Background: an optimization exercise with open tools, aiming at small area. Do not read the settings as production practice.
At most, simulation tests tie the RTL to the original design; equivalence was not proved.
The series may have gaps, and a smaller design here may also do less where the tests do not look.
Only the layout flow was run in runs 3 and 8; the RTL was not checked for function there.
Power figures rest on the tool's default switching activity, not on a simulated workload.

Fig. 1: run 1, floorplan with the power grid
Pins as bars on the die edge.
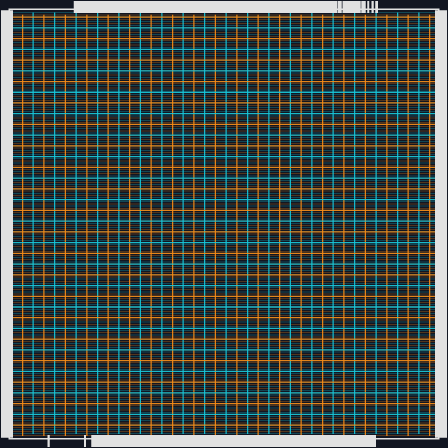
Fig. 2: run 1, cell density map
The bar under the picture is 200 um long. 27 x 27 tiles, from white (low) to dark blue (high), 0 to 100% covered.
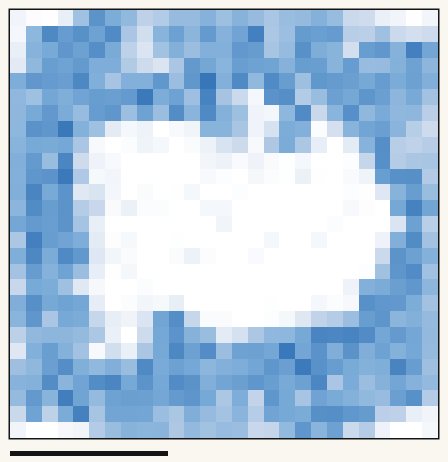
Fig. 3: run 1, routing congestion map
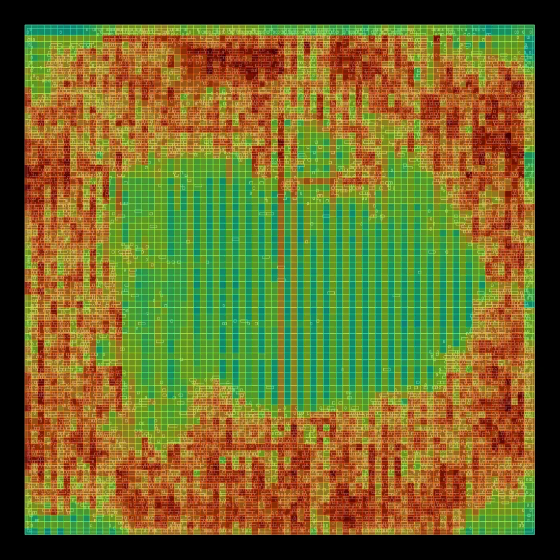
Fig. 4: run 1, metal 4
The bar under the picture is 200 um long.
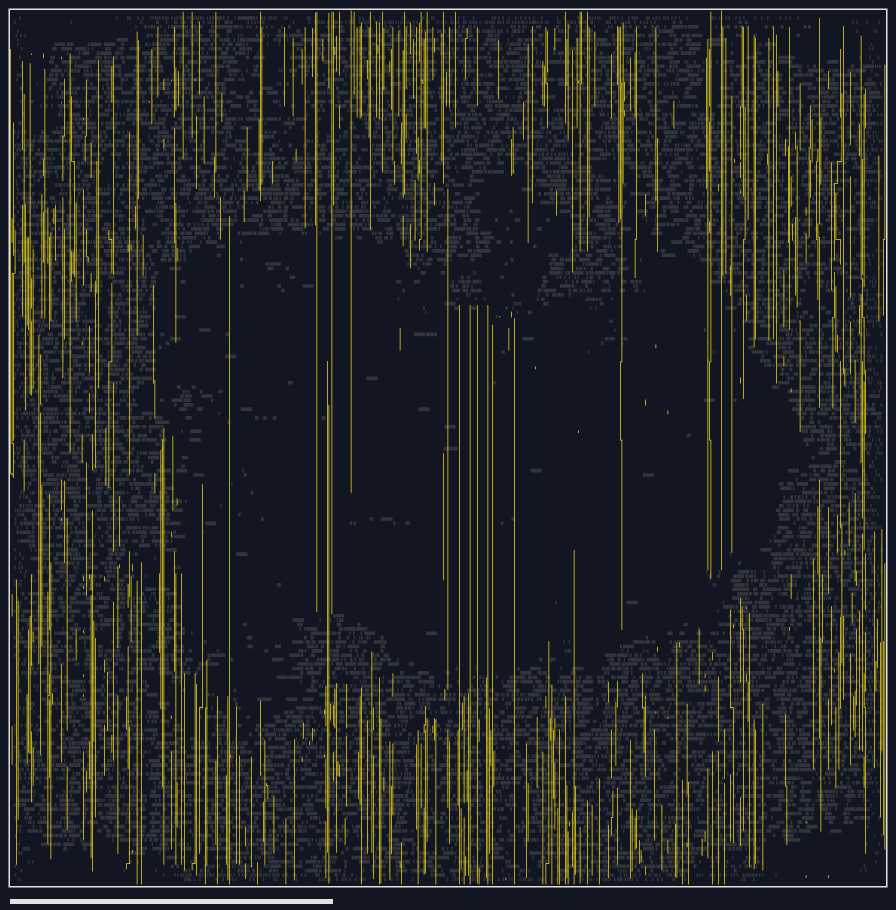
`flow/flow/run.sh`:
```
#!/bin/bash
# The standard layout, with the port buffers made from the smallest buffer
# cell (sky130_fd_sc_hd__buf_1) instead of the flow's default choice.
export BUFFER_PORTS_ARGS="-buffer_cell sky130_fd_sc_hd__buf_1"
bash standard.sh > standard.log 2>&1
```
`flow/standard.sh`:
```
#!/bin/bash
# synth_recipe.tcl (not shown) runs the flow's synth.tcl, then flattens the netlist and writes it again
# the make line also repeats each setting of config.mk as NAME=value (left out here)
make -C /OpenROAD-flow-scripts/flow DESIGN_CONFIG=/design/flow/config.mk WORK_HOME=/design/flow/orfs CLKGATE_MAP_FILE= SYNTH_SCRIPT=/design/flow/synth_recipe.tcl "${@:-finish}"
```
`flow/config.mk`:
```
export PLATFORM = sky130hd
export DESIGN_NAME = vec_alu
export DESIGN_NICKNAME = vec_alu
export VERILOG_FILES = /design/flow/design.v
export SDC_FILE = /design/flow/constraint.sdc
export NUM_CORES = 4
export LEC_CHECK = 0
export CAP_MARGIN = 20
export CORE_MARGIN = 2
export CORE_UTILIZATION = 30
export SLEW_MARGIN = 20
```
`flow/constraint.sdc`:
```
create_clock -name core_clock -period 10.0 [get_ports {clk}]
set_input_delay 2.0000 -clock core_clock [delete_from_list [all_inputs] [get_ports {clk}]]
set_output_delay 2.0000 -clock core_clock [all_outputs]
set_load 0.01 [all_outputs]
```
`flow/design.v`:
```
module register #(
        parameter BITS = 8
    )(
        input logic [BITS-1:0] r,
        input logic set,
        input logic en,
        input logic clk,
        output logic [BITS-1:0] out
    );
    logic [BITS-1:0] mem_n;
    always_ff @(posedge clk) begin
        mem_n <= ~r & (mem_n | {BITS{set}});
    end
    assign out = ~mem_n & {BITS{en}};
endmodule
module vector_element_alu #(
        parameter BITS = 8,
        parameter N = 64
    )(
        input logic [N-1:0][BITS-1:0] A,
        input logic [BITS-1:0] A_len,
        input logic [N-1:0][BITS-1:0] B,
        input logic [BITS-1:0] B_len,
        input logic [BITS-1:0] scalar,
        input logic [2:0] op_sel,
        input logic scalar_sel,
        input logic set,
        input logic en,
        input logic clk,
        output logic [N-1:0][BITS-1:0] S,
        output logic [BITS-1:0] S_len
    );
    logic is_not, is_mul, use_b, inv, cin, kill, sel_s, sel_c, sel_cmp;
    logic [BITS-1:0] b_scalar;
    assign is_not  = (op_sel == 3'd7);
    assign is_mul  = (op_sel == 3'd2);
    assign use_b   = ~scalar_sel & ~is_not;
    assign b_scalar = (scalar & {BITS{~is_not}}) ^ {BITS{inv}};
    assign inv     = (op_sel == 3'd1) | (op_sel == 3'd3) | is_not;
    assign cin     = (op_sel == 3'd1) | (op_sel == 3'd3);
    assign kill    = op_sel[2];
    assign sel_s   = set & (op_sel != 3'd3) & (op_sel != 3'd4);
    assign sel_c   = set & ((op_sel == 3'd4) | (op_sel == 3'd5));
    assign sel_cmp = set & (op_sel == 3'd3);
    logic a_gt;
    logic [BITS-1:0] len;
    always_comb begin
        a_gt = 1'b0;
        for (int i = 0; i < BITS; i++)
            a_gt = (A_len[i] & ~B_len[i]) | (~(A_len[i] ^ B_len[i]) & a_gt);
    end
    assign len = (scalar_sel | a_gt) ? A_len : B_len;
    register #(.BITS(BITS)) len_reg (
        .r(len & {BITS{set}}),
        .set(set),
        .en(en),
        .clk(clk),
        .out(S_len)
    );
    genvar i;
    generate
        for (i = 0; i < N; i++) begin : lane
            logic [BITS-1:0] r;
            alu_lane l (
                .a(A[i]),
                .bv(B[i]),
                .b_scalar(b_scalar),
                .use_s(scalar_sel),
                .is_not(is_not),
                .inv(inv),
                .m(is_mul),
                .cin(cin),
                .kill(kill),
                .sel_s(sel_s),
                .sel_c(sel_c),
                .sel_cmp(sel_cmp),
                .r(r)
            );
            register #(.BITS(BITS)) res_reg (
                .r(r),
                .set(set),
                .en(en),
                .clk(clk),
                .out(S[i])
            );
        end
    endgenerate
endmodule
module alu_lane (
        input  logic [7:0] a,
        input  logic [7:0] bv,
        input  logic [7:0] b_scalar,
        input  logic       use_s,
        input  logic       is_not,
        input  logic       inv,
        input  logic       m,
        input  logic       cin,
        input  logic       kill,
        input  logic       sel_s,
        input  logic       sel_c,
        input  logic       sel_cmp,
        output logic [7:0] r
    );
    logic [7:0] y;
    assign y = use_s ? b_scalar : (bv & {8{~is_not}}) ^ {8{inv}};
    logic x0, y0;
    logic [7:0][7:0] ppn;
    assign x0 = a[0] | ~m;
    assign y0 = y[0] | ~m;
    always_comb begin
        ppn = '1;
        for (int k = 0; k < 8; k++) ppn[k][0] = ~(a[k] & y0);
        for (int k = 1; k < 8; k++) ppn[0][k] = ~(x0 & y[k]);
        for (int p = 1; p < 8; p++)
            for (int q = 1; p + q < 8; q++)
                ppn[p][q] = ~(a[p] & y[q] & m);
    end
    logic fc3_0, fc4_0, fc4_1, fc5_0, fc5_1, fc5_2, fc6_0, fc6_1, fc6_2, fc6_3, fs3_0, fs4_0, fs4_1, fs5_0, fs5_1, fs5_2, fs6_0, fs6_1, fs6_2, fs6_3, hc2_0, hc3_1, hc4_2, hc5_3, hc6_4, hs2_0, hs3_1, hs4_2, hs5_3, hs6_4;
    assign hs2_0 = ~(ppn[2][0] ^ ppn[1][1]);
    assign hc2_0 = ppn[2][0] | ppn[1][1];
    assign fs3_0 = ppn[3][0] ^ ppn[1][2] ^ ppn[2][1];
    assign fc3_0 = (ppn[3][0] & ppn[1][2]) | (ppn[3][0] & ppn[2][1]) | (ppn[1][2] & ppn[2][1]);
    assign hs3_1 = ~(fs3_0 ^ hc2_0);
    assign hc3_1 = fs3_0 | hc2_0;
    assign fs4_0 = ppn[4][0] ^ ppn[1][3] ^ ppn[2][2];
    assign fc4_0 = (ppn[4][0] & ppn[1][3]) | (ppn[4][0] & ppn[2][2]) | (ppn[1][3] & ppn[2][2]);
    assign fs4_1 = fs4_0 ^ ppn[3][1] ^ fc3_0;
    assign fc4_1 = (fs4_0 & ppn[3][1]) | (fs4_0 & fc3_0) | (ppn[3][1] & fc3_0);
    assign hs4_2 = ~(fs4_1 ^ hc3_1);
    assign hc4_2 = fs4_1 | hc3_1;
    assign fs5_0 = ppn[5][0] ^ ppn[1][4] ^ ppn[2][3];
    assign fc5_0 = (ppn[5][0] & ppn[1][4]) | (ppn[5][0] & ppn[2][3]) | (ppn[1][4] & ppn[2][3]);
    assign fs5_1 = fs5_0 ^ ppn[3][2] ^ ppn[4][1];
    assign fc5_1 = (fs5_0 & ppn[3][2]) | (fs5_0 & ppn[4][1]) | (ppn[3][2] & ppn[4][1]);
    assign fs5_2 = fs5_1 ^ fc4_0 ^ fc4_1;
    assign fc5_2 = (fs5_1 & fc4_0) | (fs5_1 & fc4_1) | (fc4_0 & fc4_1);
    assign hs5_3 = ~(fs5_2 ^ hc4_2);
    assign hc5_3 = fs5_2 | hc4_2;
    assign fs6_0 = ppn[6][0] ^ ppn[1][5] ^ ppn[2][4];
    assign fc6_0 = (ppn[6][0] & ppn[1][5]) | (ppn[6][0] & ppn[2][4]) | (ppn[1][5] & ppn[2][4]);
    assign fs6_1 = fs6_0 ^ ppn[3][3] ^ ppn[4][2];
    assign fc6_1 = (fs6_0 & ppn[3][3]) | (fs6_0 & ppn[4][2]) | (ppn[3][3] & ppn[4][2]);
    assign fs6_2 = fs6_1 ^ ppn[5][1] ^ fc5_0;
    assign fc6_2 = (fs6_1 & ppn[5][1]) | (fs6_1 & fc5_0) | (ppn[5][1] & fc5_0);
    assign fs6_3 = fs6_2 ^ fc5_1 ^ fc5_2;
    assign fc6_3 = (fs6_2 & fc5_1) | (fs6_2 & fc5_2) | (fc5_1 & fc5_2);
    assign hs6_4 = ~(fs6_3 ^ hc5_3);
    assign hc6_4 = fs6_3 | hc5_3;
    logic [7:0] xn, yn;
    assign xn[0] = ppn[0][0];
    assign yn[0] = ~(y[0] & ~m);
    assign xn[1] = ppn[1][0];
    assign xn[2] = hs2_0;
    assign xn[3] = hs3_1;
    assign xn[4] = hs4_2;
    assign xn[5] = hs5_3;
    assign xn[6] = hs6_4;
    assign xn[7] = ~(ppn[7][0] ^ ppn[1][6] ^ ppn[2][5] ^ ppn[3][4] ^ ppn[4][3] ^ ppn[5][2] ^ ppn[6][1] ^ fc6_0 ^ fc6_1 ^ fc6_2 ^ fc6_3 ^ hc6_4);
    always_comb for (int k = 1; k < 8; k++) yn[k] = ppn[0][k];
    logic [8:0] cn;
    logic [7:0] sn, con, s, co;
    assign cn[0] = ~cin;
    always_comb begin
        for (int k = 0; k < 8; k++) begin
            sn[k]  = xn[k] ^ yn[k] ^ cn[k];
            con[k] = (xn[k] & yn[k]) | (xn[k] & cn[k]) | (yn[k] & cn[k]);
            cn[k+1] = con[k] | kill;
        end
    end
    assign s  = ~sn;
    assign co = ~con;
    logic nz;
    assign nz = |s;
    always_comb begin
        r[0] = (s[0] & sel_s) | (co[0] & sel_c) | (nz & sel_cmp);
        for (int k = 1; k < 8; k++)
            r[k] = (s[k] & sel_s) | (co[k] & sel_c) | (s[7] & sel_cmp);
    end
endmodule
module vec_alu (
        input  logic         clk,
        input  logic         set,
        input  logic         en,
        input  logic [2:0]   op_sel,
        input  logic         scalar_sel,
        input  logic [7:0]   scalar,
        input  logic [511:0] A,
        input  logic [7:0]   A_len,
        input  logic [511:0] B,
        input  logic [7:0]   B_len,
        output logic [511:0] S,
        output logic [7:0]   S_len
    );
    vector_element_alu #(
        .BITS(8),
        .N(64)
    ) alu (
        .A(A),
        .A_len(A_len),
        .B(B),
        .B_len(B_len),
        .scalar(scalar),
        .op_sel(op_sel),
        .scalar_sel(scalar_sel),
        .set(set),
        .en(en),
        .clk(clk),
        .S(S),
        .S_len(S_len)
    );
endmodule
```
==> impl_metrics.toml, run 1 <==
[synthesis]
postSynthAreaPerCell_um2 = 8.30
synth_nets = 12998
synth_top_area_share_pct = 26.5
synth-adder-area-share_pct = 31.3
synthArstFlopShare_pct = 0
synth.distinct_cells = 65
seq_area_frac_synth_pct = 12.1
synthCells = 10464
synth.largest_area_cell = "fa_1"
synth_xor_area_share_pct = 6.90
synth_edf_count = 8
synth.cell_area_mm2 = 0.0869
synthTopCellsByCount = "1261 x nor2_1, 1152 x fa_1, 1042 x nor2b_1"
synth_top_family_by_area = "adder cells"
ys_ff_latch = 520
synth_compound_gate_area_share_pct = 14.0
yosys.area_share.simple_pct = 24.6
yosys_warnings = 3
synthMuxAreaShare_pct = 5.15

[cts]
cts_buffers = 80
cts_tree = "done"
clk_latency_ns = 0.80
post_cts_buffers = 0
clockBufferDepth = 4
cts_sinks = 520
clockRootBuffer = "clkbuf_16"
cts_hold_buf = 0

[setup_path]
critical_path.cell_chain = "clkbuf_4 > and2_4 > buf_4 > buf_4 > a21oi_2 > nand2_1 > and2_1 > fa_1 > fa_1 > fa_1 > fa_1 > ha_1 > xnor2_1 > xnor2_1 > xnor2_1 > xnor2_1 > xnor2_1 > xnor2_1 > fa_1 > nor4b_1 > a21oi_1 > a211oi_1"
crit_family = "adder cells"
critical-path-max-stage-delay_ns = 0.90
cp_common_cell = "xnor2_1"
crit_path_end_kind = "flip-flop"
crit_buf_inv = 3
crit_required_ns = 10.71
cpMaxStageDelayCell = "and2_4"
path_max_fanout = 24
worstPathArrival_ns = 9.45

[sta]
rsz0062_at_grt = "false"
finalSetupTns_ns = 0
worst_slew_pin_slew_ns = 1.22
setup_slack_ns = 1.26
setup_violations = 0
clock_skew_ns = 0
hold_slack_ns = 0.510

[final_layout]
syn2layout_area_growth_pct = 15.3
fillers = 30931
final_common_cell = "buf_1"
top_register = "alu.lane.res_reg.mem_n"
top_regs = "alu.lane.res_reg.mem_n: 512 flops"
multi_input_comb_area_mm2 = 0.0713
final_cell_mix = "1561 x buf_1, 1259 x nor2_1, 1152 x fa_1"
final_cell_area_mm2 = 0.100
stdcell_count = 15665
fin_nets = 14204
largest_register_ffs = 512

[die]
io_pins = 1575
dieArea_mm2 = 0.294

[run]
maxCapViolCount = 0

[place]
gp_congestion = 1.03
dp.cells = 15369

[pwr]
power_w = 0.0138
power_density_mw_per_mm2 = 137

[run_status]
status = "complete, no violations"

[drt]
drt-initial-drc-count = 10038
wl_met3_um = 57500
routed_via_density = 5.65

[grt]
grt_pass1_vias = 86602
Notes on Fig. 1 above:
VSS: shown in orange. VDD: shown in cyan.
39 straps on met5. The core has 197 rows. 1575 signal pins sit on the boundary.
DIE HEIGHT: 542 um
Die Wd: 542 um
core area: 0.288 mm2

Notes on Fig. 2 above:
The emptiest ninth of the die: middle. The fullest tile reaches 72%. The mean over all tiles is 32%. 20% of the tiles are nearly empty.
Post-Route Utilization: 34.8%
starting density of the core: 30.1%

Notes on Fig. 3 above:
met3 global-route usage: 11.5%
grt met1 use: 39.2%
M2 GR Usage: 45.6%
total track usage: 31.8%

Notes on Fig. 4 above:
The layer holds 7.9% of the routed length. 477 nets have wire on it. The wires run mostly vertical.
detailed-route wire length: 480000 um
Vias: 88549

-- run 1: power by group --
group	leakage, nW	switching, W	total, W	internal [W]
Sequential	4.39	0.000614	0.00336	0.00275
Combinational	35.1	0.00449	0.00731	0.00283
Clock	1.30	0.00130	0.00310	0.00180
Total	40.8	0.00640	0.0138	0.00737
-- run 1: path summary, 6_finish.rpt --
check,to,slack [ns],startpoint,depth (start not counted)
hold reg to reg,alu.lane[56].res_reg.mem_n[7],0.51,alu.lane[56].res_reg.mem_n[7],2
setup / recovery,alu.lane[22].res_reg.mem_n[0],1.26,scalar_sel,22
setup reg to reg,alu.lane[10].res_reg.mem_n[0],8.90,alu.lane[10].res_reg.mem_n[0],2
hold / removal,alu.lane[56].res_reg.mem_n[7],0.51,alu.lane[56].res_reg.mem_n[7],2
-- run 1: cell type report --
type,instances,share of cell area [%]
clock inverters,36,0.457
clock buffers,105,2.25
repair buffers,1870,8.84
flip-flops and latches,520,10.5
multi-input cells,8737,71.1
diodes,155,0.387
well taps,3781,4.72
inverters,461,1.76
==> inputs of run 2 (changes only) <==
==> flow/run.sh (new file) <==
#!/bin/bash
# synth_recipe.tcl (not shown) runs the flow's synth.tcl, then flattens the netlist and writes it again
# the make line also repeats each setting of config.mk as NAME=value (left out here)
make -C /OpenROAD-flow-scripts/flow DESIGN_CONFIG=/design/flow/config.mk WORK_HOME=/design/flow/orfs CLKGATE_MAP_FILE= SYNTH_SCRIPT=/design/flow/synth_recipe.tcl finish
removed: flow/flow/run.sh
removed: flow/standard.sh
Fig. 5: run 2, metal 4
The bar under the picture is 200 um long.
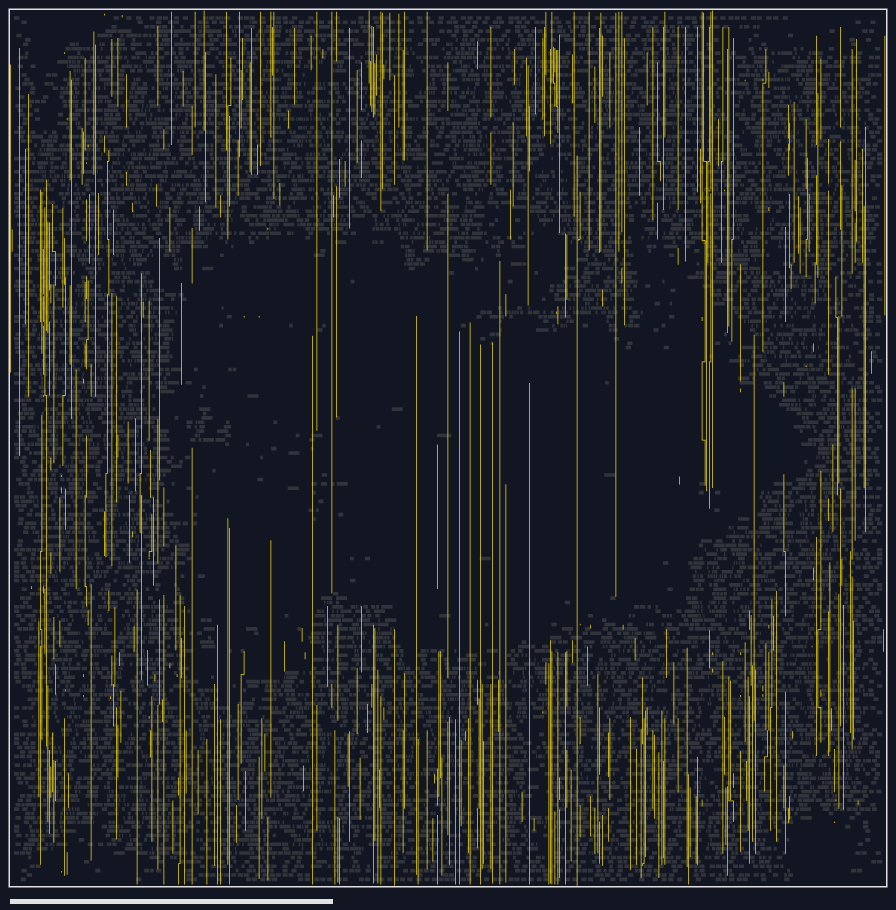
The layer holds 7.1% of the routed length. The layer carries 34.6 mm of wire. 385 nets have wire on it.
detailed-route wire length: 485000 um
Vias: 88109

Fig. 6: run 2, the metal 2 layer
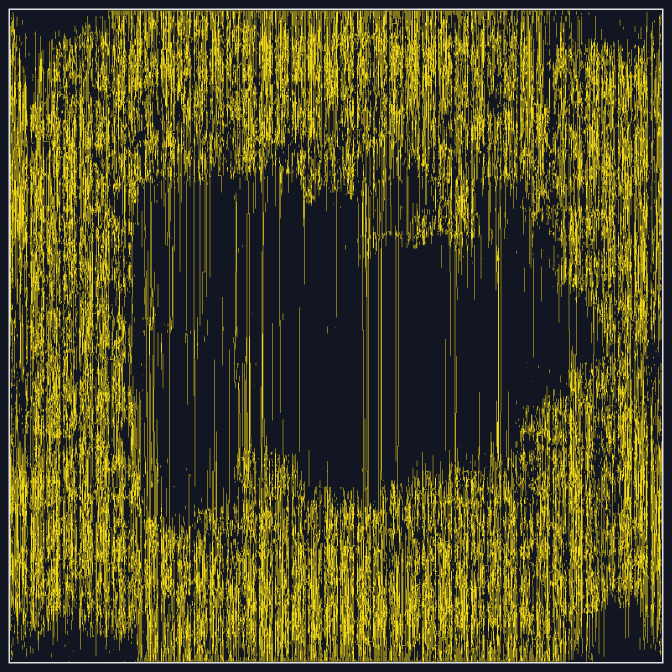
The wires run mostly vertical. The layer holds 42% of the routed length.
M2 GR Usage: 47.0%

Fig. 7: run 2, routing congestion map
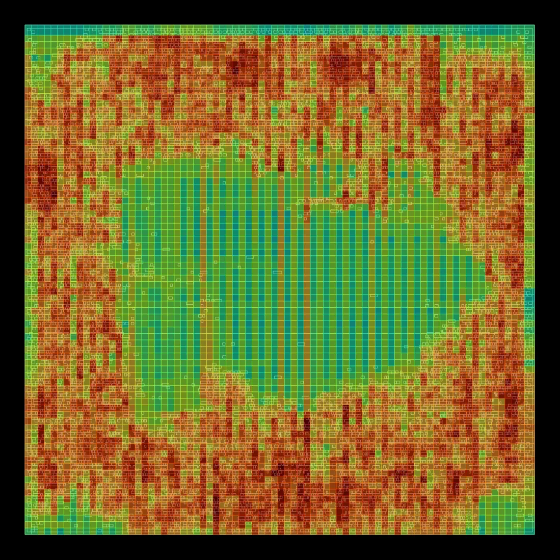
busiest grt layer: met2
Post-Route Utilization: 38.0%

Fig. 8: run 2, cell density map
The bar under the picture is 200 um long. 27 x 27 tiles, from white (low) to dark blue (high), 0 to 100% covered.
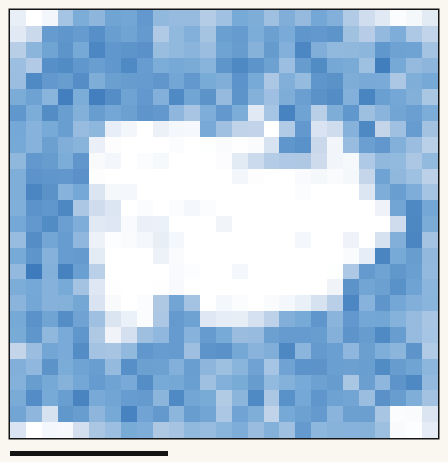
The mean over all tiles is 36%. The fullest tile reaches 69%. 18% of the tiles are nearly empty. The emptiest ninth of the die: middle.

==> run 2 against run 1 <==
Via count shrank 0.50%; first-iteration DRC count down 1.9%; design area rose by 9.4%; critical path type unchanged; wire length grew 1.1%; global-route usage rose by 0.29 points; hold slack worse by 0.0039 ns; die area did not move; area after synthesis did not move; core utilization increased by 3.3 points; power increased by 6.0%.
==> impl_metrics.toml, run 2 <==
[pwr]
pg_clk_w = 0.00323
p_comb_share_pct = 55.0
irDropWorstVdd_v = 0.000131
p_int_w = 0.00817
switching_share_pct = 44.0
pwr-share-clk_pct = 22.1
power_density_mw_per_mm2 = 133
seqPwrFrac_pct = 22.9
p_leak_nw = 44.7
power_w = 0.0146
comb-power_w = 0.00803
top_power_group = "combinational logic"
p_switching_w = 0.00643
powerSeq_w = 0.00335

[synthesis]
yosys_warnings = 3
synth_nets = 12998
yosysMostFrequentCell = "nor2_1"
synthMuxAreaShare_pct = 5.15
seq_area_frac_synth_pct = 12.1
synth.cell_area_mm2 = 0.0869
synth_compound_gate_area_share_pct = 14.0
synthCells = 10464
synth_top_family_by_area = "adder cells"
postSynthAreaPerCell_um2 = 8.30
synthArstFlopShare_pct = 0
synth_xor_area_share_pct = 6.90
synthTopCellsByArea = "fa_1 27%, dfxtp_1 12%, nor2b_1 7.5%, nor2_1 5.4%, xnor2_1 5.4%"
synth_top_flop_cell = "dfxtp_1"
synth.largest_area_cell = "fa_1"
synth_top_area_share_pct = 26.5
synth-adder-area-share_pct = 31.3
synth_edf_count = 8
synthTopCellsByCount = "1261 x nor2_1, 1152 x fa_1, 1042 x nor2b_1"
ys_ff_latch = 520
synth.distinct_cells = 65
yosys.area_share.simple_pct = 24.6

[grt]
grtUsageTotal_pct = 32.1
grtUsageMet1_pct = 40.3
grt_pass1_wl_um = 677000
antenna_found_initial = 187
grt_max_degree = 152
gr-total-overflow = 0
gr-usage-met3_pct = 10.2
grt_pass1_vias = 87526

[final_layout]
top_regs = "alu.lane.res_reg.mem_n: 512 flops"
drive_above_1_share_pct = 4.42
final_common_cell = "clkdlybuf4s50_1"
syn2layout_area_growth_pct = 26.2
stdcell_count = 15584
multi_input_comb_area_mm2 = 0.0713
top_register = "alu.lane.res_reg.mem_n"
final_cell_area_mm2 = 0.110
seq_area_mm2 = 0.0105
fillers = 29883
final_cell_mix = "1564 x clkdlybuf4s50_1, 1259 x nor2_1, 1152 x fa_1"
largest_register_ffs = 512
fin_nets = 14156

[cts]
cts_sinks = 520
clk_latency_ns = 0.83
cts_hold_buf = 0
htree_num_levels = 3
post_cts_buffers = 0
clockRootBuffer = "clkbuf_16"
cts_buffers = 84
path_clk_slew_ns = 0.06
cts.repair.resized = 0
cts_tree = "done"
clockBufferDepth = 4

[die]
io_pins = 1575
num_rows = 197
dieArea_mm2 = 0.294
core_region_area_mm2 = 0.288
fp.dieW_um = 542
initial_utilization_pct = 30.1
die_h_um = 542

[setup_path]
path_max_fanout = 22
reg2reg_slack_ns = 8.83
critical-path-max-stage-delay_ns = 0.75
cp.depth = 21
crit_end = "alu.lane[38].res_reg.mem_n[0]"
crit_family = "adder cells"
critPathKind = "in -> reg"
cp-start-kind = "input port"
reg2reg_to = "alu.lane[15].res_reg.mem_n[1]"
worstPathArrival_ns = 9.29
cpMaxStageDelayCell = "and2_4"
rr_startpoint = "alu.lane[15].res_reg.mem_n[1]"
r2r_cells = 2
crit_path_end_kind = "flip-flop"
crit_required_ns = 10.72
critical_path.cell_chain = "clkbuf_8 > and2_4 > buf_12 > buf_4 > a21oi_1 > mux2i_1 > nor2_1 > fa_1 > fa_1 > fa_1 > fa_1 > ha_1 > xor2_1 > xnor2_1 > xnor2_1 > xnor2_1 > xnor2_1 > fa_1 > nor4b_1 > a21oi_1 > a211oi_1"
crit_buf_inv = 3
cp-startpoint = "scalar_sel"
cp_common_cell = "fa_1"

[sta]
finalHoldViolations = 0
max_freq_mhz = 117
rsz0062_at_grt = "false"
finalMaxSlewViolations = 0
hold_slack_ns = 0.506
worst_slew_pin_slew_ns = 1.23
setup_violations = 0
clock_skew_ns = 0
finalSetupTns_ns = 0
fin_crit_sh_pct = 85.7
layout_min_cycle_time_ns = 8.57
slew-limit-headroom_pct = 17.8
setup_slack_ns = 1.43

[drt]
wl_met2_um = 206000
routed_via_density = 5.65
wl_met3_um = 55200
drc = 0
ant_nets = 0
drtPass1Iterations = 8
top_layer = "met5"
drt-initial-drc-count = 9847
wl_met1_um = 189000
avgRoutedWirePerCell_um = 31.1

[place]
gp_congestion = 1.01
post-place-ws_ns = 0.727
port_buffers = 1574
dp.cells = 15317
dp_hpwl_um = 385000
place_area_mm2 = 0.106

[min_path]
hold_class = "reg -> reg"

[run_status]
status = "complete, no violations"

[run]
maxCapViolCount = 0
[run 2: cell counts after synthesis]
Identical to the previous run, type by type.
[run 2: worst min-delay path by stage]
stage	start	to	slack, ns	cells past startpoint
CTS	alu.lane[31].res_reg.mem_n[7]	alu.lane[31].res_reg.mem_n[7]	0.51	2
global route	alu.lane[46].res_reg.mem_n[7]	alu.lane[46].res_reg.mem_n[7]	0.52	2
global placement	alu.lane[44].res_reg.mem_n[7]	alu.lane[44].res_reg.mem_n[7]	0.48	2
detailed placement	alu.lane[31].res_reg.mem_n[7]	alu.lane[31].res_reg.mem_n[7]	0.49	2
floorplan	alu.lane[63].res_reg.mem_n[7]	alu.lane[63].res_reg.mem_n[7]	0.46	2
finish	alu.lane[31].res_reg.mem_n[7]	alu.lane[31].res_reg.mem_n[7]	0.51	2
[run 2: area by class of cell]
cell class              instances  area share [%]
well taps                    3781            4.32
diodes                        121           0.276
flip-flops and latches        520            9.57
inverters                     461            1.61
multi-input cells            8737            65.0
clock inverters                34           0.411
repair buffers               1818            16.6
clock buffers                 112            2.18
==> inputs of run 3 (changes only) <==
--- a/flow/design.v
+++ b/flow/design.v
@@ -35,7 +35,7 @@
     assign is_not  = (op_sel == 3'd7);
     assign is_mul  = (op_sel == 3'd2);
     assign use_b   = ~scalar_sel & ~is_not;
-    assign b_scalar = (scalar & {BITS{~is_not}}) ^ {BITS{inv}};
+    assign b_scalar = scalar & {BITS{scalar_sel & ~is_not}};
     assign inv     = (op_sel == 3'd1) | (op_sel == 3'd3) | is_not;
     assign cin     = (op_sel == 3'd1) | (op_sel == 3'd3);
     assign kill    = op_sel[2];
@@ -65,8 +65,7 @@
                 .a(A[i]),
                 .bv(B[i]),
                 .b_scalar(b_scalar),
-                .use_s(scalar_sel),
-                .is_not(is_not),
+                .use_b(use_b),
                 .inv(inv),
                 .m(is_mul),
                 .cin(cin),
@@ -90,8 +89,7 @@
         input  logic [7:0] a,
         input  logic [7:0] bv,
         input  logic [7:0] b_scalar,
-        input  logic       use_s,
-        input  logic       is_not,
+        input  logic       use_b,
         input  logic       inv,
         input  logic       m,
         input  logic       cin,
@@ -102,7 +100,7 @@
         output logic [7:0] r
     );
     logic [7:0] y;
-    assign y = use_s ? b_scalar : (bv & {8{~is_not}}) ^ {8{inv}};
+    assign y = ((bv & {8{use_b}}) | b_scalar) ^ {8{inv}};
     logic x0, y0;
     logic [7:0][7:0] ppn;
     assign x0 = a[0] | ~m;
--- a/flow/config.mk
+++ b/flow/config.mk
@@ -7,5 +7,5 @@
 export LEC_CHECK = 0
 export CAP_MARGIN = 20
 export CORE_MARGIN = 2
-export CORE_UTILIZATION = 30
+export CORE_UTILIZATION = 60
 export SLEW_MARGIN = 20
==> run 3 against run 2 <==
The run now fails in I/O pin placement; area after synthesis grew 1.7%; synthesized cell count increased by 1.3%.
==> impl_metrics.toml, run 3 <==
[synthesis]
synth_top_area_share_pct = 26.1
yosysMostFrequentCell = "fa_1"
synth.distinct_cells = 75
synthTopCellsByCount = "1152 x fa_1, 1140 x nor2_1, 994 x nor2b_1"
synth_edf_count = 8
seq_area_frac_synth_pct = 11.9
ys_ff_latch = 520
synthCells = 10599
synth_nets = 13133
synthTopCellsByArea = "fa_1 26%, dfxtp_1 12%, xnor2_1 7.1%, nor2b_1 7.0%, nor2_1 4.8%"
yosys_warnings = 3
postSynthAreaPerCell_um2 = 8.33
synth.cell_area_mm2 = 0.0883
synthArstFlopShare_pct = 0
synth.largest_area_cell = "fa_1"
synth_top_flop_cell = "dfxtp_1"

[die]
fp.dieW_um = 388
initial_utilization_pct = 60.5
die_h_um = 388
num_rows = 140

[run_status]
error = "[ERROR PPL-0024] Number of IO pins (1575) exceeds maximum number of available positions (1402). Increase the die perimeter from 1550.50um to 2142.00um."
lastStage = "I/O pin placement"
status = "did not finish"
## run 3: cells by family after synthesis
family | count (synthesis) | share of synthesized area [%]
and+or+nand+nor | 4334 | 24.7
AOI/OAI and AO/OA | 1977 | 14.6
adders and majority gates | 1479 | 30.8
buffers and inverters | 1152 | 5.59
xor gates and xnor gates | 835 | 8.70
DFF | 520 | 11.9
muxes | 302 | 3.73
==> inputs of run 4 (changes only) <==
--- a/flow/design.v
+++ b/flow/design.v
@@ -31,11 +31,11 @@
         output logic [BITS-1:0] S_len
     );
     logic is_not, is_mul, use_b, inv, cin, kill, sel_s, sel_c, sel_cmp;
-    logic [BITS-1:0] b_scalar;
+    logic [BITS-1:0] b_xor;
     assign is_not  = (op_sel == 3'd7);
     assign is_mul  = (op_sel == 3'd2);
     assign use_b   = ~scalar_sel & ~is_not;
-    assign b_scalar = scalar & {BITS{scalar_sel & ~is_not}};
+    assign b_xor = is_not ? '1 : (scalar_sel ? scalar ^ {BITS{inv}} : {BITS{inv}});
     assign inv     = (op_sel == 3'd1) | (op_sel == 3'd3) | is_not;
     assign cin     = (op_sel == 3'd1) | (op_sel == 3'd3);
     assign kill    = op_sel[2];
@@ -43,15 +43,16 @@
     assign sel_c   = set & ((op_sel == 3'd4) | (op_sel == 3'd5));
     assign sel_cmp = set & (op_sel == 3'd3);
     logic a_gt;
-    logic [BITS-1:0] len;
     always_comb begin
         a_gt = 1'b0;
         for (int i = 0; i < BITS; i++)
             a_gt = (A_len[i] & ~B_len[i]) | (~(A_len[i] ^ B_len[i]) & a_gt);
     end
-    assign len = (scalar_sel | a_gt) ? A_len : B_len;
+    logic sel_a, sel_b;
+    assign sel_a = set & (scalar_sel | a_gt);
+    assign sel_b = set & ~(scalar_sel | a_gt);
     register #(.BITS(BITS)) len_reg (
-        .r(len & {BITS{set}}),
+        .r((A_len & {BITS{sel_a}}) | (B_len & {BITS{sel_b}})),
         .set(set),
         .en(en),
         .clk(clk),
@@ -64,7 +65,7 @@
             alu_lane l (
                 .a(A[i]),
                 .bv(B[i]),
-                .b_scalar(b_scalar),
+                .b_xor(b_xor),
                 .use_b(use_b),
                 .inv(inv),
                 .m(is_mul),
@@ -88,7 +89,7 @@
 module alu_lane (
         input  logic [7:0] a,
         input  logic [7:0] bv,
-        input  logic [7:0] b_scalar,
+        input  logic [7:0] b_xor,
         input  logic       use_b,
         input  logic       inv,
         input  logic       m,
@@ -100,7 +101,7 @@
         output logic [7:0] r
     );
     logic [7:0] y;
-    assign y = ((bv & {8{use_b}}) | b_scalar) ^ {8{inv}};
+    assign y = (bv & {8{use_b}}) ^ b_xor;
     logic x0, y0;
     logic [7:0][7:0] ppn;
     assign x0 = a[0] | ~m;
==> flow/flow/run.sh (new file) <==
#!/bin/bash
# The standard layout with these changes:
#  - synthesis is the standard one (synth_recipe.tcl and ORFS's synth.tcl,
#    unchanged otherwise) but ABC maps with flow/area.abc, an area-oriented
#    script, instead of ORFS's delay-oriented abc_speed.script;
#  - flow/en_nor.py then rewrites the output gates that invert en inside
#    each gate to share one inverter (same function, smaller cells);
#  - the port buffers are the smallest buffer cell (sky130_fd_sc_hd__buf_1);
#  - floorplan skips its timing repair, which sizes up gates on nets that
#    are not yet buffered (REMOVE_ABC_BUFFERS=1; synthesis leaves no buffers
#    to remove); placement's repair_design buffers those nets;
#  - clock tree synthesis builds the tree from clkbuf_4 cells and adds no
#    dummy loads (the default builds it from clkbuf_16 cells).
# Every tool's output goes to the ORFS logs under orfs/logs and to
# standard.log; the netlist rewrite reports to en_nor.log.
set -euo pipefail
W=$PWD
# ORFS's synth.tcl with only the abc call's script replaced
sed 's|log_cmd abc {\*}$abc_args|log_cmd abc {*}[lreplace $abc_args 1 1 $::env(MY_ABC_SCRIPT)]|' \
    "$FLOW_HOME/scripts/synth.tcl" > "$W/synth_area.tcl"
grep -q 'MY_ABC_SCRIPT' "$W/synth_area.tcl"
# The standard flow's synthesis wrapper, sourcing that copy
sed "s|source \$::env(SCRIPTS_DIR)/synth.tcl|source $W/synth_area.tcl|" \
    "$W/synth_recipe.tcl" > "$W/synth_recipe_area.tcl"
grep -q "synth_area.tcl" "$W/synth_recipe_area.tcl"
sed "s|SYNTH_SCRIPT=[^ ]*|SYNTH_SCRIPT=$W/synth_recipe_area.tcl|" "$W/standard.sh" > "$W/standard_area.sh"
grep -q "synth_recipe_area.tcl" "$W/standard_area.sh"
WH=$(grep -o 'WORK_HOME=[^ ]*' "$W/standard.sh" | head -1 | cut -d= -f2)
RES="$WH/results/$FLOW_PLATFORM/vec_alu/base"
export MY_ABC_SCRIPT="$W/flow/area.abc"
export BUFFER_PORTS_ARGS="-buffer_cell sky130_fd_sc_hd__buf_1"
export REMOVE_ABC_BUFFERS=1
export CTS_ARGS="-sink_clustering_enable -repair_clock_nets -dont_use_dummy_load -buf_list sky130_fd_sc_hd__clkbuf_4"
bash "$W/standard_area.sh" "$RES/1_2_yosys.v" > "$W/standard_synth.log" 2>&1
python3 "$W/flow/en_nor.py" "$RES/1_2_yosys.v" > "$W/en_nor.log" 2>&1
bash "$W/standard_area.sh" > "$W/standard.log" 2>&1
==> flow/flow/area.abc (new file) <==
strash
&get -n
&st
&synch2
&dch
&nf -R 1000 -p -F 8 -A 4
&put
==> flow/flow/en_nor.py (new file) <==
#!/usr/bin/env python3
# Netlist clean-up after synthesis: ABC maps each output gate
# S = en & ~mem_n to nor2b(A=mem_n, B_N=en), inverting en inside every gate.
# This rewrites them as nor2(A=mem_n, B=en_n) with one shared inverter
# for en_n. The function is unchanged.
import re, sys
path = sys.argv[1]
src = open(path).read()
pat = re.compile(r'sky130_fd_sc_hd__nor2b_1(\s+\S+\s*\(\s*\.A\(([^()]*)\),\s*\.B_N\(en\),\s*\.Y\(([^()]*)\)\s*\);)')
n = 0
def rep(m):
    global n
    n += 1
    return 'sky130_fd_sc_hd__nor2_1' + m.group(1).replace('.B_N(en)', '.B(en_n_shared)')
out = pat.sub(rep, src)
if n:
    mod = re.search(r'module\s+vec_alu\s*\(.*?\);', out, re.S)
    ins = ('\n  wire en_n_shared;\n  sky130_fd_sc_hd__inv_1 en_n_shared_inv (\n    .A(en),\n    .Y(en_n_shared)\n  );\n')
    out = out[:mod.end()] + ins + out[mod.end():]
open(path, 'w').write(out)
print(f"en_nor.py: rewrote {n} nor2b gates on en")
==> flow/standard.sh (new file) <==
#!/bin/bash
# synth_recipe.tcl (not shown) runs the flow's synth.tcl, then flattens the netlist and writes it again
# the make line also repeats each setting of config.mk as NAME=value (left out here)
make -C /OpenROAD-flow-scripts/flow DESIGN_CONFIG=/design/flow/config.mk WORK_HOME=/design/flow/orfs CLKGATE_MAP_FILE= SYNTH_SCRIPT=/design/flow/synth_recipe.tcl "${@:-finish}"
--- a/flow/config.mk
+++ b/flow/config.mk
@@ -6,6 +6,6 @@
 export NUM_CORES = 4
 export LEC_CHECK = 0
 export CAP_MARGIN = 20
-export CORE_MARGIN = 2
-export CORE_UTILIZATION = 60
+export CORE_AREA = 5 5 555 555
+export DIE_AREA = 0 0 560 560
 export SLEW_MARGIN = 20
removed: flow/run.sh
Fig. 9: run 4, cell density map
The bar under the picture is 200 um long. 28 x 28 tiles, from white (low) to dark blue (high), 0 to 100% covered.
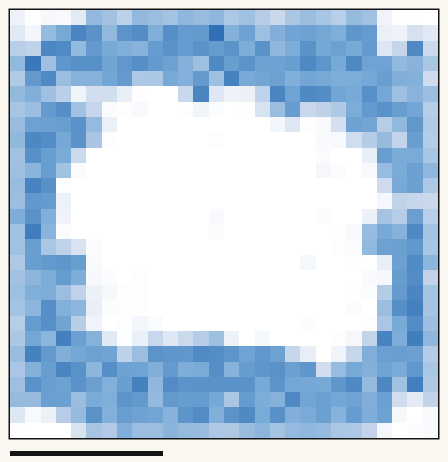
The fullest tile reaches 74%. 34% of the tiles are nearly empty. The emptiest ninth of the die: middle. The mean over all tiles is 28%.
core area: 0.302 mm2
starting density of the core: 26.0%
Post-Route Utilization: 30.7%

Fig. 10: run 4, routing congestion map
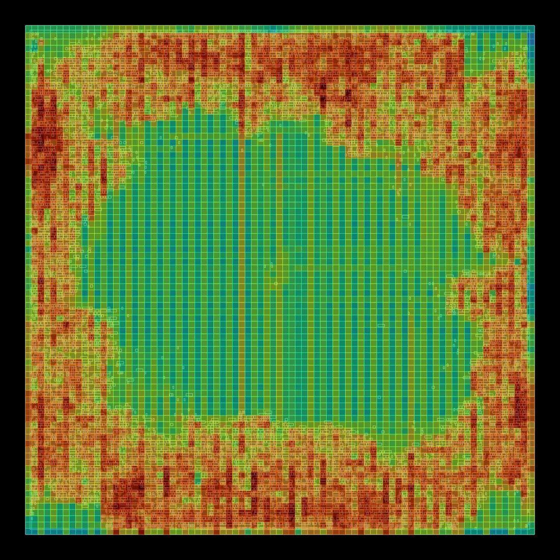
met3 global-route usage: 6.57%
total track usage: 24.0%
WL per Instance: 25.3 um
M2 GR Usage: 37.4%
grt met1 use: 30.1%

Fig. 11: run 4, floorplan with the power grid
Pins as bars on the die edge.
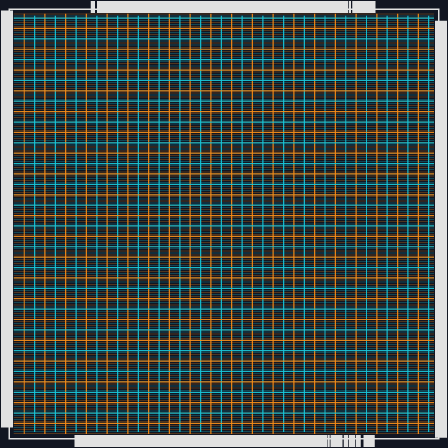
VDD: shown in cyan. VSS: shown in orange.
203 met1 rails follow the rows. 1575 signal pins sit on the boundary. 40 straps on met4. 40 straps on met5.
Die Wd: 560 um
DIE HEIGHT: 560 um
Peak VDD IR: 0.0000843 V

Fig. 12: run 4, the metal 2 layer
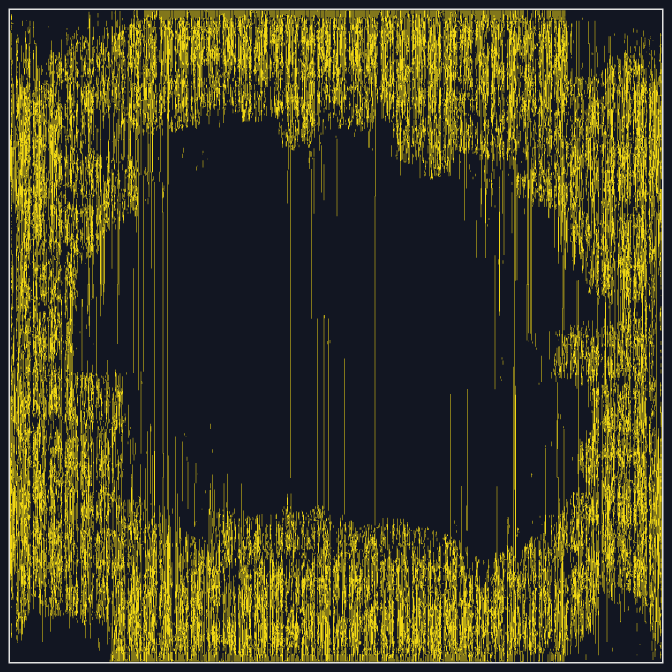
The layer holds 44% of the routed length. The longest straight run is 407 um. The layer carries 173 mm of wire.
detailed-route wire length: 392000 um
Vias: 80656

==> run 4 against run 3 <==
The run now finishes clean; synthesized cell count decreased by 10%; area after synthesis shrank 11%.
==> impl_metrics.toml, run 4 <==
[die]
dieArea_mm2 = 0.314
io_pins = 1575
num_rows = 202

[setup_path]
cp_common_cell = "fa_1"
crit_required_ns = 10.94
crit_path_end_kind = "flip-flop"
cpMaxStageDelayCell = "fa_1"
path_max_fanout = 31
critical-path-max-stage-delay_ns = 0.48
rr_startpoint = "alu.lane[47].res_reg.mem_n[4]"
reg2reg_slack_ns = 8.87
critPathKind = "in -> reg"
worstPathArrival_ns = 9.50
crit_end = "alu.lane[5].res_reg.mem_n[6]"
reg2reg_to = "alu.lane[47].res_reg.mem_n[4]"
crit_buf_inv = 2
crit_family = "adder cells"
cp.depth = 28
cp-start-kind = "input port"
cp-startpoint = "op_sel[1]"
r2r_cells = 2

[sta]
fin_crit_sh_pct = 85.6
worst_slew_pin_slew_ns = 1.16
hold_slack_ns = 0.448
slew-limit-headroom_pct = 22.2
finalSetupTns_ns = 0
setup_slack_ns = 1.44
layout_min_cycle_time_ns = 8.56
max_freq_mhz = 117
clock_skew_ns = 0
finalMaxSlewViolations = 0
setup_violations = 0
finalHoldViolations = 0
rsz0062_at_grt = "false"

[min_path]
hold_class = "reg -> reg"
min-delay-start = "alu.len_reg.mem_n[7]"
holdPathEnd = "alu.len_reg.mem_n[7]"
min_path_cells = 2

[place]
post-place-ws_ns = 0.429
dp_hpwl_um = 315000
gp_congestion = 0.990
port_buffers = 1574

[cts]
path_clk_slew_ns = 0.05
cts_buffers = 178
clk_latency_ns = 1.17
cts_hold_buf = 0
cts_sinks = 520
post_cts_buffers = 0
clockRootBuffer = "clkbuf_4"
htree_num_levels = 4
cts_tree = "done"
clockBufferDepth = 4
cts.repair.resized = 0

[grt]
grt_max_degree = 165
grt_pass1_vias = 80886
antenna_found_initial = 127
grt_pass1_wl_um = 564000
gr-total-overflow = 0

[final_layout]
fin_nets = 13958
multi_input_comb_area_mm2 = 0.0672
top_regs = "alu.lane.res_reg.mem_n: 512 flops, alu.len_reg.mem_n: 8 flops"
syn2layout_area_growth_pct = 18.3
largest_register_ffs = 512
seq_area_mm2 = 0.0104
fillers = 32840
drive_above_1_share_pct = 2.96
final_common_cell = "buf_1"
final_cell_mix = "1571 x buf_1, 1532 x nor2_1, 1152 x fa_1"
top_register = "alu.lane.res_reg.mem_n"

[run_status]
status = "complete, no violations"

[drt]
drtPass1Iterations = 7
ant_nets = 0
routed_via_density = 5.21
drc = 0
drt-initial-drc-count = 8477

[synthesis]
yosys_warnings = 3
postSynthAreaPerCell_um2 = 8.22
synth.cell_area_mm2 = 0.0784
synthCells = 9535

[run]
maxCapViolCount = 0

[pwr]
power_density_mw_per_mm2 = 133
p_leak_nw = 35.9
## run 4: worst register-to-register path, delay by kind of cell (launching register included)
kind	cells	cell delay [ns]
flip-flops	1	0.68
AO/OA/AOI/OAI	2	0.37
## run 4: cell type report
class                           count  share of cell area (%)
Antenna cell                       79                   0.213
Multi-Input combinational cell   8743                    72.5
Clock buffer                      178                    1.44
Sequential cell                   520                    11.2
Timing Repair Buffer             1709                    8.18
Inverter                          272                    1.11
Tap cell                         3978                    5.37
## run 4: per-layer routing
metal	part of all wire (%)	vias up	global-route usage (%)	wire length (um)
met5	0.17	-	0	657
met4	6.1	96	12.8	23800
met3	10	966	6.57	41000
met2	44	4530	37.4	173000
met1	39	39564	30.1	153000
li1	-	35500	-	-
## run 4: power breakdown
group	internal, W	switching [W]
combinational	0.00263	0.00437
sequential	0.00282	0.000661
clock	0.000796	0.00110
## run 4: metrics by stage
stage / total power [W] / instance area, um2 / cells
6_report: 0.0124 / 92700 / 15479
5_1_grt: 0.0133 / 92700 / 15469
4_1_cts: 0.0124 / 92500 / 15400
3_5_place_dp: 0.0104 / 91200 / 15222
3_3_place_gp: 0.0104 / 91200 / 15222
2_1_floorplan: 0.00779 / 78400 / 9535
==> inputs of run 5 (changes only) <==
--- a/flow/flow/run.sh
+++ b/flow/flow/run.sh
@@ -9,6 +9,8 @@
 #  - floorplan skips its timing repair, which sizes up gates on nets that
 #    are not yet buffered (REMOVE_ABC_BUFFERS=1; synthesis leaves no buffers
 #    to remove); placement's repair_design buffers those nets;
+#  - pins may sit on adjacent routing tracks (place_pins -min_distance 1
+#    -min_distance_in_tracks), so that a smaller die holds all 1577 pins;
 #  - clock tree synthesis builds the tree from clkbuf_4 cells and adds no
 #    dummy loads (the default builds it from clkbuf_16 cells).
 # Every tool's output goes to the ORFS logs under orfs/logs and to
@@ -30,6 +32,7 @@
 export MY_ABC_SCRIPT="$W/flow/area.abc"
 export BUFFER_PORTS_ARGS="-buffer_cell sky130_fd_sc_hd__buf_1"
 export REMOVE_ABC_BUFFERS=1
+export PLACE_PINS_ARGS="-min_distance 1 -min_distance_in_tracks"
 export CTS_ARGS="-sink_clustering_enable -repair_clock_nets -dont_use_dummy_load -buf_list sky130_fd_sc_hd__clkbuf_4"
 bash "$W/standard_area.sh" "$RES/1_2_yosys.v" > "$W/standard_synth.log" 2>&1
 python3 "$W/flow/en_nor.py" "$RES/1_2_yosys.v" > "$W/en_nor.log" 2>&1
--- a/flow/config.mk
+++ b/flow/config.mk
@@ -6,6 +6,6 @@
 export NUM_CORES = 4
 export LEC_CHECK = 0
 export CAP_MARGIN = 20
-export CORE_AREA = 5 5 555 555
-export DIE_AREA = 0 0 560 560
+export CORE_AREA = 5 5 415 415
+export DIE_AREA = 0 0 420 420
 export SLEW_MARGIN = 20
Fig. 13: run 5, floorplan with the power grid
Pins as bars on the die edge.
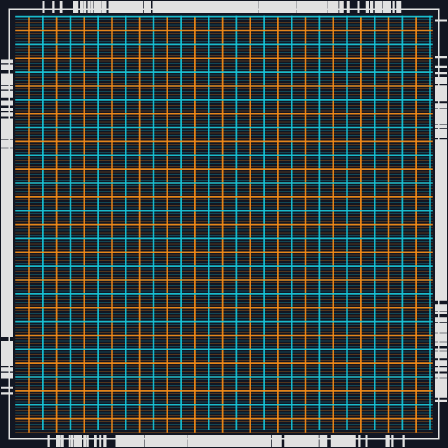
VSS: shown in orange. VDD: shown in cyan.
1575 signal pins sit on the boundary. The core has 150 rows. 30 straps on met5. 151 met1 rails follow the rows.
Peak VDD IR: 0.000113 V
Die Wd: 420 um
DIE HEIGHT: 420 um
core area: 0.167 mm2

Fig. 14: run 5, cell density map
The bar under the picture is 100 um long. 21 x 21 tiles, from white (low) to dark blue (high), 0 to 100% covered.
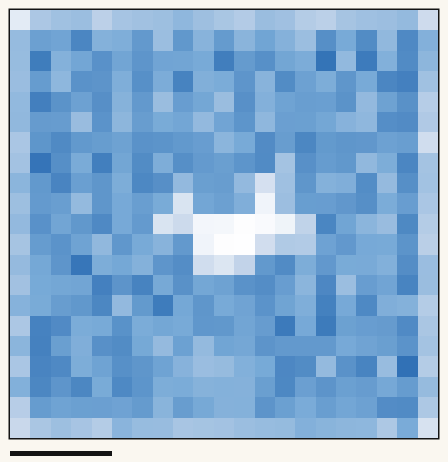
The mean over all tiles is 49%. 0.70% of the tiles are nearly empty. The emptiest ninth of the die: middle. The fullest tile reaches 74%.
Post-Route Utilization: 54.0%
starting density of the core: 46.9%

Fig. 15: run 5, close-up of the layout
Window x 195 to 225, y 195 to 225 um. Cells in grey, sequential cells in the stronger grey; small squares are vias.
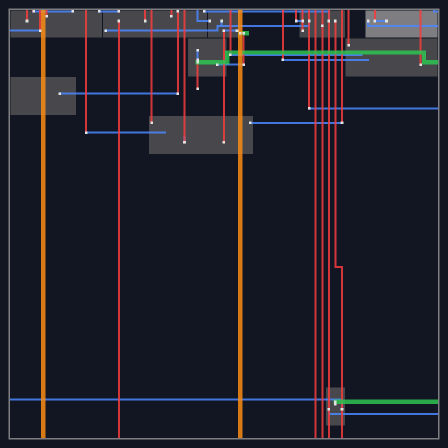
met4: shown in orange. met2: shown in red. met3: shown in green. met1: shown in blue.
Netlist names of flops here include alu.lane.res_reg.mem_n (1). Most frequent: fa_1 (4). Sequential cells in the window: 1. 10 logic cells have their middle in the window.

Fig. 16: run 5, the metal 2 layer
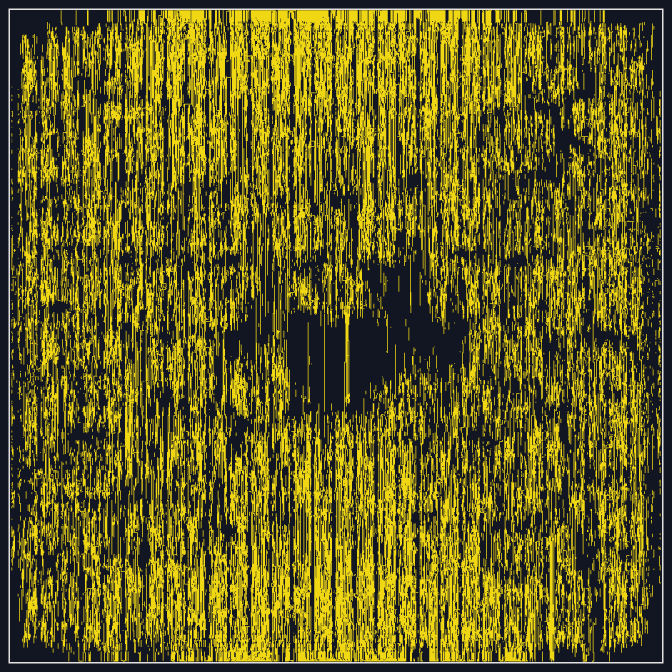
The layer holds 42% of the routed length. The wires run mostly vertical. The layer carries 147 mm of wire.
detailed-route wire length: 352000 um
M2 GR Usage: 55.8%

==> run 5 against run 4 <==
Synthesized cell count did not move; register-to-register slack better by 0.28 ns; largest cell class unchanged; worst setup slack better by 0.15 ns; still clean; non-clock buffer count fell by 14.
==> impl_metrics.toml, run 5 <==
[setup_path]
crit_family = "adder cells"
path_max_fanout = 45
crit_end = "alu.lane[50].res_reg.mem_n[3]"
r2r_cells = 2
reg2reg_slack_ns = 9.15
crit_path_end_kind = "flip-flop"
critPathKind = "in -> reg"
reg2reg_to = "alu.lane[27].res_reg.mem_n[0]"
cp-start-kind = "input port"
worstPathArrival_ns = 9.38
cpMaxStageDelayCell = "fa_1"
cp_common_cell = "fa_1"
critical-path-max-stage-delay_ns = 0.47
cp-startpoint = "op_sel[2]"
crit_buf_inv = 5
rr_startpoint = "alu.lane[27].res_reg.mem_n[0]"
cp.depth = 29
crit_required_ns = 10.98

[sta]
clock_skew_ns = 0
layout_min_cycle_time_ns = 8.40
slew-limit-headroom_pct = 22.9
finalHoldViolations = 0
finalSetupTns_ns = 0
setup_slack_ns = 1.60
setup_violations = 0
hold_slack_ns = 0.458
fin_crit_sh_pct = 84.0
max_freq_mhz = 119
rsz0062_at_grt = "false"
worst_slew_pin_slew_ns = 1.16

[synthesis]
synth.cell_area_mm2 = 0.0784
yosys_warnings = 3
synthCells = 9535
postSynthAreaPerCell_um2 = 8.22

[pwr]
p_leak_nw = 35.7
power_w = 0.0119
power_density_mw_per_mm2 = 132

[cts]
cts_hold_buf = 0
post_cts_buffers = 0
cts_sinks = 520
clockRootBuffer = "clkbuf_4"
clockBufferDepth = 3
clk_latency_ns = 1.18
cts.repair.resized = 0
cts_tree = "done"
path_clk_slew_ns = 0.06
htree_num_levels = 4
cts_buffers = 173

[min_path]
min-delay-start = "alu.len_reg.mem_n[4]"
min_path_cells = 2
holdPathEnd = "alu.len_reg.mem_n[4]"
hold_class = "reg -> reg"

[final_layout]
largest_register_ffs = 512
top_register = "alu.lane.res_reg.mem_n"
fillers = 16622
seq_area_mm2 = 0.0104
fin_nets = 13939
final_common_cell = "buf_1"
top_regs = "alu.lane.res_reg.mem_n: 512 flops, alu.len_reg.mem_n: 8 flops"
syn2layout_area_growth_pct = 15.2
multi_input_comb_area_mm2 = 0.0672
stdcell_count = 13762
drive_above_1_share_pct = 2.77
final_cell_area_mm2 = 0.0904

[die]
dieArea_mm2 = 0.176
io_pins = 1575
num_rows = 150

[drt]
vias = 80737
ant_nets = 0
drtPass1Iterations = 6
drc = 0
avgRoutedWirePerCell_um = 25.5
drt-initial-drc-count = 8057
routed_via_density = 5.87

[place]
gp_congestion = 1.04
dp.cells = 13433
post-place-ws_ns = 0.620
place_area_mm2 = 0.0887
port_buffers = 1574

[grt]
grtUsageTotal_pct = 38.9
grt_max_degree = 160
grt_pass1_vias = 81761
grt_pass1_wl_um = 515000
antenna_found_initial = 178
gr-total-overflow = 0

[run]
maxCapViolCount = 0

[run_status]
status = "complete, no violations"
run 5: cell count changes in the layout (fill, tap and decap cells not counted), sizes merged:
cell / change
diode: +76
buf: -13
clkbuf: -6
run 5: where the power goes:
| group | internal [W] | switching [W] |
|---|---|---|
| clock network | 0.000773 | 0.00104 |
| registers | 0.00282 | 0.000466 |
| logic | 0.00261 | 0.00418 |
| total | 0.00620 | 0.00569 |
run 5: final cells by class:
| class | instances | share of cell area [%] |
|---|---|---|
| diodes | 155 | 0.429 |
| clock buffers | 173 | 1.44 |
| inverters | 272 | 1.14 |
| multi-input cells | 8743 | 74.4 |
| flip-flops and latches | 520 | 11.5 |
| well taps | 2204 | 3.05 |
| repair buffers | 1695 | 8.07 |
run 5: worst reg2reg max path, cell delays in order (launching register included):
cell	delay [ns]
dfxtp_1	0.41
o22ai_1	0.11
a221oi_1	0.24
run 5: routing by layer:
layer  wire length, um  share of wire (%)  GRT usage (%)
met1            132000                 37           47.4
met3             40600                 12           13.5
met5               361               0.10           1.83
met2            147000                 42           55.8
met4             31900                9.1           30.2
==> inputs of run 6 (changes only) <==
--- a/flow/flow/run.sh
+++ b/flow/flow/run.sh
@@ -11,7 +11,8 @@
 #    to remove); placement's repair_design buffers those nets;
 #  - pins may sit on adjacent routing tracks (place_pins -min_distance 1
 #    -min_distance_in_tracks), so that a smaller die holds all 1577 pins;
-#  - clock tree synthesis builds the tree from clkbuf_4 cells and adds no
+#  - clock tree synthesis builds the tree from clkbuf_4 cells, in clusters
+#    of up to 14 sinks within 40 um, and adds no
 #    dummy loads (the default builds it from clkbuf_16 cells).
 # Every tool's output goes to the ORFS logs under orfs/logs and to
 # standard.log; the netlist rewrite reports to en_nor.log.
@@ -33,7 +34,7 @@
 export BUFFER_PORTS_ARGS="-buffer_cell sky130_fd_sc_hd__buf_1"
 export REMOVE_ABC_BUFFERS=1
 export PLACE_PINS_ARGS="-min_distance 1 -min_distance_in_tracks"
-export CTS_ARGS="-sink_clustering_enable -repair_clock_nets -dont_use_dummy_load -buf_list sky130_fd_sc_hd__clkbuf_4"
+export CTS_ARGS="-sink_clustering_enable -repair_clock_nets -dont_use_dummy_load -buf_list sky130_fd_sc_hd__clkbuf_4 -sink_clustering_size 14 -sink_clustering_max_diameter 40"
 bash "$W/standard_area.sh" "$RES/1_2_yosys.v" > "$W/standard_synth.log" 2>&1
 python3 "$W/flow/en_nor.py" "$RES/1_2_yosys.v" > "$W/en_nor.log" 2>&1
 bash "$W/standard_area.sh" > "$W/standard.log" 2>&1
==> flow/config.mk (replaced) <==
export PLATFORM = sky130hd
export DESIGN_NAME = vec_alu
export DESIGN_NICKNAME = vec_alu
export VERILOG_FILES = /design/flow/design.v
export SDC_FILE = /design/flow/constraint.sdc
export NUM_CORES = 4
export LEC_CHECK = 0
export CAP_MARGIN = 10
export CORE_AREA = 5 5 385 385
export DIE_AREA = 0 0 390 390
export SLEW_MARGIN = 10
Fig. 17: run 6, the metal 2 layer
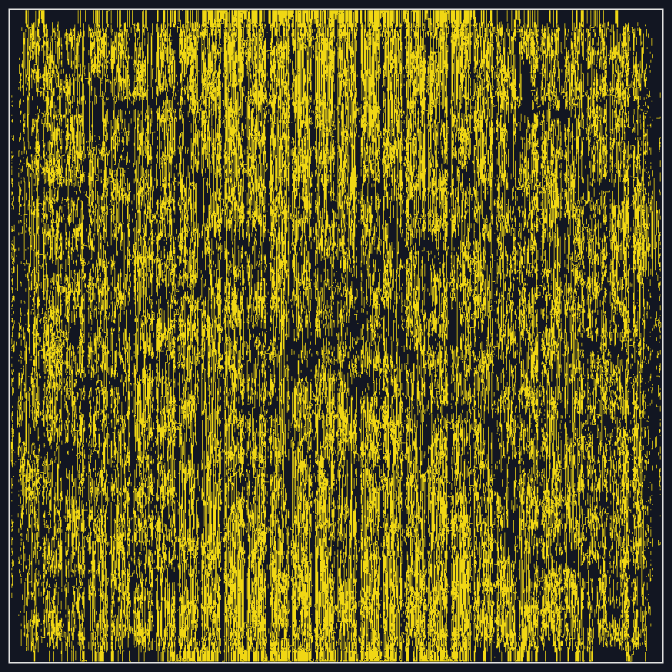
The longest straight run is 135 um. The layer holds 41% of the routed length.
M2 GR Usage: 59.6%
detailed-route wire length: 340000 um
Vias: 80760

Fig. 18: run 6, routing congestion map
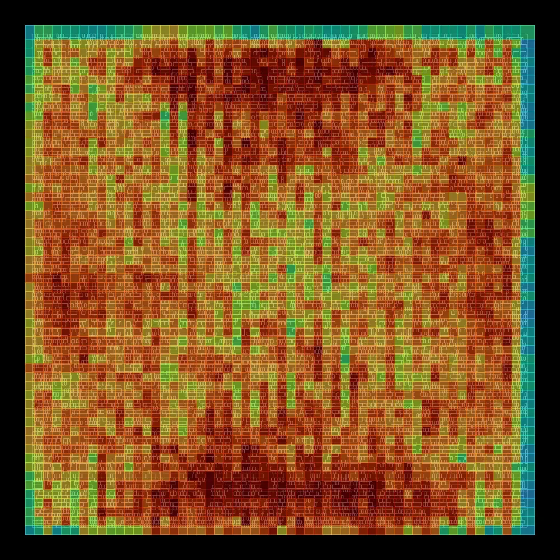
grt met1 use: 52.2%
WL per Instance: 25.4 um
Post-Route Utilization: 62.5%
total track usage: 43.6%

Fig. 19: run 6, floorplan with the power grid
Pins as bars on the die edge.
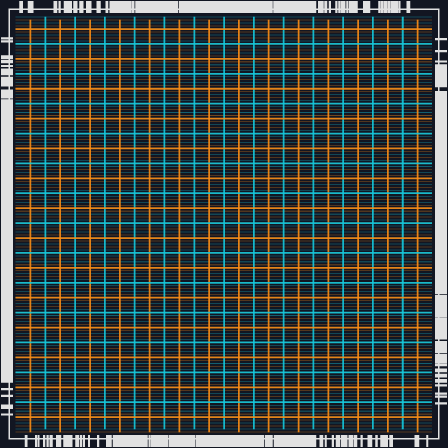
VSS: shown in orange. VDD: shown in cyan.
1575 signal pins sit on the boundary. 140 met1 rails follow the rows.
DIE HEIGHT: 390 um
core area: 0.143 mm2
Peak VDD IR: 0.0000979 V
Die Wd: 390 um

Fig. 20: run 6, cell density map
The bar under the picture is 100 um long. 39 x 39 tiles, from white (low) to dark blue (high), 0 to 100% covered.
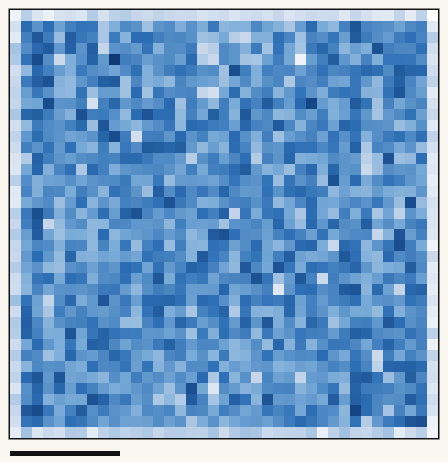
0.10% of the tiles are nearly empty. The mean over all tiles is 57%. 14% of the tiles are over 75% full. The densest ninth of the die: middle. The fullest tile reaches 96%.
starting density of the core: 54.7%

==> run 6 against run 5 <==
Still clean; cell count shrank 2.5%; fmax decreased by 1.3%; design area fell by 0.77%; non-clock buffer count fell by 3; power decreased by 2.2%; sequential power about the same; core utilization rose by 8.5 points; critical path depth fell by 5; count of clock-buffer cells in the layout down 40; largest power group unchanged.
==> impl_metrics.toml, run 6 <==
[run_status]
status = "complete, no violations"

[synthesis]
synthCells = 9535
synth.cell_area_mm2 = 0.0784
postSynthAreaPerCell_um2 = 8.22
yosys_warnings = 3

[final_layout]
fin_nets = 13896
final_cell_area_mm2 = 0.0897
fillers = 13595
seq_area_mm2 = 0.0104
stdcell_count = 13423
drive_above_1_share_pct = 2.41
largest_register_ffs = 512
top_register = "alu.lane.res_reg.mem_n"
top_regs = "alu.lane.res_reg.mem_n: 512 flops, alu.len_reg.mem_n: 8 flops"
syn2layout_area_growth_pct = 14.4
final_cell_mix = "1572 x buf_1, 1534 x nor2_1, 1152 x fa_1"
final_common_cell = "buf_1"
multi_input_comb_area_mm2 = 0.0672

[cts]
clk_latency_ns = 1.16
cts_buffers = 133
cts.repair.resized = 0
cts_tree = "done"
clockBufferDepth = 3
cts_hold_buf = 0
path_clk_slew_ns = 0.06
post_cts_buffers = 0
htree_num_levels = 4
cts_sinks = 520
clockRootBuffer = "clkbuf_4"

[setup_path]
cpMaxStageDelayCell = "a31oi_4"
critical-path-max-stage-delay_ns = 0.77
crit_family = "adder cells"
crit_path_end_kind = "flip-flop"
r2r_cells = 2
path_max_fanout = 10
critPathKind = "in -> reg"
cp-start-kind = "input port"
rr_startpoint = "alu.lane[42].res_reg.mem_n[0]"
worstPathArrival_ns = 9.54
reg2reg_to = "alu.lane[42].res_reg.mem_n[0]"
reg2reg_slack_ns = 9.16
crit_buf_inv = 3
critical_path.cell_chain = "clkbuf_4 > nand2b_1 > and2_0 > a21oi_1 > a31oi_4 > buf_4 > buf_4 > xnor2_1 > nor2b_1 > fa_1 > fa_1 > fa_1 > fa_1 > ha_1 > xnor2_1 > xnor2_1 > xnor2_1 > xnor2_1 > xnor2_1 > fa_1 > nand4bb_1 > nor4_1 > o22ai_1 > a221oi_1"
crit_required_ns = 11.03
crit_end = "alu.lane[52].res_reg.mem_n[0]"
cp_common_cell = "xnor2_1"
cp.depth = 24
cp-startpoint = "op_sel[2]"

[pwr]
pg_clk_w = 0.00156
switching_share_pct = 48.2
power_w = 0.0116
p_int_w = 0.00602
p_switching_w = 0.00560
powerSeq_w = 0.00325
p_leak_nw = 35.5
seqPwrFrac_pct = 28.0
pwr-share-clk_pct = 13.4
top_power_group = "combinational logic"
p_comb_share_pct = 58.6
power_density_mw_per_mm2 = 130
comb-power_w = 0.00680

[place]
dp_hpwl_um = 257000
gp_congestion = 1.05
port_buffers = 1574
place_area_mm2 = 0.0883
dp.cells = 13130
post-place-ws_ns = 0.572

[drt]
drc = 0
ant_nets = 0
drt-initial-drc-count = 8391
wl_met2_um = 138000
drtPass1Iterations = 8
routed_via_density = 6.02
top_layer = "met5"
wl_met3_um = 50500
wl_met1_um = 121000

[run]
maxCapViolCount = 0

[min_path]
hold_class = "reg -> reg"

[sta]
slew-limit-headroom_pct = 20.3
setup_violations = 0
layout_min_cycle_time_ns = 8.51
max_freq_mhz = 117
clock_skew_ns = 0
setup_slack_ns = 1.49
finalMaxSlewViolations = 0
fin_crit_sh_pct = 85.1
rsz0062_at_grt = "false"
worst_slew_pin_slew_ns = 1.19
finalSetupTns_ns = 0
hold_slack_ns = 0.457
finalHoldViolations = 0

[grt]
antenna_found_initial = 207
grt_pass1_vias = 80540
grt_pass1_wl_um = 501000
gr-usage-met3_pct = 20.5
grt_max_degree = 212
grt-busiest-layer = "met2"
gr-total-overflow = 0

[die]
io_pins = 1575
dieArea_mm2 = 0.152
num_rows = 139
-- run 6: cell type report --
| class | count | area share [%] |
|---|---|---|
| diodes | 160 | 0.447 |
| well taps | 1903 | 2.66 |
| repair buffers | 1692 | 8.09 |
| inverters | 272 | 1.15 |
| flip-flops and latches | 520 | 11.6 |
| clock buffers | 133 | 1.11 |
| multi-input cells | 8743 | 74.9 |
-- run 6: how the worst min path moves through the flow --
stage | to | from | slack (ns) | depth (start not counted)
2_1_floorplan | alu.len_reg.mem_n[0] | alu.len_reg.mem_n[0] | 0.43 | 2
3_3_place_gp | alu.len_reg.mem_n[1] | alu.len_reg.mem_n[1] | 0.44 | 2
3_5_place_dp | alu.len_reg.mem_n[4] | alu.len_reg.mem_n[4] | 0.44 | 2
4_1_cts | alu.len_reg.mem_n[7] | alu.len_reg.mem_n[7] | 0.45 | 2
5_1_grt | alu.len_reg.mem_n[1] | alu.len_reg.mem_n[1] | 0.48 | 2
6_report | alu.len_reg.mem_n[7] | alu.len_reg.mem_n[7] | 0.46 | 2
==> inputs of run 7 (changes only) <==
--- a/flow/flow/run.sh
+++ b/flow/flow/run.sh
@@ -9,8 +9,6 @@
 #  - floorplan skips its timing repair, which sizes up gates on nets that
 #    are not yet buffered (REMOVE_ABC_BUFFERS=1; synthesis leaves no buffers
 #    to remove); placement's repair_design buffers those nets;
-#  - pins may sit on adjacent routing tracks (place_pins -min_distance 1
-#    -min_distance_in_tracks), so that a smaller die holds all 1577 pins;
 #  - clock tree synthesis builds the tree from clkbuf_4 cells, in clusters
 #    of up to 14 sinks within 40 um, and adds no
 #    dummy loads (the default builds it from clkbuf_16 cells).
@@ -33,7 +31,6 @@
 export MY_ABC_SCRIPT="$W/flow/area.abc"
 export BUFFER_PORTS_ARGS="-buffer_cell sky130_fd_sc_hd__buf_1"
 export REMOVE_ABC_BUFFERS=1
-export PLACE_PINS_ARGS="-min_distance 1 -min_distance_in_tracks"
 export CTS_ARGS="-sink_clustering_enable -repair_clock_nets -dont_use_dummy_load -buf_list sky130_fd_sc_hd__clkbuf_4 -sink_clustering_size 14 -sink_clustering_max_diameter 40"
 bash "$W/standard_area.sh" "$RES/1_2_yosys.v" > "$W/standard_synth.log" 2>&1
 python3 "$W/flow/en_nor.py" "$RES/1_2_yosys.v" > "$W/en_nor.log" 2>&1
--- a/flow/config.mk
+++ b/flow/config.mk
@@ -6,6 +6,6 @@
 export NUM_CORES = 4
 export LEC_CHECK = 0
 export CAP_MARGIN = 10
-export CORE_AREA = 5 5 385 385
-export DIE_AREA = 0 0 390 390
+export CORE_AREA = 5 5 555 555
+export DIE_AREA = 0 0 560 560
 export SLEW_MARGIN = 10
Fig. 21: run 7, routing congestion map
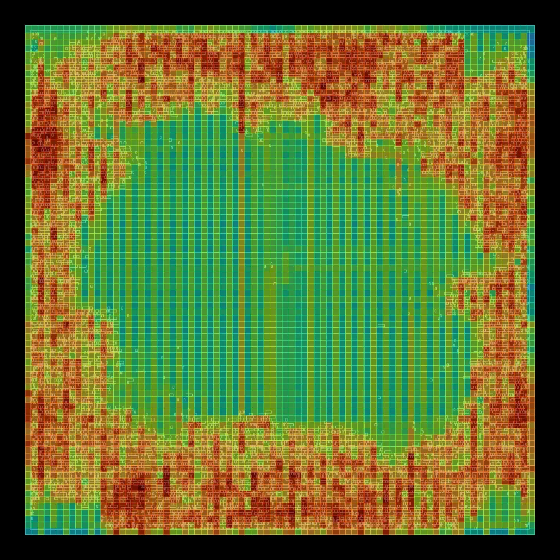
WL per Instance: 25.3 um
total track usage: 23.9%
Post-Route Utilization: 30.6%
grt met1 use: 30.0%

Fig. 22: run 7, cell density map
The bar under the picture is 200 um long. 28 x 28 tiles, from white (low) to dark blue (high), 0 to 100% covered.
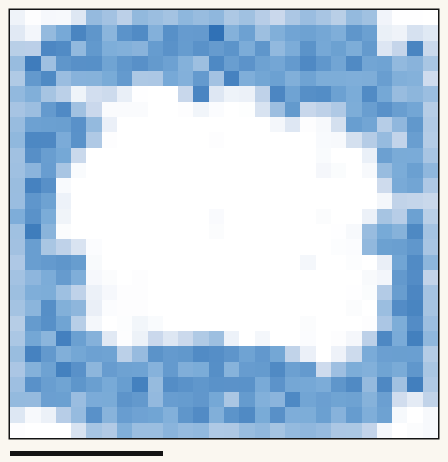
The mean over all tiles is 28%. The fullest tile reaches 74%. 34% of the tiles are nearly empty. The emptiest ninth of the die: middle.
core area: 0.302 mm2
starting density of the core: 26.0%

Fig. 23: run 7, metal 4
The bar under the picture is 200 um long.
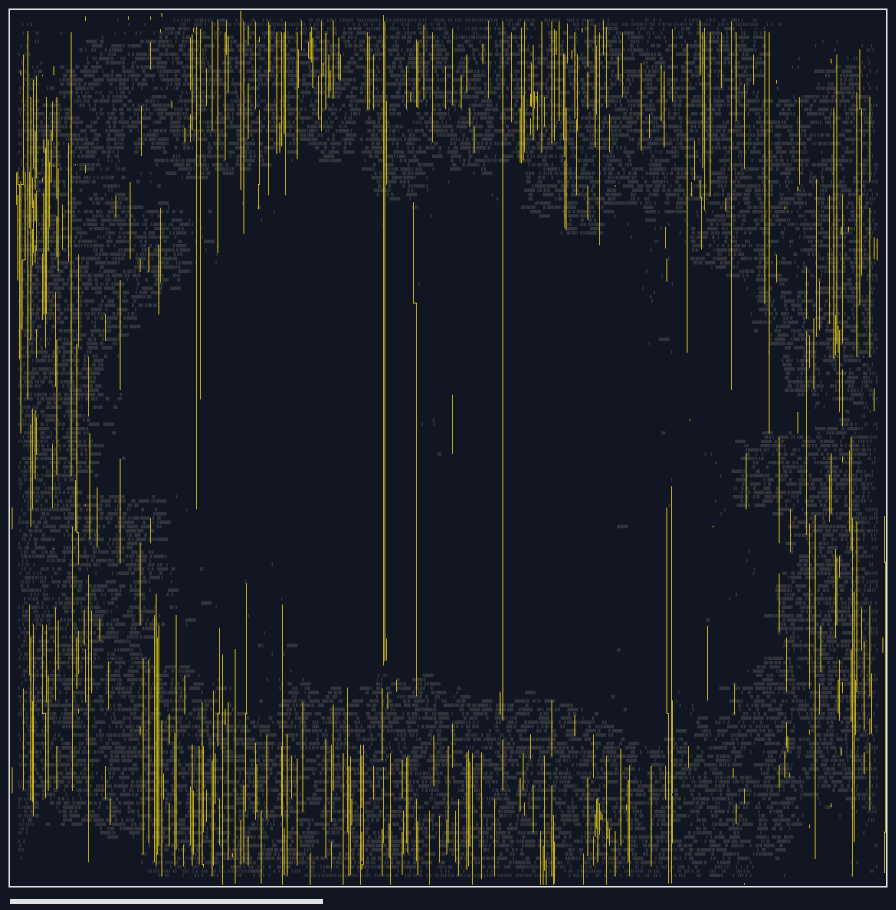
The wires run mostly vertical. The longest straight run is 447 um. The layer holds 6.1% of the routed length. 312 nets have wire on it. The layer carries 24.1 mm of wire.
detailed-route wire length: 392000 um
Vias: 80421

Fig. 24: run 7, the metal 2 layer
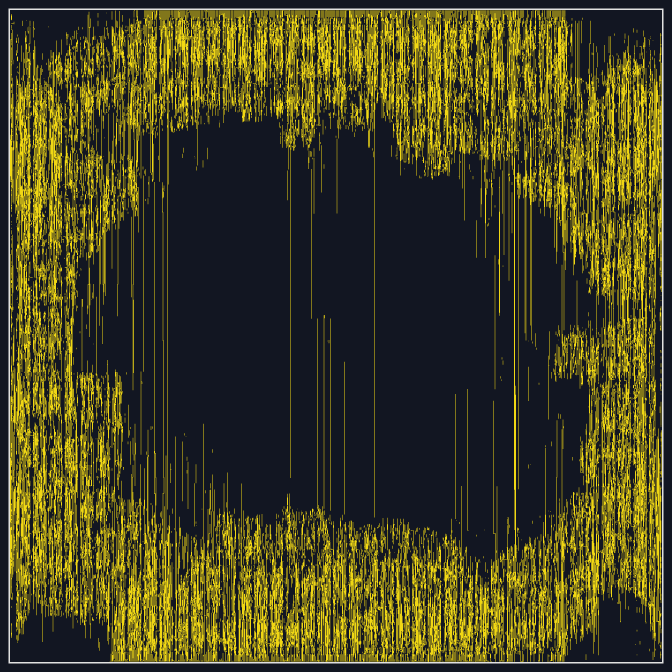
The layer holds 44% of the routed length. The longest straight run is 436 um.
M2 GR Usage: 37.3%

==> run 7 against run 6 <==
Combinational power increased by 3%; clock skew unchanged; global-route usage decreased by 20 points; via count down 0.42%; wire length up 15%; non-clock buffer count rose by 17; sequential cell count unchanged; power up 5.0%; critical path depth rose by 4; design area grew 3.2%; critical endpoint is now alu.lane[5].res_reg.mem_n[3]; largest power group unchanged.
==> impl_metrics.toml, run 7 <==
[final_layout]
largestClassByArea = "multi-input combinational cells"
drive_above_1_share_pct = 2.73
final_cell_mix = "1571 x buf_1, 1534 x nor2_1, 1152 x fa_1"
final_common_cell = "buf_1"
final_cell_area_mm2 = 0.0926
fin_nets = 13933
nonClockBufferCount = 1709
largest_register_ffs = 512
multi_input_area_share_pct = 72.6
design.seq.count = 520
stdcell_count = 15462
inverters = 272
syn2layout_area_growth_pct = 18.0
fillers = 32878
buf_share_pct = 8.19
clkbuf_count = 153
multi_input_comb_area_mm2 = 0.0672
seq_area_mm2 = 0.0104
clk_share_pct = 1.24
sh_seq_area_pct = 11.2
top_regs = "alu.lane.res_reg.mem_n: 512 flops, alu.len_reg.mem_n: 8 flops"
diodes = 87
top_register = "alu.lane.res_reg.mem_n"
multi_input_gates = 8743

[cts]
clk_latency_ns = 1.17
clockBufferDepth = 4
cts_hold_buf = 0
clockRootBuffer = "clkbuf_4"
cts_tree = "done"
cts_sinks = 520
cts_buffers = 153
htree_num_levels = 4
cts.repair.resized = 0
path_clk_slew_ns = 0.06
post_cts_buffers = 0

[pwr]
seqPwrFrac_pct = 28.5
pwr-share-clk_pct = 14.2
p_comb_share_pct = 57.3
irDropWorstVdd_v = 0.0000837
p_switching_w = 0.00607
power_density_mw_per_mm2 = 132
power_w = 0.0122
p_leak_nw = 35.8
switching_share_pct = 49.8
p_int_w = 0.00613

[die]
die_h_um = 560
taps = 3978
io_pins = 1575
dieArea_mm2 = 0.314
fp.dieW_um = 560
num_rows = 202

[drt]
routed_via_density = 5.20
wl_met1_um = 154000
top_layer = "met5"
ant_nets = 0
drt-initial-drc-count = 8380
drtPass1Iterations = 7
drc = 0
wl_met3_um = 40100
wl_met2_um = 173000

[setup_path]
path_max_fanout = 31
crit_path_end_kind = "flip-flop"
crit_required_ns = 10.93
cpMaxStageDelayCell = "fa_1"
crit_buf_inv = 2
worstPathArrival_ns = 9.46
cp-start-kind = "input port"
rr_startpoint = "alu.lane[47].res_reg.mem_n[0]"
critical-path-max-stage-delay_ns = 0.47
r2r_cells = 2
critPathKind = "in -> reg"
reg2reg_slack_ns = 8.87
crit_family = "adder cells"
reg2reg_to = "alu.lane[47].res_reg.mem_n[0]"
cp_common_cell = "fa_1"

[grt]
grt_pass1_vias = 80689
antenna_found_initial = 126
grt_max_degree = 165
gr-total-overflow = 0
grt_pass1_wl_um = 563000
gr-usage-met3_pct = 6.64
grt-busiest-layer = "met2"

[place]
dp.cells = 15222
port_buffers = 1574
post-place-ws_ns = 0.429
gp_congestion = 0.990
dp_hpwl_um = 315000
place_area_mm2 = 0.0912

[sta]
setup_slack_ns = 1.46
finalSetupTns_ns = 0
fin_crit_sh_pct = 85.4
hold_slack_ns = 0.448
finalHoldViolations = 0
slew-limit-headroom_pct = 16.8
worst_slew_pin_slew_ns = 1.24
setup_violations = 0
rsz0062_at_grt = "false"
max_freq_mhz = 117
clock_skew_ns = 0
finalMaxSlewViolations = 0
layout_min_cycle_time_ns = 8.54

[synthesis]
postSynthAreaPerCell_um2 = 8.22
synth.cell_area_mm2 = 0.0784
yosys_warnings = 3
synthCells = 9535

[min_path]
hold_class = "reg -> reg"
min_path_cells = 2
holdPathEnd = "alu.len_reg.mem_n[1]"
min-delay-start = "alu.len_reg.mem_n[1]"

[run]
maxCapViolCount = 0

[run_status]
status = "complete, no violations"
-- run 7: power groups by stage --
stage | Clock (W) | Sequential [W] | Combinational, W
3_3_place_gp | 0 | 0.00351 | 0.00686
4_1_cts | 0.00181 | 0.00346 | 0.00694
3_5_place_dp | 0 | 0.00350 | 0.00689
2_1_floorplan | 0 | 0.00311 | 0.00468
6_report | 0.00174 | 0.00348 | 0.00699
5_1_grt | 0.00189 | 0.00354 | 0.00769
-- run 7: worst reg2reg max path: stages, from the launching register on --
cell and delay [ns]:
dfxtp_1 0.68, o21ai_0 0.15, a211oi_1 0.22
-- run 7: worst max-delay path by stage --
stage                     startpoint                            end  depth (start not counted)  slack [ns]
after floorplan            op_sel[0]  alu.lane[18].res_reg.mem_n[2]                         22      -48.01
after CTS                  op_sel[2]   alu.lane[5].res_reg.mem_n[3]                         28        1.81
after global placement     op_sel[2]   alu.lane[2].res_reg.mem_n[5]                         29        0.56
final                      op_sel[1]   alu.lane[5].res_reg.mem_n[3]                         28        1.46
after detailed placement   op_sel[2]   alu.lane[2].res_reg.mem_n[2]                         29        0.43
after global routing       op_sel[1]  alu.lane[42].res_reg.mem_n[5]                         29        1.29
## Run 8: files that changed since run 7, shown whole
removed: flow/flow/run.sh
removed: flow/flow/area.abc
removed: flow/flow/en_nor.py
removed: flow/standard.sh
==> flow/design.v <==
module register #(
        parameter BITS = 8
    )(
        input logic [BITS-1:0] in,
        input logic set,
        input logic en,
        input logic clk,
        output logic [BITS-1:0] out
    );
    logic [BITS-1:0] mem;
    always_ff @(posedge clk) begin
        if(set) mem <= in;
    end
    assign out = en ? mem : '0;
endmodule
module vector_element_alu #(
        parameter BITS = 8,
        parameter N = 64,
        parameter MULT_SHIFT = 0
    )(
        input logic [N-1:0][BITS-1:0] A,
        input logic [BITS-1:0] A_len,
        input logic [N-1:0][BITS-1:0] B,
        input logic [BITS-1:0] B_len,
        input logic [BITS-1:0] scalar,
        input logic [2:0] op_sel,
        input logic scalar_sel,
        input logic set,
        input logic en,
        input logic clk,
        output logic [N-1:0][BITS-1:0] S,
        output logic [BITS-1:0] S_len
    );
    logic [N-1:0][BITS-1:0] B_inter;
    logic [7:0] S_len_inter;
    assign S_len_inter = (scalar_sel) ? A_len : ((A_len > B_len) ? A_len : B_len);
    register #(
        .BITS(8)
    ) len (
        .in(S_len_inter),
        .set(set),
        .en(en),
        .clk(clk),
        .out(S_len)
    );
    genvar i;
    generate
        for (i=0; i<N; i++) begin
            assign B_inter[i] = scalar_sel ? scalar : B[i];
            single_element_alu #(
                .BITS(BITS),
                .MULT_SHIFT(MULT_SHIFT)
            ) alu (
                .A(A[i]),
                .B(B_inter[i]),
                .sel(op_sel),
                .set(set),
                .S(S[i]),
                .en(en),
                .clk(clk)
            );
        end
    endgenerate
endmodule
module single_element_alu #(
        parameter BITS = 8,
        parameter MULT_SHIFT = 0
    )(
        input logic [BITS-1:0] A,
        input logic [BITS-1:0] B,
        input logic [2:0] sel,
        input logic set,
        input logic en,
        input logic clk,
        output logic [BITS-1:0] S
    );
    logic [BITS-1:0] S_int;
    logic [BITS-1:0] add_sub_out;
    logic [BITS-1:0] mult_out;
    logic [BITS-1:0] cmp_out;
    always_comb begin
        if (sel[2]) begin  
            case (sel[1:0])
                2'b00: S_int = A & B;
                2'b01: S_int = A | B;
                2'b10: S_int = A ^ B;
                2'b11: S_int = ~A;
            endcase
        end else begin  
            if (sel[1]) begin  
                if (sel[0]) begin
                    S_int = cmp_out;
                end else begin
                    S_int = mult_out;
                end
            end else begin  
                S_int = add_sub_out;
            end
        end
    end
    assign cmp_out[BITS-1:1] = { (BITS-1) {add_sub_out[BITS-1]} };
    assign cmp_out[0] = |add_sub_out;
    single_add_sub #(
        .BITS(BITS)
    ) adder (
        .A(A),
        .B(B),
        .sub(sel[0]),
        .S(add_sub_out)
    );
    single_multiplier #(
        .BITS(BITS),
        .OUT_SHIFT(MULT_SHIFT)
    ) mult (
        .A(A),
        .B(B),
        .P(mult_out)
    ); 
    register #(
        .BITS(BITS)
    ) r (
        .in(S_int),
        .set(set),
        .en(en),
        .clk(clk),
        .out(S)
    );
endmodule
module single_add_sub #(
        parameter BITS = 8
    )(
        input logic [BITS-1:0] A,
        input logic [BITS-1:0] B,
        input logic sub,
        output logic [BITS-1:0] S
    );
    logic[BITS-1:0] B_int;
    assign B_int = B ^ {BITS{sub}};
    assign S = A + B_int + sub;
endmodule
module single_multiplier #(
        parameter BITS = 8,
        parameter OUT_SHIFT = 0
    )(
        input logic signed [BITS-1:0] A,
        input logic signed [BITS-1:0] B,
        output logic signed [BITS-1:0] P
    );
    logic [2*BITS-1:0] temp_P;
    assign temp_P = A * B;
    always_comb begin
        for (int i=0; i<BITS; i++) begin
            P[i] = temp_P[i+OUT_SHIFT];
        end
    end
endmodule
module vec_alu (
        input  logic         clk,
        input  logic         set,
        input  logic         en,
        input  logic [2:0]   op_sel,
        input  logic         scalar_sel,
        input  logic [7:0]   scalar,
        input  logic [511:0] A,
        input  logic [7:0]   A_len,
        input  logic [511:0] B,
        input  logic [7:0]   B_len,
        output logic [511:0] S,
        output logic [7:0]   S_len
    );
    vector_element_alu #(
        .BITS(8),
        .N(64),
        .MULT_SHIFT(0)
    ) alu (
        .A(A),
        .A_len(A_len),
        .B(B),
        .B_len(B_len),
        .scalar(scalar),
        .op_sel(op_sel),
        .scalar_sel(scalar_sel),
        .set(set),
        .en(en),
        .clk(clk),
        .S(S),
        .S_len(S_len)
    );
endmodule
==> flow/run.sh <==
#!/bin/bash
# synth_recipe.tcl (not shown) runs the flow's synth.tcl, then flattens the netlist and writes it again
# the make line also repeats each setting of config.mk as NAME=value (left out here)
make -C /OpenROAD-flow-scripts/flow DESIGN_CONFIG=/design/flow/config.mk WORK_HOME=/design/flow/orfs CLKGATE_MAP_FILE= SYNTH_SCRIPT=/design/flow/synth_recipe.tcl finish
==> flow/config.mk <==
export PLATFORM = sky130hd
export DESIGN_NAME = vec_alu
export DESIGN_NICKNAME = vec_alu
export VERILOG_FILES = /design/flow/design.v
export SDC_FILE = /design/flow/constraint.sdc
export NUM_CORES = 4
export LEC_CHECK = 0
export CAP_MARGIN = 20
export CORE_MARGIN = 2
export CORE_UTILIZATION = 30
export SLEW_MARGIN = 20
Fig. 25: run 8, routing congestion map
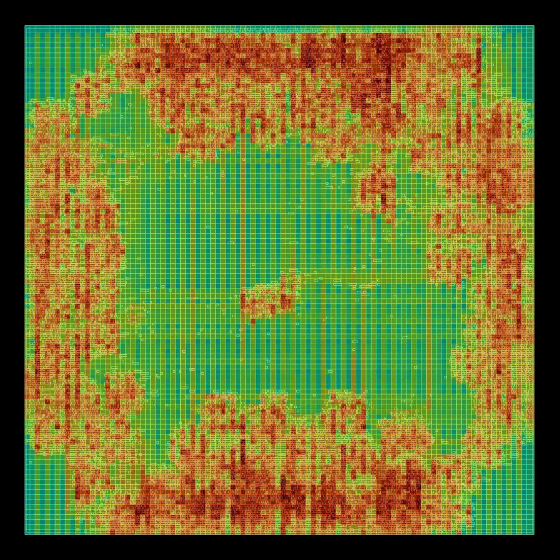
grt met1 use: 32.0%
total track usage: 25.2%
WL per Instance: 25.7 um
M2 GR Usage: 39.2%
Post-Route Utilization: 35.6%

Fig. 26: run 8, cell density map
The bar under the picture is 200 um long. 35 x 35 tiles, from white (low) to dark blue (high), 0 to 100% covered.
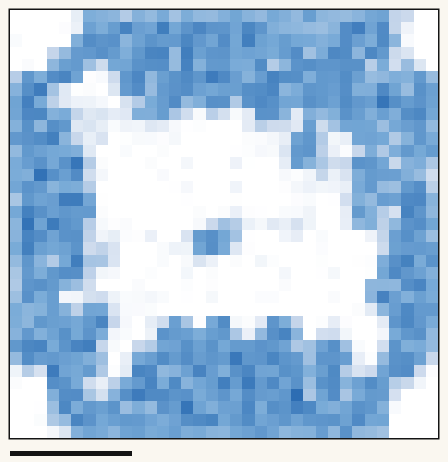
25% of the tiles are nearly empty. The mean over all tiles is 33%. 0.10% of the tiles are over 75% full. The fullest tile reaches 75%. The emptiest ninth of the die: middle.
starting density of the core: 30.1%
core area: 0.482 mm2

Fig. 27: run 8, close-up of the layout
Window x 335 to 365, y 335 to 365 um. Cells in grey, sequential cells in the stronger grey; small squares are vias.
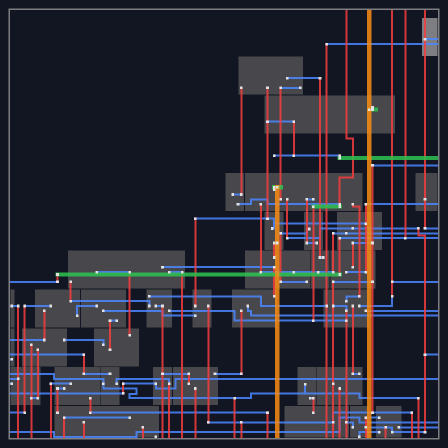
met2: shown in red. met3: shown in green. met4: shown in orange. met1: shown in blue.
30 logic cells have their middle in the window. Sequential cells in the window: 0. Most frequent: xnor2_1 (11), inv_1 (5), nor2_1 (4).

Fig. 28: run 8, the metal 2 layer
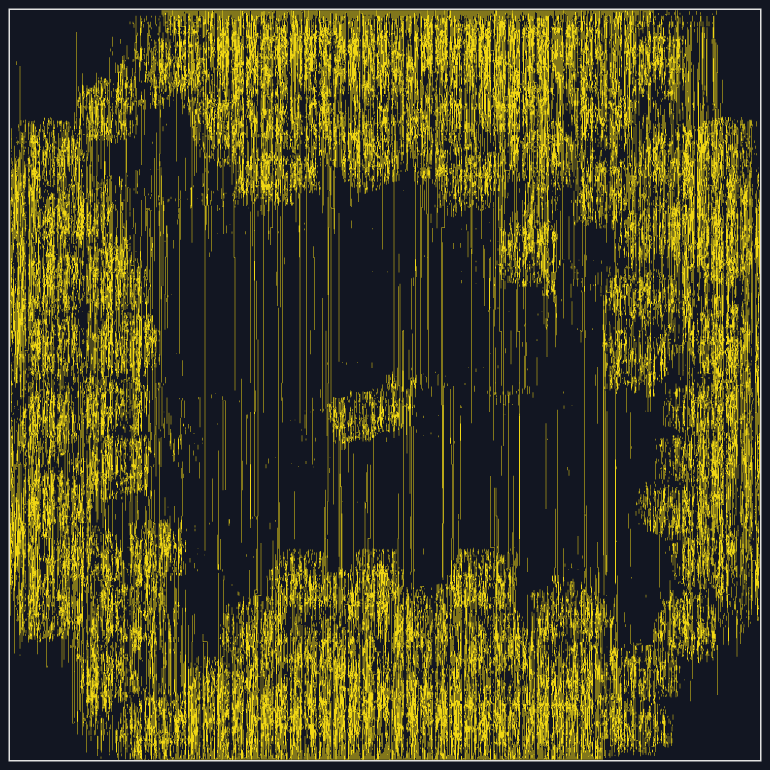
The longest straight run is 346 um. The wires run mostly vertical.
Vias: 128710
detailed-route wire length: 638000 um

==> run 8 against run 7 <==
Still clean on timing, DRC and antenna; combinational power increased by 99%; die area increased by 56%; power increased by 68%; sequential share of layout area decreased by 2.2 points; sequential cell count unchanged; wire length increased by 63%; area after synthesis increased by 85%; fmax increased by 17%; first-iteration DRC count increased by 42%; core utilization increased by 5.0 points; hold slack improved by 1.2 ns; global-route usage increased by 1.3 points; critical path type unchanged.
==> impl_metrics.toml, run 8 <==
[place]
gp_congestion = 0.968
port_buffers = 1574
dp_hpwl_um = 506000
dp.cells = 24506
place_area_mm2 = 0.168

[setup_path]
path_max_fanout = 23
critPathKind = "in -> reg"
crit_path_end_kind = "flip-flop"
cp-start-kind = "input port"
cp.depth = 20
cpMaxStageDelayCell = "and2_4"
critical_path.cell_chain = "buf_8 > and2_4 > buf_4 > a21oi_1 > inv_1 > nand2_1 > fa_1 > inv_1 > fa_1 > fa_1 > inv_1 > fa_1 > inv_1 > ha_1 > a21oi_1 > xnor2_1 > xnor2_1 > xnor3_1 > mux2i_1 > mux2_2"
cp-startpoint = "scalar_sel"
critical-path-max-stage-delay_ns = 0.77
crit_required_ns = 10.59
crit_end = "alu.genblk1[49].alu.r.mem[7]"
crit_family = "adder cells"
crit_buf_inv = 6
worstPathArrival_ns = 7.90

[cts]
path_clk_slew_ns = 0.06
cts.repair.resized = 0
cts_buffers = 92
clockRootBuffer = "clkbuf_16"
cts_sinks = 520
post_cts_buffers = 0
cts_hold_buf = 0
cts_tree = "done"
clockBufferDepth = 4
htree_num_levels = 3

[drt]
routed_via_density = 5.19
wl_met3_um = 49100
drtPass1Iterations = 8
ant_nets = 0
wl_met1_um = 262000
wl_met2_um = 281000
top_layer = "met5"
drc = 0
drt-initial-drc-count = 11876

[synthesis]
synthMuxAreaShare_pct = 8.95
synth.largest_area_cell = "ha_1"
postSynthAreaPerCell_um2 = 8.57
synthCells = 16957
synthTopCellsByArea = "ha_1 23%, fa_1 11%, edfxtp_1 11%, inv_1 8.0%, xnor2_1 7.5%"
synth_top_flop_cell = "edfxtp_1"
yosys.area_share.simple_pct = 12.5
synthArstFlopShare_pct = 0
ys_ff_latch = 520
synth_edf_count = 520
synth.cell_area_mm2 = 0.145
seq_area_frac_synth_pct = 10.7
synth_nets = 21476
synth_xor_area_share_pct = 11.5
synth_top_area_share_pct = 22.7
yosys_warnings = 3
synth_compound_gate_area_share_pct = 11.9
synth.distinct_cells = 81
yosysMostFrequentCell = "inv_1"
synth_top_family_by_area = "adder cells"
synthTopCellsByCount = "3117 x inv_1, 2632 x ha_1, 2083 x nor2_1"
synth-adder-area-share_pct = 34.1

[sta]
setup_violations = 0
max_freq_mhz = 137
finalHoldViolations = 0
worst_slew_pin_slew_ns = 1.10
finalSetupTns_ns = 0
fin_crit_sh_pct = 73.1
layout_min_cycle_time_ns = 7.31
finalMaxSlewViolations = 0
rsz0062_at_grt = "false"
slew-limit-headroom_pct = 26.4

[grt]
grt_max_degree = 130
grt_pass1_wl_um = 910000
grt_pass1_vias = 127616
gr-total-overflow = 0
grt-busiest-layer = "met2"
gr-usage-met3_pct = 5.08
antenna_found_initial = 226

[final_layout]
syn2layout_area_growth_pct = 18.2
top_register = "alu.genblk1.alu.r.mem"
top_regs = "alu.genblk1.alu.r.mem: 512 flops, alu.len.mem: 8 flops"
final_cell_area_mm2 = 0.172
drive_above_1_share_pct = 6.08
fillers = 49611
fin_nets = 22694
final_cell_mix = "3116 x inv_1, 2632 x ha_1, 2080 x nor2_1"
stdcell_count = 24810
final_common_cell = "inv_1"
largest_register_ffs = 512

[die]
io_pins = 1575
fp.dieW_um = 700
dieArea_mm2 = 0.490
die_h_um = 700
num_rows = 255

[pwr]
switching_share_pct = 46.0
p_int_w = 0.0111
irDropWorstVdd_v = 0.000149
top_power_group = "combinational logic"
pwr-share-clk_pct = 17.2
comb-power_w = 0.0139
p_switching_w = 0.00945
pg_clk_w = 0.00353
p_leak_nw = 79.8
power_density_mw_per_mm2 = 120
powerSeq_w = 0.00309
seqPwrFrac_pct = 15.1
power_w = 0.0205
p_comb_share_pct = 67.7

[run]
maxCapViolCount = 0

[run_status]
status = "complete, no violations"

[min_path]
hold_class = "in -> reg"
-- run 8: final cells by class --
type	instances	area (um2)	area share [%]
diodes	147	368	0.214
clock buffers	103	2340	1.36
clock inverters	54	666	0.387
inverters	3157	11900	6.91
multi-input cells	12583	115000	66.8
flip-flops and latches	520	15600	9.09
well taps	6425	8040	4.68
repair buffers	1821	18100	10.5
-- run 8: worst min-delay path by stage --
stage               from  cells past startpoint  slack, ns                      endpoint
floorplan            set                      0       2.11   alu.genblk1[0].alu.r.mem[0]
global placement     set                      1       2.55  alu.genblk1[16].alu.r.mem[3]
detailed placement   set                      1       2.56  alu.genblk1[16].alu.r.mem[3]
CTS                  set                      1       1.56  alu.genblk1[14].alu.r.mem[0]
global route         set                      1       1.57  alu.genblk1[16].alu.r.mem[3]
finish               set                      1       1.61  alu.genblk1[16].alu.r.mem[3]
-- run 8: stage by stage --
step | hold WS, ns | worst slack [ns] | util (%)
after floorplan | 2.11 | 2.74 | -
after global routing | 1.57 | 2.44 | 35.6
after detailed placement | 2.56 | 1.79 | 34.9
final | 1.61 | 2.69 | 35.6
after CTS | 1.56 | 2.74 | 35.5
after global placement | 2.55 | 1.77 | 34.9

separate check: timing with driven ports:
In the flow no input, the clock included, has a driving cell. The finished layouts below were timed again as built, in two steps.
Step 1 sets driving cells, clkbuf_16 on the clock port and buf_2 on the other inputs (assumed; they add their load-dependent delay and slew).
Step 2, shift: input delay + t, output delay - t, t = (earliest + latest rising clock arrival at the registers) / 2. This alone moves slack from input paths to output paths.
Three values: ideal, step 1, step 2; two values: the first two.
| run | t, ns | setup WS [ns] | latest minus earliest clock arrival (ns) | worst data-port slew with drivers (ns) |
|---|---|---|---|---|
| run 1 | 0.903 | 1.264 / 1.334 / 0.431 | 0.063 / 0.062 | 0.44 |
| run 2 | 0.911 | 1.427 / 1.326 / 0.415 | 0.052 / 0.052 | 0.39 |
| run 4 | 1.232 | 1.444 / 1.416 / 0.184 | 0.164 / 0.163 | 0.37 |
| run 5 | 1.282 | 1.596 / 1.508 / 0.226 | 0.179 / 0.178 | 0.29 |
| run 6 | 1.222 | 1.486 / 1.441 / 0.219 | 0.119 / 0.118 | 0.35 |
| run 7 | 1.216 | 1.463 / 1.436 / 0.220 | 0.154 / 0.154 | 0.39 |
| run 8 | 0.972 | 2.689 / 2.631 / 1.659 | 0.092 / 0.092 | 0.43 |
After both steps every run listed still meets setup and hold. The setup slack of run 5, which loses most, moves by -0.088 ns with the drivers and by -1.370 ns with both steps.
